Source: an optimization exercise on an open RTL-to-GDS flow (aim: a short achievable clock period and few clock cycles). Production flows keep margins and buffers that such runs may drop. Only simulation tests tie the RTL to the original design; equivalence was not proved. The series may have gaps, and a smaller design here may also do less where the tests do not look. Treat power and IR drop as tool artefacts here; the default activity estimate runs too high for this design.

## design.v

```verilog
module alu (
    input [31:0] src1,
    input [31:0] src2,
    input [4:0] op,
    output [31:0] alu_result
);
    wire [31:0] sum  = src1 + src2;
    wire [31:0] diff = src1 - src2;
    wire [31:0] shr  = src1 >> src2[4:0];
    assign alu_result = ({32{op[0]}} & sum)
                      | ({32{op[1]}} & diff)
                      | ({32{op[2]}} & (src1 & src2))
                      | ({32{op[3]}} & (src1 | src2))
                      | ({32{op[4]}} & shr);
endmodule
module control_unit (
    input [31:0] instruction,
    output reg RegWrite,
    output reg MemRead,
    output reg MemWrite,
    output reg Branch,
    output reg ALUSrc,
    output reg [4:0] ALUOp,      
    output reg uses_rs1,
    output reg uses_rs2          
);
    localparam R_TYPE = 7'b0110011;
    localparam I_TYPE_LOAD = 7'b0000011;
    localparam I_TYPE_ALU = 7'b0010011;
    localparam S_TYPE = 7'b0100011;
    localparam B_TYPE = 7'b1100011;
    wire [6:0] opcode = instruction[6:0];
    wire [2:0] funct3 = instruction[14:12];
    wire [6:0] funct7 = instruction[31:25];
    always @(*) begin
        RegWrite = 1'b0;
        MemRead = 1'b0;
        MemWrite = 1'b0;
        Branch = 1'b0;
        ALUSrc = 1'b0;
        ALUOp = 5'b00001;
        uses_rs1 = 1'b0;
        uses_rs2 = 1'b0;
        case (opcode)
            R_TYPE: begin
                RegWrite = 1'b1;
                uses_rs1 = 1'b1;
                uses_rs2 = 1'b1;
                case ({funct7, funct3})
                    10'b0100000_000: ALUOp = 5'b00010;
                    10'b0000000_110: ALUOp = 5'b01000;
                    10'b0000000_111: ALUOp = 5'b00100;
                    10'b0000000_101: ALUOp = 5'b10000;
                    default: ALUOp = 5'b00001;
                endcase
            end
            I_TYPE_LOAD: begin
                RegWrite = 1'b1;
                MemRead = 1'b1;
                ALUSrc = 1'b1;
                uses_rs1 = 1'b1;
            end
            I_TYPE_ALU: begin
                RegWrite = 1'b1;
                ALUSrc = 1'b1;
                uses_rs1 = 1'b1;
                if (funct3 == 3'b111) ALUOp = 5'b00100;
            end
            S_TYPE: begin
                MemWrite = 1'b1;
                ALUSrc = 1'b1;
                uses_rs1 = 1'b1;
            end
            B_TYPE: begin
                if (instruction[19:15] != instruction[24:20]) begin
                    Branch = 1'b1;
                    uses_rs1 = 1'b1;
                    uses_rs2 = 1'b1;
                end
            end
            default: begin
            end
        endcase
    end
endmodule
module register_file (
    input clk,
    input rst,
    input RegWrite,
    input [4:0] rs1_addr,
    input [4:0] rs2_addr,
    input [4:0] rd_addr,
    input [31:0] write_data,
    output [31:0] rs1_data,
    output [31:0] rs2_data
);
    reg [31:0] registers[1:31];
    integer i;
    assign rs1_data = (rs1_addr != 5'b00000) ? registers[rs1_addr] : 32'b0;
    assign rs2_data = (rs2_addr != 5'b00000) ? registers[rs2_addr] : 32'b0;
    always @(posedge clk or posedge rst) begin
        if (rst) begin
            for (i = 1; i < 32; i = i + 1) begin
                registers[i] <= 32'b0;
            end
        end else if (RegWrite && (rd_addr != 5'b00000)) begin
            registers[rd_addr] <= write_data;
        end
    end
endmodule
module immediate_generator (
    input [31:0] instruction,
    output [31:0] immediate,
    output [12:1] branch_offset
);
    wire is_store = (instruction[6:0] == 7'b0100011);
    assign immediate = {{20{instruction[31]}}, instruction[31:25],
                        is_store ? instruction[11:7] : instruction[24:20]};
    assign branch_offset = {instruction[31], instruction[7], instruction[30:25], instruction[11:8]};
endmodule
module forwarding_unit (
    input [4:0] rs_addr,
    input ID_EX_wr,               
    input [4:0] ID_EX_rd_addr,
    input EX_MEM_wr,              
    input [4:0] EX_MEM_rd_addr,
    output fwd_mem,
    output fwd_wb
);
    assign fwd_mem = ID_EX_wr && (ID_EX_rd_addr == rs_addr);
    assign fwd_wb  = !fwd_mem && EX_MEM_wr && (EX_MEM_rd_addr == rs_addr);
endmodule
module hazard_detection_unit (
    input ID_EX_load_wr,         
    input [4:0] ID_EX_rd_addr,
    input uses_rs1,
    input uses_rs2,
    input [4:0] rs1_addr,
    input [4:0] rs2_addr,
    output stall
);
    assign stall = ID_EX_load_wr &&
                   ((uses_rs1 && (ID_EX_rd_addr == rs1_addr)) ||
                    (uses_rs2 && (ID_EX_rd_addr == rs2_addr)));
endmodule
module processor (
    input clk,
    input rst,
    output [31:0] imem_addr,
    input  [31:0] imem_rdata,
    output [31:0] dmem_addr,
    output [15:0] dmem_wdata,
    output        dmem_we,
    input  [15:0] dmem_rdata
);
    reg [11:1] pc;
    reg [11:1] IF_ID_pc;
    reg [31:0] IF_ID_instruction;
    reg IF_ID_valid;
    reg [31:0] ID_EX_a, ID_EX_b;
    reg [15:0] ID_EX_sdata;
    reg ID_EX_fa_mem, ID_EX_fa_wb, ID_EX_fb_mem, ID_EX_fb_wb, ID_EX_fs_mem, ID_EX_fs_wb;
    reg [4:0] ID_EX_op;
    reg [4:0] ID_EX_rd_addr;
    reg [11:1] ID_EX_target;
    reg ID_EX_wr, ID_EX_load, ID_EX_store, ID_EX_branch;
    reg [31:0] EX_MEM_alu_result;
    reg [15:0] EX_MEM_sdata;
    reg [4:0] EX_MEM_rd_addr;
    reg EX_MEM_wr, EX_MEM_load, EX_MEM_store;
    reg [31:0] MEM_WB_result;
    reg [4:0] MEM_WB_rd_addr;
    reg MEM_WB_wr;
    wire stall;
    wire branch_taken;
    wire [31:0] f_instr = imem_rdata;
    wire f_uncond = (f_instr[6:0] == 7'b1100011) && (f_instr[19:15] == f_instr[24:20]);
    wire [11:1] f_offset = {f_instr[7], f_instr[30:25], f_instr[11:8]};
    always @(posedge clk or posedge rst) begin
        if (rst) begin
            pc <= 11'b0;
        end else if (branch_taken) begin
            pc <= ID_EX_target;
        end else if (!stall) begin
            pc <= f_uncond ? pc + f_offset : pc + 11'd2;
        end
    end
    assign imem_addr = {20'b0, pc, 1'b0};
    always @(posedge clk or posedge rst) begin
        if (rst) begin
            IF_ID_valid <= 1'b0;
        end else if (branch_taken) begin
            IF_ID_valid <= 1'b0;
        end else if (!stall) begin
            IF_ID_valid <= 1'b1;
        end
    end
    always @(posedge clk) begin
        if (!stall) begin
            IF_ID_pc <= pc;
            IF_ID_instruction <= f_instr;
        end
    end
    wire [4:0] rs1_addr = IF_ID_instruction[19:15];
    wire [4:0] rs2_addr = IF_ID_instruction[24:20];
    wire [4:0] rd_addr  = IF_ID_instruction[11:7];
    wire RegWrite, MemRead, MemWrite, Branch, ALUSrc, uses_rs1, uses_rs2;
    wire [4:0] ALUOp;
    control_unit cu (
        .instruction(IF_ID_instruction),
        .RegWrite(RegWrite),
        .MemRead(MemRead),
        .MemWrite(MemWrite),
        .Branch(Branch),
        .ALUSrc(ALUSrc),
        .ALUOp(ALUOp),
        .uses_rs1(uses_rs1),
        .uses_rs2(uses_rs2)
    );
    wire [31:0] immediate;
    wire [12:1] branch_offset;
    immediate_generator imm_gen (
        .instruction(IF_ID_instruction),
        .immediate(immediate),
        .branch_offset(branch_offset)
    );
    wire [31:0] rs1_data_raw, rs2_data_raw;
    register_file rf (
        .clk(clk),
        .rst(rst),
        .RegWrite(MEM_WB_wr),
        .rs1_addr(rs1_addr),
        .rs2_addr(rs2_addr),
        .rd_addr(MEM_WB_rd_addr),
        .write_data(MEM_WB_result),
        .rs1_data(rs1_data_raw),
        .rs2_data(rs2_data_raw)
    );
    wire [31:0] rs1_data = (MEM_WB_wr && (MEM_WB_rd_addr == rs1_addr)) ? MEM_WB_result : rs1_data_raw;
    wire [31:0] rs2_data = (MEM_WB_wr && (MEM_WB_rd_addr == rs2_addr)) ? MEM_WB_result : rs2_data_raw;
    hazard_detection_unit hdu (
        .ID_EX_load_wr(ID_EX_load && ID_EX_wr),
        .ID_EX_rd_addr(ID_EX_rd_addr),
        .uses_rs1(uses_rs1 && IF_ID_valid),
        .uses_rs2(uses_rs2 && IF_ID_valid),
        .rs1_addr(rs1_addr),
        .rs2_addr(rs2_addr),
        .stall(stall)
    );
    wire fa_mem, fa_wb, f2_mem, f2_wb;
    forwarding_unit fu1 (
        .rs_addr(rs1_addr),
        .ID_EX_wr(ID_EX_wr), .ID_EX_rd_addr(ID_EX_rd_addr),
        .EX_MEM_wr(EX_MEM_wr), .EX_MEM_rd_addr(EX_MEM_rd_addr),
        .fwd_mem(fa_mem), .fwd_wb(fa_wb)
    );
    forwarding_unit fu2 (
        .rs_addr(rs2_addr),
        .ID_EX_wr(ID_EX_wr), .ID_EX_rd_addr(ID_EX_rd_addr),
        .EX_MEM_wr(EX_MEM_wr), .EX_MEM_rd_addr(EX_MEM_rd_addr),
        .fwd_mem(f2_mem), .fwd_wb(f2_wb)
    );
    wire d_bubble = branch_taken || stall || !IF_ID_valid;
    always @(posedge clk or posedge rst) begin
        if (rst) begin
            ID_EX_wr <= 1'b0;
            ID_EX_load <= 1'b0;
            ID_EX_store <= 1'b0;
            ID_EX_branch <= 1'b0;
        end else begin
            ID_EX_wr <= !d_bubble && RegWrite && (rd_addr != 5'b00000);
            ID_EX_load <= !d_bubble && MemRead;
            ID_EX_store <= !d_bubble && MemWrite;
            ID_EX_branch <= !d_bubble && Branch;
        end
    end
    always @(posedge clk) begin
        ID_EX_a <= rs1_data;
        ID_EX_b <= ALUSrc ? immediate : rs2_data;
        ID_EX_sdata <= rs2_data[15:0];
        ID_EX_fa_mem <= fa_mem;
        ID_EX_fa_wb <= fa_wb;
        ID_EX_fb_mem <= f2_mem && !ALUSrc;
        ID_EX_fb_wb <= f2_wb && !ALUSrc;
        ID_EX_fs_mem <= f2_mem;
        ID_EX_fs_wb <= f2_wb;
        ID_EX_op <= ALUOp;
        ID_EX_rd_addr <= rd_addr;
        ID_EX_target <= IF_ID_pc + branch_offset[11:1];
    end
    wire [31:0] src1 = ID_EX_fa_mem ? EX_MEM_alu_result :
                       ID_EX_fa_wb  ? MEM_WB_result : ID_EX_a;
    wire [31:0] src2 = ID_EX_fb_mem ? EX_MEM_alu_result :
                       ID_EX_fb_wb  ? MEM_WB_result : ID_EX_b;
    wire [15:0] sdata = ID_EX_fs_mem ? (EX_MEM_load ? dmem_rdata : EX_MEM_alu_result[15:0]) :
                        ID_EX_fs_wb  ? MEM_WB_result[15:0] : ID_EX_sdata;
    wire [31:0] alu_result;
    alu alu_inst (
        .src1(src1),
        .src2(src2),
        .op(ID_EX_op),
        .alu_result(alu_result)
    );
    assign branch_taken = ID_EX_branch && (src1 == src2);
    always @(posedge clk or posedge rst) begin
        if (rst) begin
            EX_MEM_wr <= 1'b0;
            EX_MEM_load <= 1'b0;
            EX_MEM_store <= 1'b0;
        end else begin
            EX_MEM_wr <= ID_EX_wr;
            EX_MEM_load <= ID_EX_load;
            EX_MEM_store <= ID_EX_store;
        end
    end
    always @(posedge clk) begin
        EX_MEM_alu_result <= alu_result;
        EX_MEM_sdata <= sdata;
        EX_MEM_rd_addr <= ID_EX_rd_addr;
    end
    assign dmem_addr = EX_MEM_alu_result;
    assign dmem_wdata = EX_MEM_sdata;
    assign dmem_we = EX_MEM_store;
    always @(posedge clk or posedge rst) begin
        if (rst) begin
            MEM_WB_wr <= 1'b0;
        end else begin
            MEM_WB_wr <= EX_MEM_wr;
        end
    end
    always @(posedge clk) begin
        MEM_WB_result <= EX_MEM_load ? {{16{dmem_rdata[15]}}, dmem_rdata} : EX_MEM_alu_result;
        MEM_WB_rd_addr <= EX_MEM_rd_addr;
    end
endmodule
```

## run.sh

```bash
#!/bin/bash
# synth_recipe.tcl (not shown) runs the flow's synth.tcl, then flattens the netlist and writes it again
# the make line also repeats each setting of config.mk as NAME=value (left out here)
make -C /OpenROAD-flow-scripts/flow DESIGN_CONFIG=/design/flow/config.mk WORK_HOME=/design/flow/orfs CLKGATE_MAP_FILE= SYNTH_SCRIPT=/design/flow/synth_recipe.tcl finish
```

## config.mk

```make
export PLATFORM = sky130hd
export DESIGN_NAME = processor
export DESIGN_NICKNAME = processor
export VERILOG_FILES = /design/flow/design.v
export SDC_FILE = /design/flow/constraint.sdc
export NUM_CORES = 4
export LEC_CHECK = 0
export CAP_MARGIN = 20
export CORE_MARGIN = 2
export CORE_UTILIZATION = 40
export SLEW_MARGIN = 20
```

## constraint.sdc

```tcl
create_clock -name core_clock -period 9.0 [get_ports {clk}]
set_input_delay 1.8000 -clock core_clock [delete_from_list [all_inputs] [get_ports {clk}]]
set_output_delay 1.8000 -clock core_clock [all_outputs]
set_load 0.01 [all_outputs]
```

==> flow_summary_export.csv, run 1 <==
group,metric,value,unit
die,core_area,162600,um^2
detailed_routing,wirelength,309.3,mm
layout,clock_area_frac,0.06408,
critical_path,worstSetupStartpointType,"register",
detailed_routing,drt-vias-per-instance,6.993,
cts,clk_latency,0.82,ns
worst_hold_path,hold_class,"register to register",
job,cap_violations,0,
cts,clk_pin_slew,0.07,ns
critical_path,r2r_setup_slack,3.43,ns
layout,syn2layout_area_growth,12.85,%
outcome,status,"no timing/DRC/antenna violations",
critical_path,path_class,"register to register",
synthesis,synth.most_common_cell,"dfrtp_1",
critical_path,cp_top_family,"compound AO/OA/AOI/OAI gates",
detailed_routing,wl_met1,112.9,mm
synthesis,yosysUniqueCellTypes,87,
detailed_routing,drtPass1Iterations,12,
timing,final.setup.worst_slack,3.430,ns
timing,rsz0062_at_grt,"no",
layout,fin_cells,8316,
global_route,use_met3,0.1540,
cts,postCtsResizedCells,0,
global_route,antenna_found_initial,13,
timing,worst_pin_slew,1.222,ns
detailed_routing,drc,0,
layout,num-nets-final,6175,
layout,nClkBuffers,195,
synthesis,synth_xor_xnor_area_share,0.009896,
layout,final_common_cell,"dfrtp_1",
timing,min_period_over_period,0.6189,
die,fp-row-count,148,
critical_path,r2r_end,"EX_MEM_alu_result[29]",
layout,design_area,73910,um^2
critical_path,crit_slowest_cell,"clkinv_1",
critical_path,required,9.73,ns
global_route,grt_usage,0.3581,
synthesis,synth_top_cell_area_share,0.3867,
worst_hold_path,min-delay-start,"ID_EX_store",
timing,fmaxAchievable,179.5,MHz
detailed_routing,met3_length,44.72,mm
detailed_routing,postRouteAntennaNets,0,
worst_hold_path,holdPathEnd,"EX_MEM_store",
cts,postCtsSetupRepairBufs,0,
placed_design,gp_congestion,0.9634,
placed_design,placed_cells,8042,
critical_path,ff2ff_path_depth,15,
layout,layout_common_cells,"dfrtp_1, mux2_2, a22oi_1",
critical_path,crit_buf_inv,3,
die,ios,131,
synthesis,ys_async_sr_fraction,0.8083,
timing,finalSetupViolations,0,
global_route,gr-usage-met1,0.4404,
cts,clockBufferDepth,3,
synthesis,synthCells,6134,
synthesis,synthMuxAreaShare,0.1928,
Testbench counts for the RTL of run 1, summed over its fixed seeds: cycles 30,477.
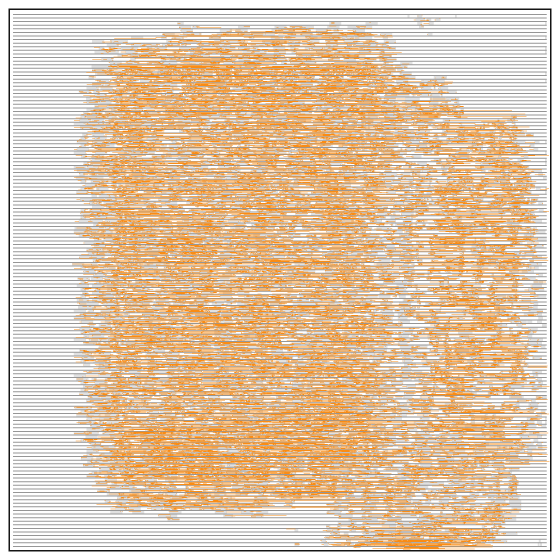
Fig. 1. Metal 1 (run 1).
Supply wires on this layer in gray.
main direction: horizontal
share of all routed wire: 37%

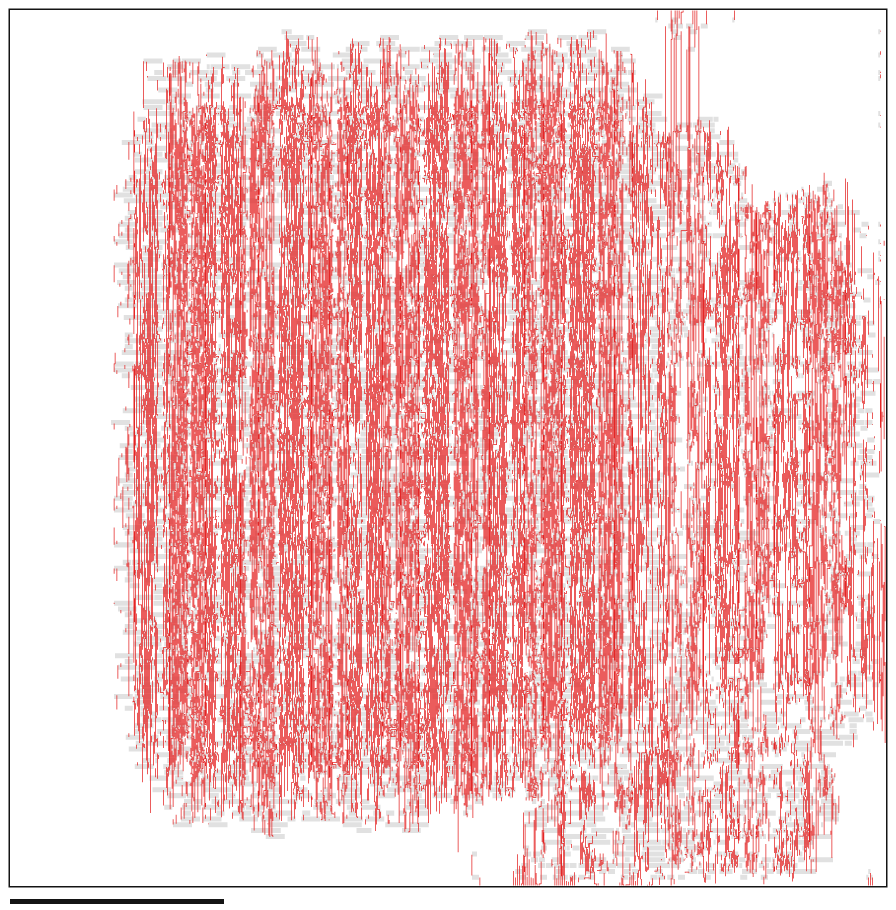
Fig. 2. Signal wires on met2 (run 1).
The bar under the picture is 100 um long.
longest straight run: 169 um
main direction: vertical
share of all routed wire: 41%

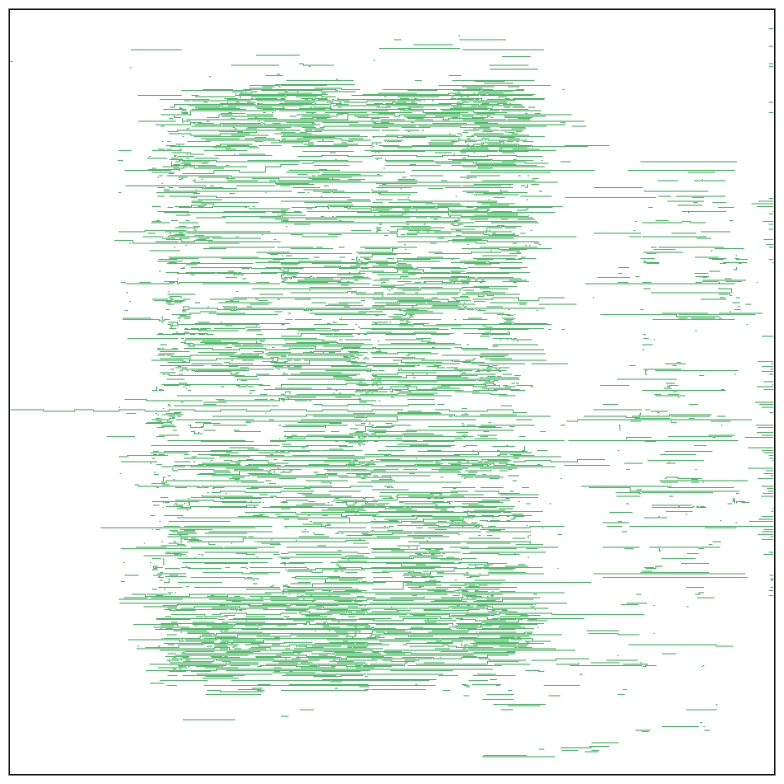
Fig. 3. M3 wires (run 1).
wire length on this layer: 44.7 mm
main direction: horizontal
share of all routed wire: 14%

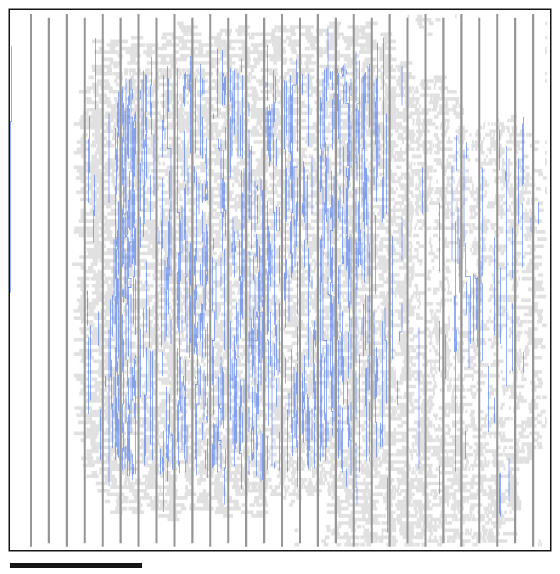
Fig. 4. M4 wires (run 1).
The bar under the picture is 100 um long. Supply wires on this layer in gray.
longest straight run: 189 um
nets with wire on the layer: 214
share of all routed wire: 7.9%

==> run 1 -> run 2 <==
--- a/design.v
+++ b/design.v
@@ -3,13 +3,12 @@
     input [31:0] src2,
-    input [4:0] op,
-    output [31:0] alu_result
+    input sub,
+    input [2:0] op,
+    output [31:0] sum,
+    output [31:0] other
 );
-    wire [31:0] sum  = src1 + src2;
-    wire [31:0] diff = src1 - src2;
-    wire [31:0] shr  = src1 >> src2[4:0];
-    assign alu_result = ({32{op[0]}} & sum)
-                      | ({32{op[1]}} & diff)
-                      | ({32{op[2]}} & (src1 & src2))
-                      | ({32{op[3]}} & (src1 | src2))
-                      | ({32{op[4]}} & shr);
+    assign sum = src1 + (src2 ^ {32{sub}}) + {31'b0, sub};
+    wire [31:0] shr = src1 >> src2[4:0];
+    assign other = ({32{op[0]}} & (src1 & src2))
+                 | ({32{op[1]}} & (src1 | src2))
+                 | ({32{op[2]}} & shr);
 endmodule
@@ -22,3 +21,5 @@
     output reg ALUSrc,
-    output reg [4:0] ALUOp,      
+    output reg ALUSum,           
+    output reg ALUSub,
+    output reg [2:0] ALUOp,      
     output reg uses_rs1,
@@ -40,3 +41,5 @@
         ALUSrc = 1'b0;
-        ALUOp = 5'b00001;
+        ALUSum = 1'b1;
+        ALUSub = 1'b0;
+        ALUOp = 3'b000;
         uses_rs1 = 1'b0;
@@ -49,7 +52,7 @@
                 case ({funct7, funct3})
-                    10'b0100000_000: ALUOp = 5'b00010;
-                    10'b0000000_110: ALUOp = 5'b01000;
-                    10'b0000000_111: ALUOp = 5'b00100;
-                    10'b0000000_101: ALUOp = 5'b10000;
-                    default: ALUOp = 5'b00001;
+                    10'b0100000_000: ALUSub = 1'b1;
+                    10'b0000000_110: begin ALUSum = 1'b0; ALUOp = 3'b010; end
+                    10'b0000000_111: begin ALUSum = 1'b0; ALUOp = 3'b001; end
+                    10'b0000000_101: begin ALUSum = 1'b0; ALUOp = 3'b100; end
+                    default: begin end
                 endcase
@@ -66,3 +69,3 @@
                 uses_rs1 = 1'b1;
-                if (funct3 == 3'b111) ALUOp = 5'b00100;
+                if (funct3 == 3'b111) begin ALUSum = 1'b0; ALUOp = 3'b001; end
             end
@@ -161,4 +164,6 @@
     reg [15:0] ID_EX_sdata;
-    reg ID_EX_fa_mem, ID_EX_fa_wb, ID_EX_fb_mem, ID_EX_fb_wb, ID_EX_fs_mem, ID_EX_fs_wb;
-    reg [4:0] ID_EX_op;
+    reg ID_EX_fa_ms, ID_EX_fa_mo, ID_EX_fa_wb, ID_EX_fb_ms, ID_EX_fb_mo, ID_EX_fb_wb;
+    reg ID_EX_fs_mem, ID_EX_fs_wb;
+    reg ID_EX_sum, ID_EX_sub;
+    reg [2:0] ID_EX_op;
     reg [4:0] ID_EX_rd_addr;
@@ -166,3 +171,4 @@
     reg ID_EX_wr, ID_EX_load, ID_EX_store, ID_EX_branch;
-    reg [31:0] EX_MEM_alu_result;
+    reg [31:0] EX_MEM_sum, EX_MEM_other;
+    reg EX_MEM_sel_sum;
     reg [15:0] EX_MEM_sdata;
@@ -171,4 +177,2 @@
     reg [31:0] MEM_WB_result;
-    reg [4:0] MEM_WB_rd_addr;
-    reg MEM_WB_wr;
     wire stall;
@@ -207,3 +211,4 @@
     wire RegWrite, MemRead, MemWrite, Branch, ALUSrc, uses_rs1, uses_rs2;
-    wire [4:0] ALUOp;
+    wire ALUSum, ALUSub;
+    wire [2:0] ALUOp;
     control_unit cu (
@@ -215,2 +220,4 @@
         .ALUSrc(ALUSrc),
+        .ALUSum(ALUSum),
+        .ALUSub(ALUSub),
         .ALUOp(ALUOp),
@@ -226,3 +233,4 @@
     );
-    wire [31:0] rs1_data_raw, rs2_data_raw;
+    wire [31:0] rs1_data, rs2_data;
+    wire [31:0] mem_result;
     register_file rf (
@@ -230,12 +238,10 @@
         .rst(rst),
-        .RegWrite(MEM_WB_wr),
+        .RegWrite(EX_MEM_wr),
         .rs1_addr(rs1_addr),
         .rs2_addr(rs2_addr),
-        .rd_addr(MEM_WB_rd_addr),
-        .write_data(MEM_WB_result),
-        .rs1_data(rs1_data_raw),
-        .rs2_data(rs2_data_raw)
+        .rd_addr(EX_MEM_rd_addr),
+        .write_data(mem_result),
+        .rs1_data(rs1_data),
+        .rs2_data(rs2_data)
     );
-    wire [31:0] rs1_data = (MEM_WB_wr && (MEM_WB_rd_addr == rs1_addr)) ? MEM_WB_result : rs1_data_raw;
-    wire [31:0] rs2_data = (MEM_WB_wr && (MEM_WB_rd_addr == rs2_addr)) ? MEM_WB_result : rs2_data_raw;
     hazard_detection_unit hdu (
@@ -280,5 +286,7 @@
         ID_EX_sdata <= rs2_data[15:0];
-        ID_EX_fa_mem <= fa_mem;
+        ID_EX_fa_ms <= fa_mem && ID_EX_sum;
+        ID_EX_fa_mo <= fa_mem && !ID_EX_sum;
         ID_EX_fa_wb <= fa_wb;
-        ID_EX_fb_mem <= f2_mem && !ALUSrc;
+        ID_EX_fb_ms <= f2_mem && ID_EX_sum && !ALUSrc;
+        ID_EX_fb_mo <= f2_mem && !ID_EX_sum && !ALUSrc;
         ID_EX_fb_wb <= f2_wb && !ALUSrc;
@@ -286,2 +294,4 @@
         ID_EX_fs_wb <= f2_wb;
+        ID_EX_sum <= ALUSum;
+        ID_EX_sub <= ALUSub;
         ID_EX_op <= ALUOp;
@@ -290,9 +300,11 @@
     end
-    wire [31:0] src1 = ID_EX_fa_mem ? EX_MEM_alu_result :
-                       ID_EX_fa_wb  ? MEM_WB_result : ID_EX_a;
-    wire [31:0] src2 = ID_EX_fb_mem ? EX_MEM_alu_result :
-                       ID_EX_fb_wb  ? MEM_WB_result : ID_EX_b;
-    wire [15:0] sdata = ID_EX_fs_mem ? (EX_MEM_load ? dmem_rdata : EX_MEM_alu_result[15:0]) :
+    wire [31:0] src1 = ID_EX_fa_ms ? EX_MEM_sum :
+                       ID_EX_fa_mo ? EX_MEM_other :
+                       ID_EX_fa_wb ? MEM_WB_result : ID_EX_a;
+    wire [31:0] src2 = ID_EX_fb_ms ? EX_MEM_sum :
+                       ID_EX_fb_mo ? EX_MEM_other :
+                       ID_EX_fb_wb ? MEM_WB_result : ID_EX_b;
+    wire [15:0] sdata = ID_EX_fs_mem ? mem_result[15:0] :
                         ID_EX_fs_wb  ? MEM_WB_result[15:0] : ID_EX_sdata;
-    wire [31:0] alu_result;
+    wire [31:0] alu_sum, alu_other;
     alu alu_inst (
@@ -300,4 +312,6 @@
         .src2(src2),
+        .sub(ID_EX_sub),
         .op(ID_EX_op),
-        .alu_result(alu_result)
+        .sum(alu_sum),
+        .other(alu_other)
     );
@@ -316,3 +330,5 @@
     always @(posedge clk) begin
-        EX_MEM_alu_result <= alu_result;
+        EX_MEM_sum <= alu_sum;
+        EX_MEM_other <= alu_other;
+        EX_MEM_sel_sum <= ID_EX_sum;
         EX_MEM_sdata <= sdata;
@@ -320,15 +336,9 @@
     end
-    assign dmem_addr = EX_MEM_alu_result;
+    assign dmem_addr = EX_MEM_sum;
     assign dmem_wdata = EX_MEM_sdata;
     assign dmem_we = EX_MEM_store;
-    always @(posedge clk or posedge rst) begin
-        if (rst) begin
-            MEM_WB_wr <= 1'b0;
-        end else begin
-            MEM_WB_wr <= EX_MEM_wr;
-        end
-    end
+    assign mem_result = EX_MEM_load    ? {{16{dmem_rdata[15]}}, dmem_rdata} :
+                        EX_MEM_sel_sum ? EX_MEM_sum : EX_MEM_other;
     always @(posedge clk) begin
-        MEM_WB_result <= EX_MEM_load ? {{16{dmem_rdata[15]}}, dmem_rdata} : EX_MEM_alu_result;
-        MEM_WB_rd_addr <= EX_MEM_rd_addr;
+        MEM_WB_result <= mem_result;
     end
--- a/config.mk
+++ b/config.mk
@@ -10,2 +10,3 @@
 export CORE_UTILIZATION = 40
+export SETUP_SLACK_MARGIN = 5
 export SLEW_MARGIN = 20
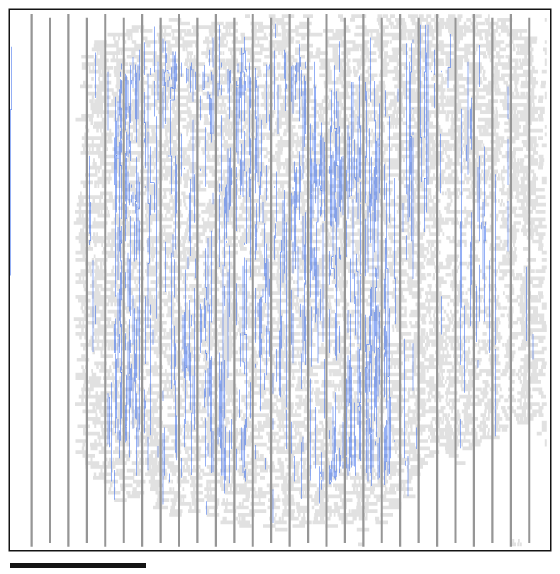
Fig. 5. M4 wires (run 2).
The bar under the picture is 100 um long. Supply wires on this layer in gray.
main direction: vertical
nets with wire on the layer: 214

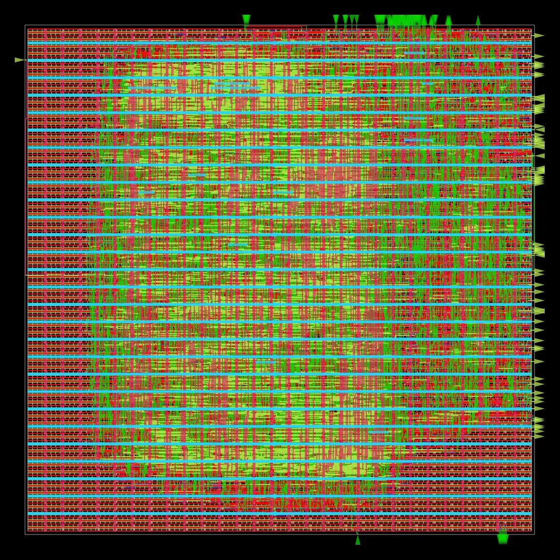
Fig. 6. Full-chip view from the flow's report step (run 2).
non-filler instance count after layout: 8743
Routed Wire Length: 293.3 mm
die area: 158000 um^2
Finished Cell Area: 71110 um^2

==> flow_summary_export.csv, run 2 <==
group,metric,value,unit
outcome,status,"no timing/DRC/antenna violations",
worst_hold_path,holdPathEnd,"EX_MEM_store",
synthesis,yosys_warnings,4,
die,core_area,153900,um^2
synthesis,synth_xor_xnor_area_share,0.01484,
job,cap_violations,0,
synthesis,synth_edf_count,43,
layout,buffers_excl_clock,307,
detailed_routing,postRouteAntennaNets,0,
timing,worst_pin_slew,1.251,ns
worst_hold_path,hold_depth,0,
critical_path,crit_cells,8,
critical_path,path_class,"register to register",
detailed_routing,highest_layer,"met5",
layout,nClkBuffers,201,
synthesis,synth.most_common_cell,"nand2_1",
layout,seq_share,0.4381,
synthesis,ys_async_sr_fraction,0.7892,
critical_path,max_stage_delay,0.75,ns
worst_hold_path,min-delay-start,"ID_EX_store",
global_route,antenna_found_initial,22,
synthesis,ys_seq_area_frac,0.5026,
global_route,grt_max_degree,178,
detailed_routing,met3_length,42.55,mm
critical_path,arrival,4.63,ns
layout,regMostFlops,"rf.registers",
timing,fmaxAchievable,249.6,MHz
worst_hold_path,hold_class,"register to register",
die,fp-row-count,144,
synthesis,synthAdderAreaFrac,0.02420,
layout,final_common_cell,"nand2_1",
cts,clk_latency,0.82,ns
cts,postCtsSetupRepairBufs,6,
detailed_routing,wl_met1,107.9,mm
synthesis,synthMuxAreaShare,0.02797,
timing,whs,0.3636,ns
critical_path,worstSetupStartpointType,"register",
cts,clockBufferDepth,3,
timing,finalSetupViolations,0,
cts,postCtsResizedCells,48,
detailed_routing,drtPass1Iterations,13,
synthesis,synth.area.top_cells,"dfrtp_1, o21ai_0, dfxtp_1, a22oi_1, nand2_1",
global_route,use_met3,0.1466,
detailed_routing,drt-vias-per-instance,6.731,
layout,final_util,0.4622,
global_route,grt_usage,0.3598,
timing,min_period_over_period,0.4451,
cts,clk_pin_slew,0.06,ns
timing,max-slew-margin-rel,0.1661,
placed_design,gp_congestion,0.9477,
critical_path,cp_top_family,"simple AND/OR/NAND/NOR gates",
cts,cts_num_sinks,1281,
placed_design,dpl.hpwl,162.0,mm
synthesis,yosysUniqueCellTypes,68,
timing,final.setup.worst_slack,4.994,ns
critical_path,crit_buf_inv,1,
die,ios,131,
detailed_routing,drc,0,
layout,syn2layout_area_growth,14.78,%
timing,rsz0062_at_grt,"yes",
detailed_routing,post_drt_wl_per_cell,33.55,um
critical_path,r2r_setup_slack,4.99,ns
layout,num-nets-final,6737,
placed_design,placed_cells,8430,
timing,finalMaxSlewViolations,0,
timing,period_needed,4.006,ns
critical_path,ff2ff_path_depth,8,
global_route,met2_usage,0.5090,
global_route,gr-usage-met1,0.4538,
layout,clock_area_frac,0.06595,
synthesis,synth_top_cell_area_share,0.4084,
global_route,grt_pass1_vias,54590,
synthesis,synthCells,6710,
critical_path,required,9.63,ns
layout,layout_common_cells,"nand2_1, o21ai_0, dfrtp_1",
critical_path,r2r_end,"ID_EX_b[26]",
critical_path,crit_slowest_cell,"nor3_1",
cts,cts_max_level,4,
Testbench counts for the RTL of run 2, summed over its fixed seeds: cycles 30,477.
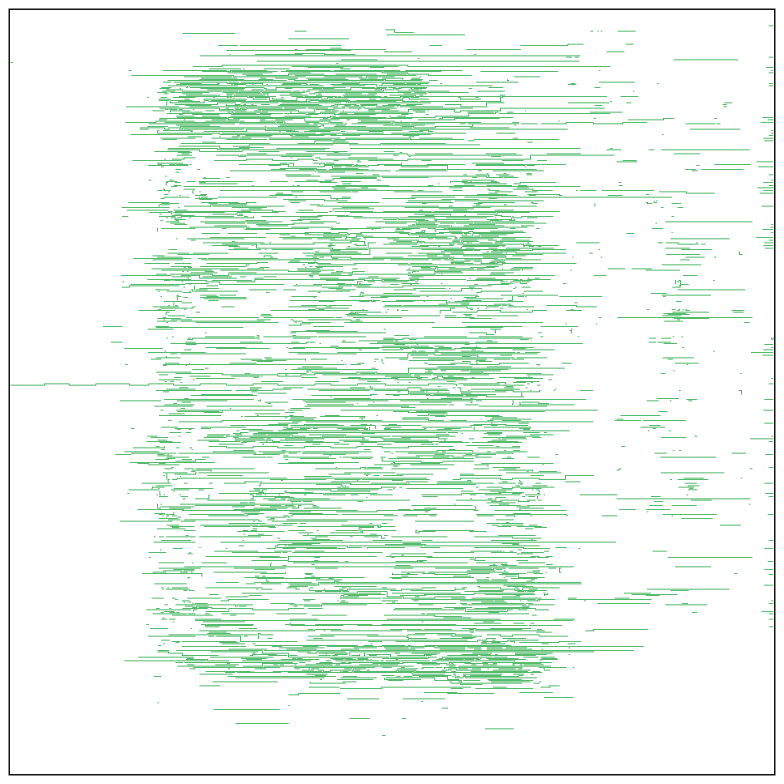
Fig. 7. M3 wires (run 2).
share of all routed wire: 15%
main direction: horizontal
longest straight run: 206 um
nets with wire on the layer: 885

## Run 3: files that changed since run 2, shown whole
removed: run.sh
==> design.v <==
module alu (
    input [31:0] src1,
    input [31:0] src2,
    input [4:0] shamt,
    input [2:0] op,
    output [31:0] other
);
    wire [31:0] shr = src1 >> shamt;
    wire [31:0] logic_res;
    genvar i;
    generate
        for (i = 0; i < 32; i = i + 1) begin : lg
            assign logic_res[i] = src2[i] ? ((src1[i] & op[0]) | op[1]) : (src1[i] & op[1]);
        end
    endgenerate
    assign other = logic_res | ({32{op[2]}} & shr);
endmodule
module control_unit (
    input [31:0] instruction,
    output reg RegWrite,
    output reg MemRead,
    output reg MemWrite,
    output reg Branch,
    output reg ALUSrc,
    output reg ALUSum,           
    output reg ALUSub,
    output reg [2:0] ALUOp,      
    output reg uses_rs1,
    output reg uses_rs2          
);
    localparam R_TYPE = 7'b0110011;
    localparam I_TYPE_LOAD = 7'b0000011;
    localparam I_TYPE_ALU = 7'b0010011;
    localparam S_TYPE = 7'b0100011;
    localparam B_TYPE = 7'b1100011;
    wire [6:0] opcode = instruction[6:0];
    wire [2:0] funct3 = instruction[14:12];
    wire [6:0] funct7 = instruction[31:25];
    always @(*) begin
        RegWrite = 1'b0;
        MemRead = 1'b0;
        MemWrite = 1'b0;
        Branch = 1'b0;
        ALUSrc = 1'b0;
        ALUSum = 1'b1;
        ALUSub = 1'b0;
        ALUOp = 3'b000;
        uses_rs1 = 1'b0;
        uses_rs2 = 1'b0;
        case (opcode)
            R_TYPE: begin
                RegWrite = 1'b1;
                uses_rs1 = 1'b1;
                uses_rs2 = 1'b1;
                case ({funct7, funct3})
                    10'b0100000_000: ALUSub = 1'b1;
                    10'b0000000_110: begin ALUSum = 1'b0; ALUOp = 3'b010; end
                    10'b0000000_111: begin ALUSum = 1'b0; ALUOp = 3'b001; end
                    10'b0000000_101: begin ALUSum = 1'b0; ALUOp = 3'b100; end
                    default: begin end
                endcase
            end
            I_TYPE_LOAD: begin
                RegWrite = 1'b1;
                MemRead = 1'b1;
                ALUSrc = 1'b1;
                uses_rs1 = 1'b1;
            end
            I_TYPE_ALU: begin
                RegWrite = 1'b1;
                ALUSrc = 1'b1;
                uses_rs1 = 1'b1;
                if (funct3 == 3'b111) begin ALUSum = 1'b0; ALUOp = 3'b001; end
            end
            S_TYPE: begin
                MemWrite = 1'b1;
                ALUSrc = 1'b1;
                uses_rs1 = 1'b1;
            end
            B_TYPE: begin
                if ((instruction[19:15] != instruction[24:20]) ||
                    (instruction[7] != instruction[31]) ||
                    (instruction[30] != instruction[31]) ||
                    (instruction[29] != instruction[31])) begin
                    Branch = 1'b1;
                    uses_rs1 = 1'b1;
                    uses_rs2 = 1'b1;
                end
            end
            default: begin
            end
        endcase
    end
endmodule
module register_file (
    input clk,
    input rst,
    input RegWrite,
    input [31:0] rs1_sel,
    input [31:0] rs2_sel,
    input [4:0] rd_addr,
    input [31:0] write_data,
    output reg [31:0] rs1_data,
    output reg [31:0] rs2_data
);
    reg [31:0] registers[1:31];
    integer i;
    always @(*) begin
        rs1_data = 32'b0;
        rs2_data = 32'b0;
        for (i = 1; i < 32; i = i + 1) begin
            rs1_data = rs1_data | ({32{rs1_sel[i]}} & registers[i]);
            rs2_data = rs2_data | ({32{rs2_sel[i]}} & registers[i]);
        end
    end
    always @(posedge clk or posedge rst) begin
        if (rst) begin
            for (i = 1; i < 32; i = i + 1) begin
                registers[i] <= 32'b0;
            end
        end else if (RegWrite && (rd_addr != 5'b00000)) begin
            registers[rd_addr] <= write_data;
        end
    end
endmodule
module immediate_generator (
    input [31:0] instruction,
    output [31:0] immediate
);
    wire is_store = (instruction[6:0] == 7'b0100011);
    assign immediate = {{20{instruction[31]}}, instruction[31:25],
                        is_store ? instruction[11:7] : instruction[24:20]};
endmodule
module forwarding_unit (
    input [4:0] rs_addr,
    input ID_EX_wr,               
    input [4:0] ID_EX_rd_addr,
    input EX_MEM_wr,              
    input [4:0] EX_MEM_rd_addr,
    output dist1,
    output dist2
);
    assign dist1 = ID_EX_wr && (ID_EX_rd_addr == rs_addr);
    assign dist2 = EX_MEM_wr && (EX_MEM_rd_addr == rs_addr);
endmodule
module hazard_detection_unit (
    input ID_EX_load_wr,         
    input [4:0] ID_EX_rd_addr,
    input uses_rs1,
    input uses_rs2,
    input [4:0] rs1_addr,
    input [4:0] rs2_addr,
    output stall
);
    assign stall = ID_EX_load_wr &&
                   ((uses_rs1 && (ID_EX_rd_addr == rs1_addr)) ||
                    (uses_rs2 && (ID_EX_rd_addr == rs2_addr)));
endmodule
module processor (
    input clk,
    input rst,
    output [31:0] imem_addr,
    input  [31:0] imem_rdata,
    output [31:0] dmem_addr,
    output [15:0] dmem_wdata,
    output        dmem_we,
    input  [15:0] dmem_rdata
);
    wire [11:1] pc;
    wire [11:1] f_target;
    reg [11:1] IF_ID_pc;
    reg [11:1] IF_ID_target;      
    reg [31:0] IF_ID_instruction;
    reg [31:0] IF_ID_rs1_sel, IF_ID_rs2_sel;    
    reg IF_ID_valid;
    reg [31:0] ID_EX_a, ID_EX_b;
    reg [31:0] ID_EX_cmp;         
    reg [4:0] ID_EX_shamt;        
    reg [15:0] ID_EX_sdata;
    reg ID_EX_sdata_late;         
    reg ID_EX_sum, ID_EX_sub, ID_EX_sum0;
    reg [2:0] ID_EX_op;
    reg [4:0] ID_EX_rd_addr;
    reg [11:1] ID_EX_target;
    reg ID_EX_wr, ID_EX_load, ID_EX_store, ID_EX_branch, ID_EX_kill;
    reg [31:0] EX_MEM_sum, EX_MEM_other;
    reg EX_MEM_sel_sum;
    reg [15:0] EX_MEM_sdata;
    reg [4:0] EX_MEM_rd_addr;
    reg EX_MEM_wr, EX_MEM_load, EX_MEM_store;
    wire stall;
    wire branch_taken;
    fetch_unit fetch (
        .clk(clk),
        .rst(rst),
        .instruction(imem_rdata),
        .branch_taken(branch_taken),
        .branch_target(ID_EX_target),
        .stall(stall),
        .pc(pc),
        .target(f_target)
    );
    assign imem_addr = {20'b0, pc, 1'b0};
    always @(posedge clk or posedge rst) begin
        if (rst) begin
            IF_ID_valid <= 1'b0;
        end else if (branch_taken) begin
            IF_ID_valid <= 1'b0;
        end else if (!stall) begin
            IF_ID_valid <= 1'b1;
        end
    end
    always @(posedge clk) begin
        if (!stall) begin
            IF_ID_pc <= pc;
            IF_ID_target <= f_target;
            IF_ID_instruction <= imem_rdata;
            IF_ID_rs1_sel <= 32'b1 << imem_rdata[19:15];
            IF_ID_rs2_sel <= 32'b1 << imem_rdata[24:20];
        end
    end
    wire [4:0] rs1_addr = IF_ID_instruction[19:15];
    wire [4:0] rs2_addr = IF_ID_instruction[24:20];
    wire [4:0] rd_addr  = IF_ID_instruction[11:7];
    wire RegWrite, MemRead, MemWrite, Branch, ALUSrc, uses_rs1, uses_rs2;
    wire ALUSum, ALUSub;
    wire [2:0] ALUOp;
    control_unit cu (
        .instruction(IF_ID_instruction),
        .RegWrite(RegWrite),
        .MemRead(MemRead),
        .MemWrite(MemWrite),
        .Branch(Branch),
        .ALUSrc(ALUSrc),
        .ALUSum(ALUSum),
        .ALUSub(ALUSub),
        .ALUOp(ALUOp),
        .uses_rs1(uses_rs1),
        .uses_rs2(uses_rs2)
    );
    wire [31:0] immediate;
    immediate_generator imm_gen (
        .instruction(IF_ID_instruction),
        .immediate(immediate)
    );
    wire [31:0] rs1_data, rs2_data;
    wire [31:0] mem_result;
    register_file rf (
        .clk(clk),
        .rst(rst),
        .RegWrite(EX_MEM_wr),
        .rs1_sel(IF_ID_rs1_sel),
        .rs2_sel(IF_ID_rs2_sel),
        .rd_addr(EX_MEM_rd_addr),
        .write_data(mem_result),
        .rs1_data(rs1_data),
        .rs2_data(rs2_data)
    );
    hazard_detection_unit hdu (
        .ID_EX_load_wr(ID_EX_load && ID_EX_wr),
        .ID_EX_rd_addr(ID_EX_rd_addr),
        .uses_rs1(uses_rs1 && IF_ID_valid),
        .uses_rs2(uses_rs2 && IF_ID_valid),
        .rs1_addr(rs1_addr),
        .rs2_addr(rs2_addr),
        .stall(stall)
    );
    wire [31:0] alu_sum, alu_other;
    wire [31:0] ex_result = ID_EX_sum ? alu_sum : alu_other;
    wire dist1_rs1, dist2_rs1, dist1_rs2, dist2_rs2;
    forwarding_unit fu1 (
        .rs_addr(rs1_addr),
        .ID_EX_wr(ID_EX_wr), .ID_EX_rd_addr(ID_EX_rd_addr),
        .EX_MEM_wr(EX_MEM_wr), .EX_MEM_rd_addr(EX_MEM_rd_addr),
        .dist1(dist1_rs1), .dist2(dist2_rs1)
    );
    forwarding_unit fu2 (
        .rs_addr(rs2_addr),
        .ID_EX_wr(ID_EX_wr), .ID_EX_rd_addr(ID_EX_rd_addr),
        .EX_MEM_wr(EX_MEM_wr), .EX_MEM_rd_addr(EX_MEM_rd_addr),
        .dist1(dist1_rs2), .dist2(dist2_rs2)
    );
    wire [31:0] op1 = dist1_rs1 ? ex_result :
                      dist2_rs1 ? mem_result : rs1_data;
    wire [31:0] op2 = dist1_rs2 ? ex_result :
                      dist2_rs2 ? mem_result : rs2_data;
    wire d_bubble = stall || !IF_ID_valid;
    always @(posedge clk or posedge rst) begin
        if (rst) begin
            ID_EX_wr <= 1'b0;
            ID_EX_load <= 1'b0;
            ID_EX_store <= 1'b0;
            ID_EX_branch <= 1'b0;
            ID_EX_kill <= 1'b0;
        end else begin
            ID_EX_wr <= !d_bubble && RegWrite && (rd_addr != 5'b00000);
            ID_EX_load <= !d_bubble && MemRead;
            ID_EX_store <= !d_bubble && MemWrite;
            ID_EX_branch <= !d_bubble && Branch;
            ID_EX_kill <= branch_taken;
        end
    end
    wire [31:0] op2_eff = ALUSrc ? immediate : (op2 ^ {32{ALUSub}});
    always @(posedge clk) begin
        ID_EX_a <= op1;
        ID_EX_b <= op2_eff;
        ID_EX_sum0 <= op1[0] ^ op2_eff[0] ^ ALUSub;
        ID_EX_cmp <= op2;
        ID_EX_shamt <= op2[4:0];
        ID_EX_sdata <= op2[15:0];
        ID_EX_sdata_late <= dist1_rs2 && ID_EX_load;
        ID_EX_sum <= ALUSum;
        ID_EX_sub <= ALUSub;
        ID_EX_op <= ALUOp;
        ID_EX_rd_addr <= rd_addr;
        ID_EX_target <= IF_ID_target;
    end
    reg [32:0] kg [0:6];
    reg [32:0] kt [0:6];
    integer l, k;
    always @(*) begin
        kg[0] = {ID_EX_a & ID_EX_b, ID_EX_sub};
        kt[0] = {ID_EX_a | ID_EX_b, 1'b0};
        for (l = 0; l < 6; l = l + 1) begin
            for (k = 0; k < 33; k = k + 1) begin
                if (k >= (1 << l)) begin
                    kg[l+1][k] = kg[l][k] | (kt[l][k] & kg[l][k - (1 << l)]);
                    kt[l+1][k] = kt[l][k] & kt[l][k - (1 << l)];
                end else begin
                    kg[l+1][k] = kg[l][k];
                    kt[l+1][k] = kt[l][k];
                end
            end
        end
    end
    assign alu_sum = {ID_EX_a[31:1] ^ (ID_EX_b[31:1] ^ kg[6][31:1]), ID_EX_sum0};
    alu alu_inst (
        .src1(ID_EX_a),
        .src2(ID_EX_b),
        .shamt(ID_EX_shamt),
        .op(ID_EX_op),
        .other(alu_other)
    );
    assign branch_taken = ID_EX_branch && !ID_EX_kill && (ID_EX_a == ID_EX_cmp);
    wire [15:0] sdata = ID_EX_sdata_late ? mem_result[15:0] : ID_EX_sdata;
    always @(posedge clk or posedge rst) begin
        if (rst) begin
            EX_MEM_wr <= 1'b0;
            EX_MEM_load <= 1'b0;
            EX_MEM_store <= 1'b0;
        end else begin
            EX_MEM_wr <= ID_EX_wr && !ID_EX_kill;
            EX_MEM_load <= ID_EX_load && !ID_EX_kill;
            EX_MEM_store <= ID_EX_store && !ID_EX_kill;
        end
    end
    always @(posedge clk) begin
        EX_MEM_sum <= alu_sum;
        EX_MEM_other <= alu_other;
        EX_MEM_sel_sum <= ID_EX_sum;
        EX_MEM_sdata <= sdata;
        EX_MEM_rd_addr <= ID_EX_rd_addr;
    end
    assign dmem_addr = EX_MEM_sum;
    assign dmem_wdata = EX_MEM_sdata;
    assign dmem_we = EX_MEM_store;
    assign mem_result = EX_MEM_load    ? {{16{dmem_rdata[15]}}, dmem_rdata} :
                        EX_MEM_sel_sum ? EX_MEM_sum : EX_MEM_other;
endmodule
module fetch_unit (
    input clk,
    input rst,
    input [31:0] instruction,
    input branch_taken,
    input [11:1] branch_target,
    input stall,
    output reg [11:1] pc,
    output [11:1] target         
);
    wire uncond = (instruction[6:0] == 7'b1100011) &&
                  (instruction[19:15] == instruction[24:20]);
    wire short_offset = (instruction[7] == instruction[31]) &&
                        (instruction[30] == instruction[31]) &&
                        (instruction[29] == instruction[31]);
    wire fast = uncond && short_offset;
    wire [9:1] offset = {instruction[29:25], instruction[11:8]};
    wire [9:0] low_sum = {1'b0, pc[9:1]} + {1'b0, offset};
    wire [11:10] hi_same = pc[11:10];
    wire [11:10] hi_up   = pc[11:10] + 2'd1;
    wire [11:10] hi_down = pc[11:10] - 2'd1;
    wire [11:10] hi = (low_sum[9] == offset[9]) ? hi_same :
                      low_sum[9] ? hi_up : hi_down;
    wire [11:1] fast_target = {hi, low_sum[8:0]};
    wire [11:10] hi_full = pc[11:10] + {instruction[7], instruction[30]} + {1'b0, low_sum[9]};
    assign target = {hi_full, low_sum[8:0]};
    wire [11:1] pc_plus_2 = pc + 11'd2;
    always @(posedge clk or posedge rst) begin
        if (rst) begin
            pc <= 11'b0;
        end else if (branch_taken) begin
            pc <= branch_target;
        end else if (!stall) begin
            pc <= fast ? fast_target : pc_plus_2;
        end
    end
endmodule
==> flow/run.sh <==
#!/bin/bash
# Layout flow: the standard synthesis unchanged, then the standard ORFS
# steps with three settings changed:
#  - port buffers are buf_4 cells (buffer_ports picks a slow delay cell
#    otherwise);
#  - repair may resize cells to any footprint;
#  - repair_timing aims for a 6.5 ns setup margin, i.e. works on every path
#    longer than 2.5 ns.
# Each step's full output goes to a log file in this folder.
set -euo pipefail
bash standard.sh synth > synth.log 2>&1
bash standard.sh "BUFFER_PORTS_ARGS=-buffer_cell sky130_fd_sc_hd__buf_4" \
    MATCH_CELL_FOOTPRINT=0 SETUP_SLACK_MARGIN=6.5 finish > layout.log 2>&1
==> standard.sh <==
#!/bin/bash
# synth_recipe.tcl (not shown) runs the flow's synth.tcl, then flattens the netlist and writes it again
# the make line also repeats each setting of config.mk as NAME=value (left out here)
make -C /OpenROAD-flow-scripts/flow DESIGN_CONFIG=/design/flow/config.mk WORK_HOME=/design/flow/orfs CLKGATE_MAP_FILE= SYNTH_SCRIPT=/design/flow/synth_recipe.tcl "${@:-finish}"
==> config.mk <==
export PLATFORM = sky130hd
export DESIGN_NAME = processor
export DESIGN_NICKNAME = processor
export VERILOG_FILES = /design/flow/design.v
export SDC_FILE = /design/flow/constraint.sdc
export NUM_CORES = 4
export LEC_CHECK = 0
export CAP_MARGIN = 20
export CORE_MARGIN = 2
export CORE_UTILIZATION = 40
export SLEW_MARGIN = 20
export SYNTH_HIERARCHICAL = 1
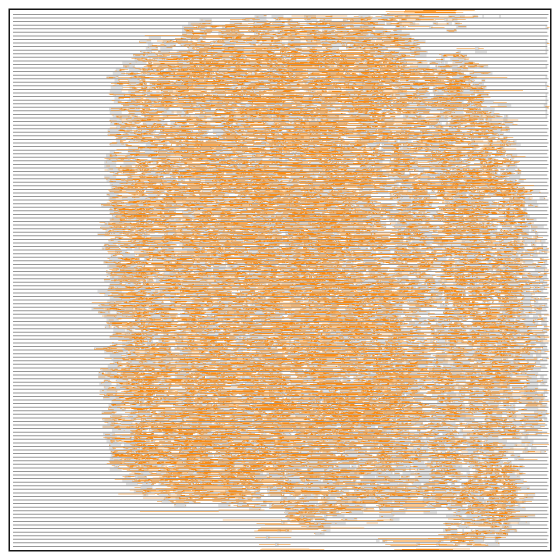
Fig. 8. Metal 1 (run 3).
Supply wires on this layer in gray.
nets with wire on the layer: 5831
main direction: horizontal

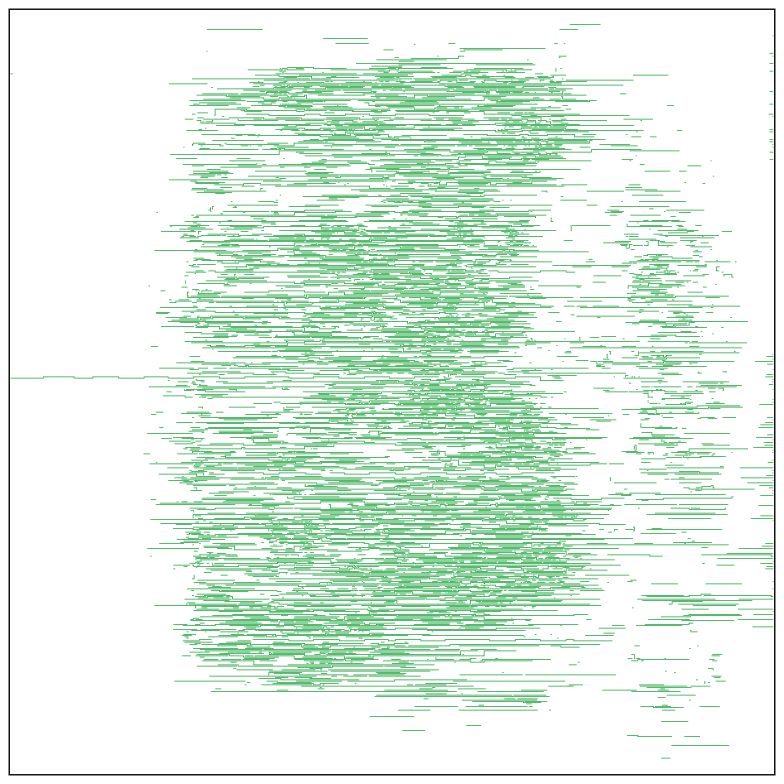
Fig. 9. M3 wires (run 3).
wire length on this layer: 58.2 mm
main direction: horizontal

==> flow_summary_export.csv, run 3 <==
group,metric,value,unit
outcome,status,"no timing/DRC/antenna violations",
cts,clockBufferDepth,3,
layout,final_util,0.5162,
layout,clock_area_frac,0.05433,
critical_path,required,7.20,ns
critical_path,cp-end-kind,"output port",
layout,seq_share,0.3859,
detailed_routing,highest_layer,"met5",
detailed_routing,post_drt_wl_per_cell,41.16,um
global_route,use_met3,0.2100,
cts,cts_max_level,4,
global_route,antenna_found_initial,32,
synthesis,yosys_warnings,13,
global_route,met2_usage,0.5360,
timing,finalMaxSlewViolations,0,
worst_hold_path,hold_class,"register to register",
detailed_routing,wl_met1,114.3,mm
worst_hold_path,hold_depth,0,
global_route,grt_max_degree,109,
worst_hold_path,holdPathEnd,"ID_EX_target[7]",
critical_path,max_stage_delay,0.45,ns
global_route,grt_pass1_vias,57390,
timing,rsz0062_at_grt,"yes",
critical_path,r2r_setup_slack,5.95,ns
global_route,grt_overflow,0,
critical_path,path_cells,"buf_6",
global_route,gr-usage-met1,0.4525,
placed_design,port_buffers,109,
cts,cts-root-buf,"clkbuf_16",
timing,finalSetupTns,0,ns
timing,fmaxAchievable,312.7,MHz
layout,final-nonclk-buf-share,0.1171,
synthesis,synthCells,5669,
critical_path,crit_start,"fetch.pc[1]",
critical_path,r2r_end,"ID_EX_b[27]",
layout,final_common_cell,"mux2_2",
critical_path,worstSetupStartpointType,"register",
detailed_routing,drc,0,
timing,finalSetupViolations,0,
layout,regMostFlops,"rf.registers",
placed_design,gp_congestion,0.9727,
critical_path,crit_cells,1,
timing,skew,0.04649,ns
detailed_routing,postRouteAntennaNets,0,
layout,nClkBuffers,207,
timing,min_period_over_period,0.3554,
detailed_routing,met3_length,58.17,mm
die,ios,131,
critical_path,path_class,"register to output port",
job,cap_violations,0,
detailed_routing,drt-vias-per-instance,7.350,
timing,whs,0.3396,ns
cts,postCtsSetupRepairBufs,320,
cts,clk_pin_slew,0.06,ns
critical_path,arrival,1.40,ns
layout,seq_cell_count,1322,
cts,clk_latency,0.86,ns
die,start_util,0.4024,
critical_path,crit_slowest_cell,"dfrtp_2",
detailed_routing,wirelength,346.7,mm
placed_design,dpl.hpwl,168.1,mm
cts,cts_num_sinks,1322,
detailed_routing,vias,61920,
critical_path,cp_top_family,"flip-flops",
critical_path,crit_buf_inv,1,
layout,layout_common_cells,"mux2_2, dfrtp_1, a22oi_1",
detailed_routing,drt_iter0_drc,13080,
timing,max-slew-margin-rel,0.1727,
layout,num-nets-final,6154,
layout,buffers_excl_clock,803,
critical_path,ff2ff_path_depth,12,
cts,postCtsResizedCells,1164,
layout,antenna_cells,32,
global_route,grt_usage,0.3927,
placed_design,placed_cells,7616,
timing,final.setup.worst_slack,5.802,ns
critical_path,crit_path_end,"imem_addr[1]",
critical_path,critPathMaxFanout,3,
layout,inverters,37,
die,core_area,165000,um^2
layout,design_area,85170,um^2
detailed_routing,drtPass1Iterations,27,
timing,worst_pin_slew,1.241,ns
layout,syn2layout_area_growth,28.29,%
worst_hold_path,min-delay-start,"IF_ID_target[7]",
timing,period_needed,3.198,ns
cts,numCtsBuffers,140,
Testbench counts for the RTL of run 3, summed over its fixed seeds: cycles 30,477.
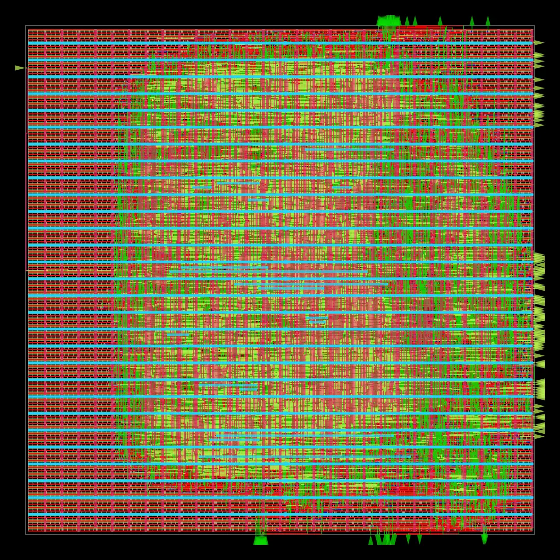
Fig. 10. Full-chip view from the flow's report step (run 3).
Die Ht: 411.4 um
non-filler instance count after layout: 8425
die area: 169300 um^2
row count: 149
Die W: 411.4 um

==> run 3 -> run 4 <==
--- a/design.v
+++ b/design.v
@@ -191,3 +191,5 @@
     wire stall;
-    wire branch_taken;
+    wire branch_taken;            
+    wire early_taken;             
+    wire redirect = branch_taken || early_taken;
     fetch_unit fetch (
@@ -198,2 +200,4 @@
         .branch_target(ID_EX_target),
+        .early_taken(early_taken),
+        .early_target(IF_ID_target),
         .stall(stall),
@@ -206,3 +210,3 @@
             IF_ID_valid <= 1'b0;
-        end else if (branch_taken) begin
+        end else if (redirect) begin
             IF_ID_valid <= 1'b0;
@@ -287,2 +291,9 @@
     wire d_bubble = stall || !IF_ID_valid;
+    wire early_cand = IF_ID_valid && Branch &&
+                      ID_EX_wr && ID_EX_sum && !ID_EX_load && !ID_EX_kill &&
+                      (((rs1_addr == ID_EX_rd_addr) && (rs2_addr == 5'b00000)) ||
+                       ((rs2_addr == ID_EX_rd_addr) && (rs1_addr == 5'b00000)));
+    wire [31:1] carries = ID_EX_a[30:0] | ID_EX_b[30:0];
+    wire sum_zero = ({ID_EX_a[31:1] ^ (ID_EX_b[31:1] ^ carries), ID_EX_sum0} == 32'b0);
+    assign early_taken = early_cand && sum_zero;
     always @(posedge clk or posedge rst) begin
@@ -298,3 +309,3 @@
             ID_EX_store <= !d_bubble && MemWrite;
-            ID_EX_branch <= !d_bubble && Branch;
+            ID_EX_branch <= !d_bubble && Branch && !early_cand;
             ID_EX_kill <= branch_taken;
@@ -345,12 +356,6 @@
     wire [15:0] sdata = ID_EX_sdata_late ? mem_result[15:0] : ID_EX_sdata;
-    always @(posedge clk or posedge rst) begin
-        if (rst) begin
-            EX_MEM_wr <= 1'b0;
-            EX_MEM_load <= 1'b0;
-            EX_MEM_store <= 1'b0;
-        end else begin
-            EX_MEM_wr <= ID_EX_wr && !ID_EX_kill;
-            EX_MEM_load <= ID_EX_load && !ID_EX_kill;
-            EX_MEM_store <= ID_EX_store && !ID_EX_kill;
-        end
+    always @(posedge clk) begin
+        EX_MEM_wr <= ID_EX_wr && !ID_EX_kill;
+        EX_MEM_load <= ID_EX_load && !ID_EX_kill;
+        EX_MEM_store <= ID_EX_store && !ID_EX_kill;
     end
@@ -375,2 +380,4 @@
     input [11:1] branch_target,
+    input early_taken,
+    input [11:1] early_target,
     input stall,
@@ -396,3 +403,3 @@
     wire [11:1] pc_plus_2 = pc + 11'd2;
-    always @(posedge clk or posedge rst) begin
+    always @(posedge clk) begin
         if (rst) begin
@@ -401,2 +408,4 @@
             pc <= branch_target;
+        end else if (early_taken) begin
+            pc <= early_target;
         end else if (!stall) begin
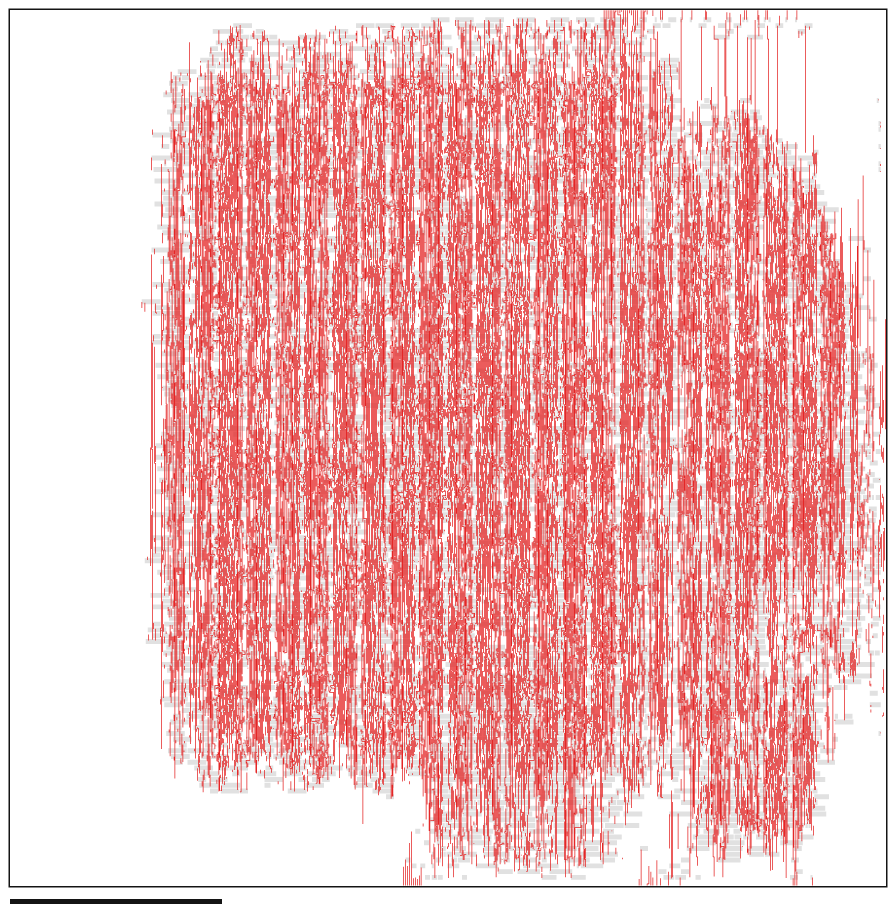
Fig. 11. Signal wires on met2 (run 4).
The bar under the picture is 100 um long.
nets with wire on the layer: 5744
main direction: vertical
wire length on this layer: 139 mm

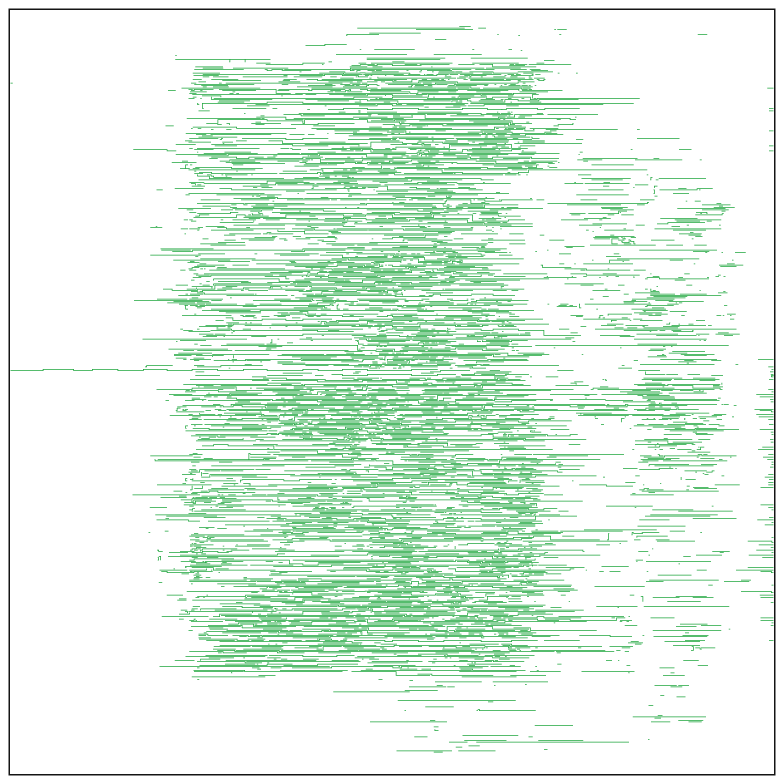
Fig. 12. M3 wires (run 4).
wire length on this layer: 56.3 mm
share of all routed wire: 16%

==> flow_summary_export.csv, run 4 <==
group,metric,value,unit
outcome,status,"no timing/DRC/antenna violations",
layout,antenna_cells,34,
worst_hold_path,hold_depth,0,
critical_path,required,7.20,ns
layout,num-nets-final,6341,
placed_design,dpl.hpwl,166.7,mm
detailed_routing,wirelength,351.8,mm
synthesis,yosys_warnings,13,
cts,clockBufferDepth,3,
detailed_routing,post_drt_wl_per_cell,40.74,um
placed_design,placed_cells,7766,
cts,cts_max_level,4,
layout,clock_area_frac,0.05369,
timing,worst_pin_slew,1.199,ns
critical_path,crit_cells,1,
die,fp-row-count,150,
synthesis,synthCells,5832,
timing,max-slew-margin-rel,0.2004,
timing,rsz0062_at_grt,"yes",
cts,cts_num_sinks,1322,
layout,syn2layout_area_growth,28.08,%
critical_path,max_stage_delay,0.43,ns
critical_path,cp-end-kind,"output port",
placed_design,gp_congestion,0.9751,
layout,final_util,0.5156,
critical_path,r2r_setup_slack,5.97,ns
layout,fin_cells,8634,
detailed_routing,vias,63050,
global_route,grt_max_degree,149,
detailed_routing,drt-vias-per-instance,7.303,
layout,final_common_cell,"mux2_2",
layout,final-nonclk-buf-share,0.1138,
detailed_routing,wl_met1,116.5,mm
timing,finalSetupViolations,0,
synthesis,avgSynthCellArea,11.53,um^2
die,start_util,0.4026,
detailed_routing,met3_length,56.32,mm
die,die_y,414.0,um
layout,seq_share,0.3812,
critical_path,worstSetupStartpointType,"register",
worst_hold_path,hold_class,"register to register",
die,ios,131,
timing,final.setup.worst_slack,5.837,ns
critical_path,crit_buf_inv,1,
layout,regMostFlops,"rf.registers",
detailed_routing,postRouteAntennaNets,0,
cts,cts-root-buf,"clkbuf_16",
global_route,grt_pass1_vias,58350,
timing,min_period_over_period,0.3514,
global_route,use_met3,0.1982,
layout,design_area,86130,um^2
critical_path,path_cells,"buf_6",
timing,skew,0.03807,ns
detailed_routing,drtPass1Iterations,17,
timing,finalMaxSlewViolations,0,
global_route,gr-usage-met1,0.4444,
die,die_area,171400,um^2
cts,postCtsSetupRepairBufs,333,
global_route,met2_usage,0.5366,
global_route,grt_overflow,0,
detailed_routing,drt_iter0_drc,12600,
critical_path,crit_path_end,"dmem_addr[20]",
worst_hold_path,min-delay-start,"IF_ID_target[5]",
cts,clk_pin_slew,0.06,ns
critical_path,r2r_end,"ID_EX_b[17]",
die,die_w,414.0,um
critical_path,path_class,"register to output port",
global_route,grt_usage,0.3868,
critical_path,ff2ff_path_depth,10,
layout,buffers_excl_clock,831,
layout,nClkBuffers,208,
die,core_area,167000,um^2
critical_path,crit_slowest_cell,"dfxtp_4",
timing,whs,0.3598,ns
critical_path,cp_top_family,"flip-flops",
cts,clk_latency,0.83,ns
critical_path,crit_start,"EX_MEM_sum[20]",
critical_path,arrival,1.36,ns
detailed_routing,highest_layer,"met5",
timing,finalSetupTns,0,ns
critical_path,critPathMaxFanout,2,
Testbench counts for the RTL of run 4, summed over its fixed seeds: cycles 29,929.
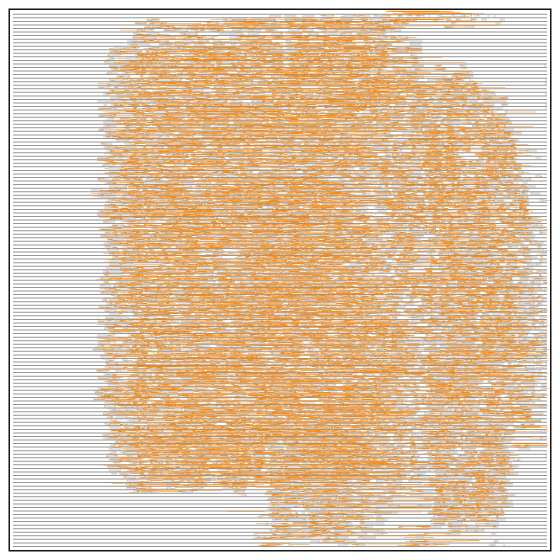
Fig. 13. Metal 1 (run 4).
Supply wires on this layer in gray.
wire length on this layer: 117 mm
main direction: horizontal
share of all routed wire: 33%

Fig. 14: run 4, IR drop map
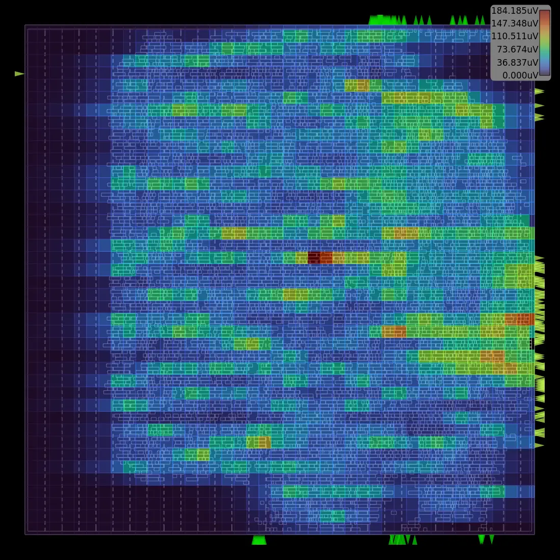

==> run 4 -> run 5 <==
--- a/design.v
+++ b/design.v
@@ -186,2 +186,3 @@
     reg [31:0] EX_MEM_sum, EX_MEM_other;
+    reg [31:0] EX_MEM_addr;       
     reg EX_MEM_sel_sum;
@@ -362,2 +363,5 @@
     always @(posedge clk) begin
+        EX_MEM_addr <= alu_sum & {32{ID_EX_load || ID_EX_store}};
+    end
+    always @(posedge clk) begin
         EX_MEM_sum <= alu_sum;
@@ -368,3 +372,3 @@
     end
-    assign dmem_addr = EX_MEM_sum;
+    assign dmem_addr = EX_MEM_addr;
     assign dmem_wdata = EX_MEM_sdata;
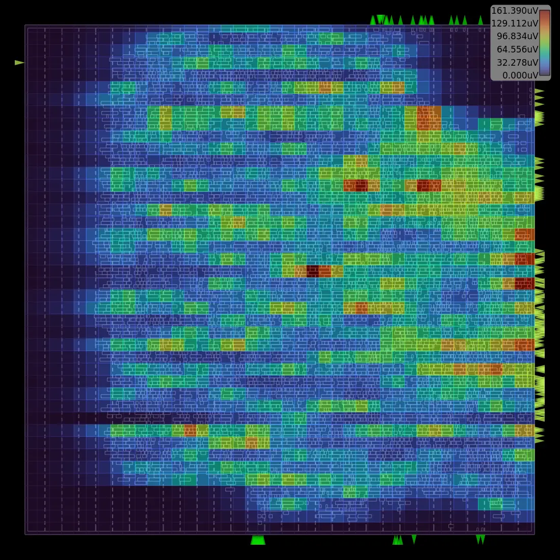
Fig. 15. IR drop map (run 5).

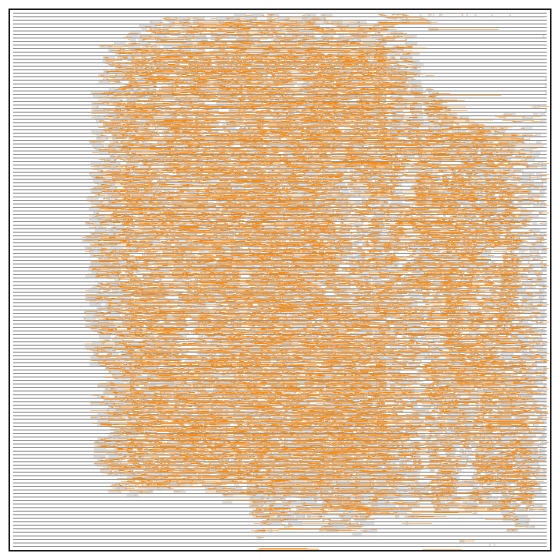
Fig. 16. Metal 1 (run 5).
Supply wires on this layer in gray.
wire length on this layer: 119 mm
share of all routed wire: 34%
main direction: horizontal

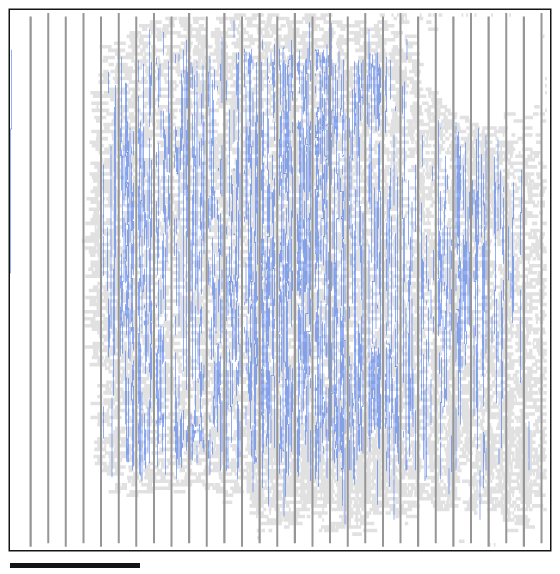
Fig. 17. M4 wires (run 5).
The bar under the picture is 100 um long. Supply wires on this layer in gray.
wire length on this layer: 37.2 mm
longest straight run: 190 um
share of all routed wire: 11%
nets with wire on the layer: 443

==> flow_summary_export.csv, run 5 <==
group,metric,value,unit
outcome,status,"no timing/DRC/antenna violations",
critical_path,path_class,"register to register",
global_route,grt_usage,0.3923,
detailed_routing,highest_layer,"met5",
global_route,met2_usage,0.5309,
layout,nClkBuffers,212,
die,start_util,0.4019,
critical_path,crit_buf_inv,2,
worst_hold_path,holdPathEnd,"ID_EX_target[9]",
synthesis,avgSynthCellArea,11.52,um^2
critical_path,ff2ff_path_depth,11,
timing,min_period_over_period,0.3491,
layout,seq_cell_count,1354,
critical_path,crit_cells,11,
global_route,antenna_found_initial,32,
die,die_y,416.0,um
layout,largestClassByArea,"multi-input gates",
placed_design,port_buffers,109,
cts,clockBufferDepth,3,
detailed_routing,drt-vias-per-instance,7.324,
layout,num-nets-final,6387,
critical_path,crit_path_end,"ID_EX_b[28]",
critical_path,cp_top_family,"compound AO/OA/AOI/OAI gates",
critical_path,crit_slowest_cell,"or4_4",
global_route,grt_max_degree,129,
detailed_routing,drtPass1Iterations,13,
layout,fin_cells,8696,
critical_path,r2r_end,"ID_EX_b[28]",
layout,layout_common_cells,"mux2_2, dfrtp_1, a22oi_1",
detailed_routing,post_drt_wl_per_cell,40.64,um
critical_path,r2r_setup_slack,5.86,ns
layout,seq_share,0.3866,
critical_path,crit_start,"IF_ID_rs2_sel[16]",
detailed_routing,vias,63690,
timing,fmaxAchievable,318.3,MHz
timing,rsz0062_at_grt,"yes",
critical_path,worstSetupStartpointType,"register",
timing,worst_pin_slew,1.234,ns
timing,whs,0.3674,ns
detailed_routing,drt_iter0_drc,12470,
die,ios,131,
cts,cts-root-buf,"clkbuf_16",
die,fp-row-count,151,
global_route,gr-usage-met1,0.4544,
detailed_routing,wirelength,353.4,mm
layout,buffers_excl_clock,827,
layout,clock_area_frac,0.05394,
critical_path,max_stage_delay,0.64,ns
layout,antenna_cells,46,
critical_path,cp-end-kind,"register",
layout,final_common_cell,"mux2_2",
global_route,grt_pass1_vias,59750,
cts,clk_latency,0.85,ns
cts,postCtsResizedCells,1132,
timing,period_needed,3.142,ns
job,cap_violations,0,
die,die_w,416.0,um
worst_hold_path,hold_depth,0,
cts,clk_pin_slew,0.06,ns
cts,cts_num_sinks,1354,
layout,final-nonclk-buf-share,0.1141,
worst_hold_path,min-delay-start,"IF_ID_target[9]",
critical_path,path_cells,"buf_12 -> buf_16 -> a22o_1 -> a221oi_1 -> nand3_1 -> or4_4 -> mux2_2 -> o22ai_1 -> a31oi_2 -> xnor2_1 -> o21ai_1",
placed_design,dpl.hpwl,173.9,mm
placed_design,gp_congestion,0.9710,
cts,cts_max_level,4,
critical_path,required,9.72,ns
detailed_routing,drc,0,
timing,final.setup.worst_slack,5.858,ns
cts,numCtsBuffers,145,
synthesis,yosys_warnings,13,
timing,finalSetupTns,0,ns
detailed_routing,met3_length,58.84,mm
global_route,grt_overflow,0,
critical_path,arrival,3.86,ns
cts,postCtsSetupRepairBufs,345,
layout,syn2layout_area_growth,27.28,%
die,die_area,173000,um^2
Testbench counts for the RTL of run 5, summed over its fixed seeds: cycles 29,929.
Fig. 18: run 5, signal wires on met2
The bar under the picture is 100 um long.
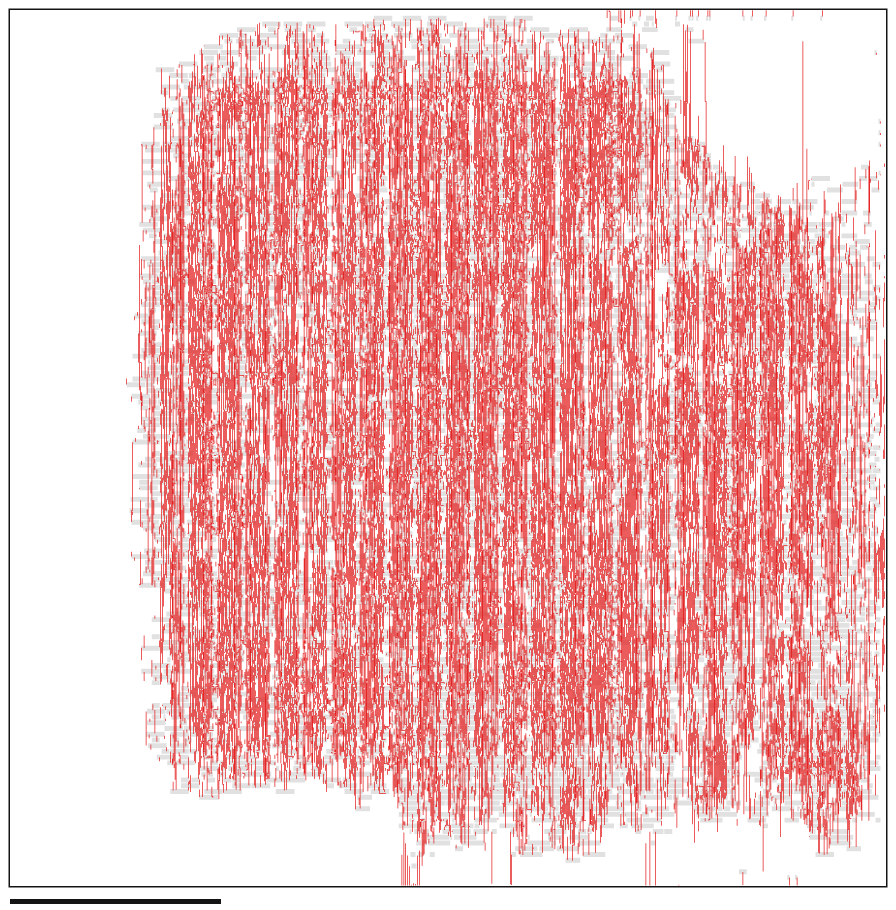

==> run 5 -> run 6 <==
--- a/design.v
+++ b/design.v
@@ -139,4 +139,7 @@
     input [4:0] EX_MEM_rd_addr,
+    input MEM_WB_wr,              
+    input [4:0] MEM_WB_rd_addr,
     output dist1,
-    output dist2
+    output dist2,
+    output dist3
 );
@@ -144,2 +147,3 @@
     assign dist2 = EX_MEM_wr && (EX_MEM_rd_addr == rs_addr);
+    assign dist3 = MEM_WB_wr && (MEM_WB_rd_addr == rs_addr);
 endmodule
@@ -169,5 +173,4 @@
     wire [11:1] pc;
-    wire [11:1] f_target;
+    wire [11:1] d_target;         
     reg [11:1] IF_ID_pc;
-    reg [11:1] IF_ID_target;      
     reg [31:0] IF_ID_instruction;
@@ -186,3 +189,2 @@
     reg [31:0] EX_MEM_sum, EX_MEM_other;
-    reg [31:0] EX_MEM_addr;       
     reg EX_MEM_sel_sum;
@@ -191,2 +193,5 @@
     reg EX_MEM_wr, EX_MEM_load, EX_MEM_store;
+    reg [31:0] MEM_WB_result;
+    reg [4:0] MEM_WB_rd_addr;
+    reg MEM_WB_wr;
     wire stall;
@@ -202,6 +207,7 @@
         .early_taken(early_taken),
-        .early_target(IF_ID_target),
+        .d_pc(IF_ID_pc),
+        .d_instruction(IF_ID_instruction),
         .stall(stall),
         .pc(pc),
-        .target(f_target)
+        .d_target(d_target)
     );
@@ -220,3 +226,2 @@
             IF_ID_pc <= pc;
-            IF_ID_target <= f_target;
             IF_ID_instruction <= imem_rdata;
@@ -255,7 +260,7 @@
         .rst(rst),
-        .RegWrite(EX_MEM_wr),
+        .RegWrite(MEM_WB_wr),
         .rs1_sel(IF_ID_rs1_sel),
         .rs2_sel(IF_ID_rs2_sel),
-        .rd_addr(EX_MEM_rd_addr),
-        .write_data(mem_result),
+        .rd_addr(MEM_WB_rd_addr),
+        .write_data(MEM_WB_result),
         .rs1_data(rs1_data),
@@ -274,3 +279,3 @@
     wire [31:0] ex_result = ID_EX_sum ? alu_sum : alu_other;
-    wire dist1_rs1, dist2_rs1, dist1_rs2, dist2_rs2;
+    wire dist1_rs1, dist2_rs1, dist3_rs1, dist1_rs2, dist2_rs2, dist3_rs2;
     forwarding_unit fu1 (
@@ -279,3 +284,4 @@
         .EX_MEM_wr(EX_MEM_wr), .EX_MEM_rd_addr(EX_MEM_rd_addr),
-        .dist1(dist1_rs1), .dist2(dist2_rs1)
+        .MEM_WB_wr(MEM_WB_wr), .MEM_WB_rd_addr(MEM_WB_rd_addr),
+        .dist1(dist1_rs1), .dist2(dist2_rs1), .dist3(dist3_rs1)
     );
@@ -285,8 +291,11 @@
         .EX_MEM_wr(EX_MEM_wr), .EX_MEM_rd_addr(EX_MEM_rd_addr),
-        .dist1(dist1_rs2), .dist2(dist2_rs2)
+        .MEM_WB_wr(MEM_WB_wr), .MEM_WB_rd_addr(MEM_WB_rd_addr),
+        .dist1(dist1_rs2), .dist2(dist2_rs2), .dist3(dist3_rs2)
     );
     wire [31:0] op1 = dist1_rs1 ? ex_result :
-                      dist2_rs1 ? mem_result : rs1_data;
+                      dist2_rs1 ? mem_result :
+                      dist3_rs1 ? MEM_WB_result : rs1_data;
     wire [31:0] op2 = dist1_rs2 ? ex_result :
-                      dist2_rs2 ? mem_result : rs2_data;
+                      dist2_rs2 ? mem_result :
+                      dist3_rs2 ? MEM_WB_result : rs2_data;
     wire d_bubble = stall || !IF_ID_valid;
@@ -296,4 +305,4 @@
                        ((rs2_addr == ID_EX_rd_addr) && (rs1_addr == 5'b00000)));
-    wire [31:1] carries = ID_EX_a[30:0] | ID_EX_b[30:0];
-    wire sum_zero = ({ID_EX_a[31:1] ^ (ID_EX_b[31:1] ^ carries), ID_EX_sum0} == 32'b0);
+    wire [31:0] carries = {ID_EX_a[30:0] | ID_EX_b[30:0], ID_EX_sub};
+    wire sum_zero = ({ID_EX_a[31:1] ^ (ID_EX_b[31:1] ^ carries[31:1]), ID_EX_sum0} == 32'b0);
     assign early_taken = early_cand && sum_zero;
@@ -327,3 +336,3 @@
         ID_EX_rd_addr <= rd_addr;
-        ID_EX_target <= IF_ID_target;
+        ID_EX_target <= d_target;
     end
@@ -357,9 +366,12 @@
     wire [15:0] sdata = ID_EX_sdata_late ? mem_result[15:0] : ID_EX_sdata;
-    always @(posedge clk) begin
-        EX_MEM_wr <= ID_EX_wr && !ID_EX_kill;
-        EX_MEM_load <= ID_EX_load && !ID_EX_kill;
-        EX_MEM_store <= ID_EX_store && !ID_EX_kill;
-    end
-    always @(posedge clk) begin
-        EX_MEM_addr <= alu_sum & {32{ID_EX_load || ID_EX_store}};
+    always @(posedge clk or posedge rst) begin
+        if (rst) begin
+            EX_MEM_wr <= 1'b0;
+            EX_MEM_load <= 1'b0;
+            EX_MEM_store <= 1'b0;
+        end else begin
+            EX_MEM_wr <= ID_EX_wr && !ID_EX_kill;
+            EX_MEM_load <= ID_EX_load && !ID_EX_kill;
+            EX_MEM_store <= ID_EX_store && !ID_EX_kill;
+        end
     end
@@ -372,3 +384,3 @@
     end
-    assign dmem_addr = EX_MEM_addr;
+    assign dmem_addr = EX_MEM_sum;
     assign dmem_wdata = EX_MEM_sdata;
@@ -377,2 +389,13 @@
                         EX_MEM_sel_sum ? EX_MEM_sum : EX_MEM_other;
+    always @(posedge clk or posedge rst) begin
+        if (rst) begin
+            MEM_WB_wr <= 1'b0;
+        end else begin
+            MEM_WB_wr <= EX_MEM_wr;
+        end
+    end
+    always @(posedge clk) begin
+        MEM_WB_result <= mem_result;
+        MEM_WB_rd_addr <= EX_MEM_rd_addr;
+    end
 endmodule
@@ -385,7 +408,9 @@
     input early_taken,
-    input [11:1] early_target,
+    input [11:1] d_pc,
+    input [31:0] d_instruction,
     input stall,
     output reg [11:1] pc,
-    output [11:1] target         
+    output [11:1] d_target       
 );
+    assign d_target = d_pc + {d_instruction[7], d_instruction[30:25], d_instruction[11:8]};
     wire uncond = (instruction[6:0] == 7'b1100011) &&
@@ -404,6 +429,4 @@
     wire [11:1] fast_target = {hi, low_sum[8:0]};
-    wire [11:10] hi_full = pc[11:10] + {instruction[7], instruction[30]} + {1'b0, low_sum[9]};
-    assign target = {hi_full, low_sum[8:0]};
     wire [11:1] pc_plus_2 = pc + 11'd2;
-    always @(posedge clk) begin
+    always @(posedge clk or posedge rst) begin
         if (rst) begin
@@ -413,3 +436,3 @@
         end else if (early_taken) begin
-            pc <= early_target;
+            pc <= d_target;
         end else if (!stall) begin
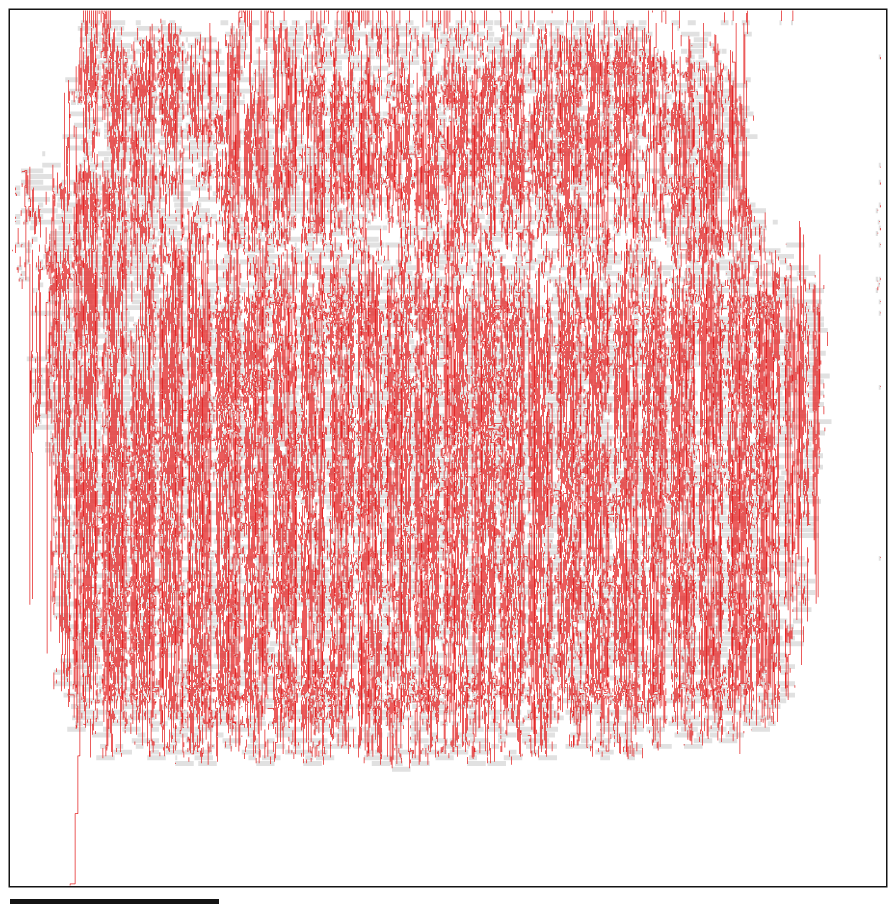
Fig. 19. Signal wires on met2 (run 6).
The bar under the picture is 100 um long.
nets with wire on the layer: 5897
longest straight run: 163 um
main direction: vertical
wire length on this layer: 132 mm
share of all routed wire: 38%

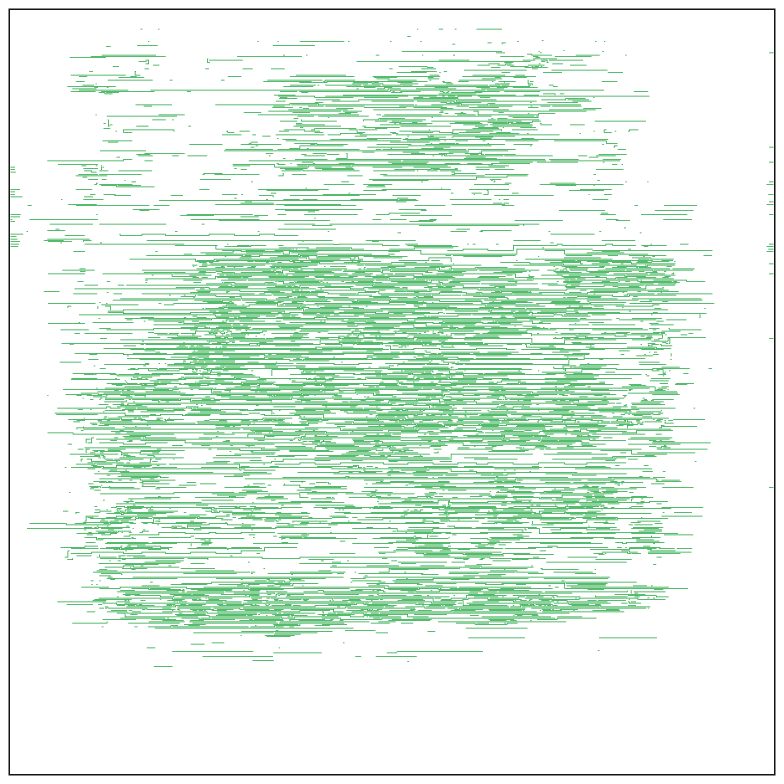
Fig. 20. M3 wires (run 6).
main direction: horizontal
share of all routed wire: 17%

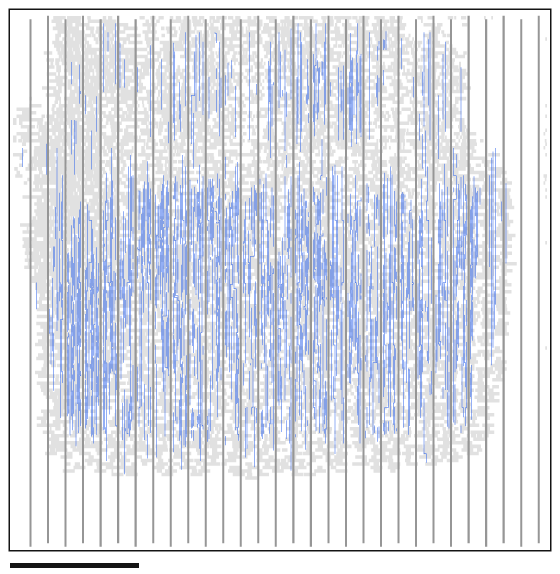
Fig. 21. M4 wires (run 6).
The bar under the picture is 100 um long. Supply wires on this layer in gray.
main direction: vertical
longest straight run: 194 um

==> flow_summary_export.csv, run 6 <==
group,metric,value,unit
layout,buffers_excl_clock,858,
cts,postCtsResizedCells,1083,
global_route,grt_max_degree,130,
layout,fin_cells,8788,
outcome,status,"no timing/DRC/antenna violations",
layout,syn2layout_area_growth,27.26,%
layout,nClkBuffers,216,
timing,finalSetupTns,0,ns
detailed_routing,wl_met1,121.7,mm
cts,cts_num_sinks,1360,
layout,num-nets-final,6492,
critical_path,arrival,3.94,ns
global_route,grt_usage,0.3786,
layout,antenna_cells,29,
worst_hold_path,holdPathEnd,"MEM_WB_rd_addr[0]",
worst_hold_path,hold_depth,0,
die,die_y,418.1,um
timing,max-slew-margin-rel,0.1795,
critical_path,crit_buf_inv,5,
layout,final_common_cell,"mux2_2",
timing,fmaxAchievable,305.4,MHz
cts,clk_latency,0.86,ns
timing,finalSetupViolations,0,
timing,period_needed,3.274,ns
critical_path,path_cells,"buf_4 -> buf_12 -> clkbuf_16 -> buf_12 -> buf_4 -> a22oi_2 -> nand4_1 -> or4_4 -> nor2b_4 -> a211oi_2 -> a211oi_2 -> a21oi_1 -> nand3_1 -> xnor2_1 -> o21ai_1",
die,die_area,174800,um^2
layout,seq_cell_count,1360,
worst_hold_path,min-delay-start,"EX_MEM_rd_addr[0]",
timing,final.setup.worst_slack,5.726,ns
timing,finalMaxSlewViolations,0,
cts,numCtsBuffers,148,
die,start_util,0.4039,
detailed_routing,drt-vias-per-instance,7.267,
detailed_routing,highest_layer,"met5",
global_route,gr-usage-met1,0.4670,
global_route,grt_overflow,0,
cts,postCtsSetupRepairBufs,380,
detailed_routing,drt_iter0_drc,12550,
synthesis,avgSynthCellArea,11.53,um^2
timing,rsz0062_at_grt,"yes",
critical_path,crit_start,"IF_ID_rs2_sel[15]",
detailed_routing,met3_length,59.66,mm
cts,cts-root-buf,"clkbuf_16",
layout,nFillCells,14310,
global_route,antenna_found_initial,28,
detailed_routing,drc,0,
timing,skew,0.03758,ns
die,core_area,169800,um^2
die,ios,131,
placed_design,port_buffers,109,
detailed_routing,vias,63860,
critical_path,max_stage_delay,0.57,ns
layout,design_area,87310,um^2
critical_path,r2r_end,"ID_EX_b[31]",
global_route,met2_usage,0.4990,
cts,clk_pin_slew,0.06,ns
detailed_routing,postRouteAntennaNets,0,
global_route,grt_pass1_vias,59820,
timing,min_period_over_period,0.3638,
layout,layout_common_cells,"mux2_2, dfrtp_1, a22oi_1",
critical_path,path_class,"register to register",
critical_path,r2r_setup_slack,5.73,ns
detailed_routing,post_drt_wl_per_cell,39.29,um
detailed_routing,wirelength,345.3,mm
timing,whs,0.3928,ns
critical_path,crit_slowest_cell,"or4_4",
layout,regMostFlops,"rf.registers",
critical_path,cp-end-kind,"register",
cts,clockBufferDepth,3,
worst_hold_path,hold_class,"register to register",
die,die_w,418.1,um
critical_path,required,9.67,ns
placed_design,gp_congestion,1.013,
die,fp-row-count,151,
critical_path,crit_cells,15,
layout,largestClassByArea,"multi-input gates",
placed_design,dpl.hpwl,173.0,mm
job,cap_violations,0,
layout,seq_share,0.3848,
cts,cts_max_level,4,
critical_path,crit_path_end,"ID_EX_b[31]",
synthesis,synthCells,5950,
critical_path,worstSetupStartpointType,"register",
timing,worst_pin_slew,1.231,ns
Testbench counts for the RTL of run 6, summed over its fixed seeds: cycles 29,929.

-- port drivers added, routing unchanged --
No port has a modelled driver above. Below, the same layouts with a new extraction and two added sets of constraints. Step 1 assumes that a clkbuf_16 drives the clock port and a buf_2 every other input. Step 2 also shifts input and output timing later by t, the mid clock arrival at the registers, as if the neighbouring blocks saw the same clock. a / b / c = ideal / step 1 / step 2; a / b = the first two.
| run | t (ns) | slack for setup (ns) | latest minus earliest clock arrival (ns) |
|---|---|---|---|
| run 1 | 0.885 | 3.430 / 3.430 / 3.430 | 0.031 / 0.031 |
| run 2 | 0.886 | 4.994 / 4.994 / 4.394 | 0.034 / 0.034 |
| run 3 | 0.913 | 5.802 / 5.719 / 5.078 | 0.049 / 0.049 |
| run 4 | 0.895 | 5.837 / 5.754 / 5.076 | 0.042 / 0.042 |
| run 5 | 0.911 | 5.858 / 5.810 / 5.113 | 0.054 / 0.054 |
| run 6 | 0.928 | 5.726 / 5.698 / 5.190 | 0.043 / 0.043 |
After both steps every run listed still meets setup and hold. The setup slack of run 4, which loses most, moves by -0.083 ns with the drivers and by -0.761 ns with both steps.
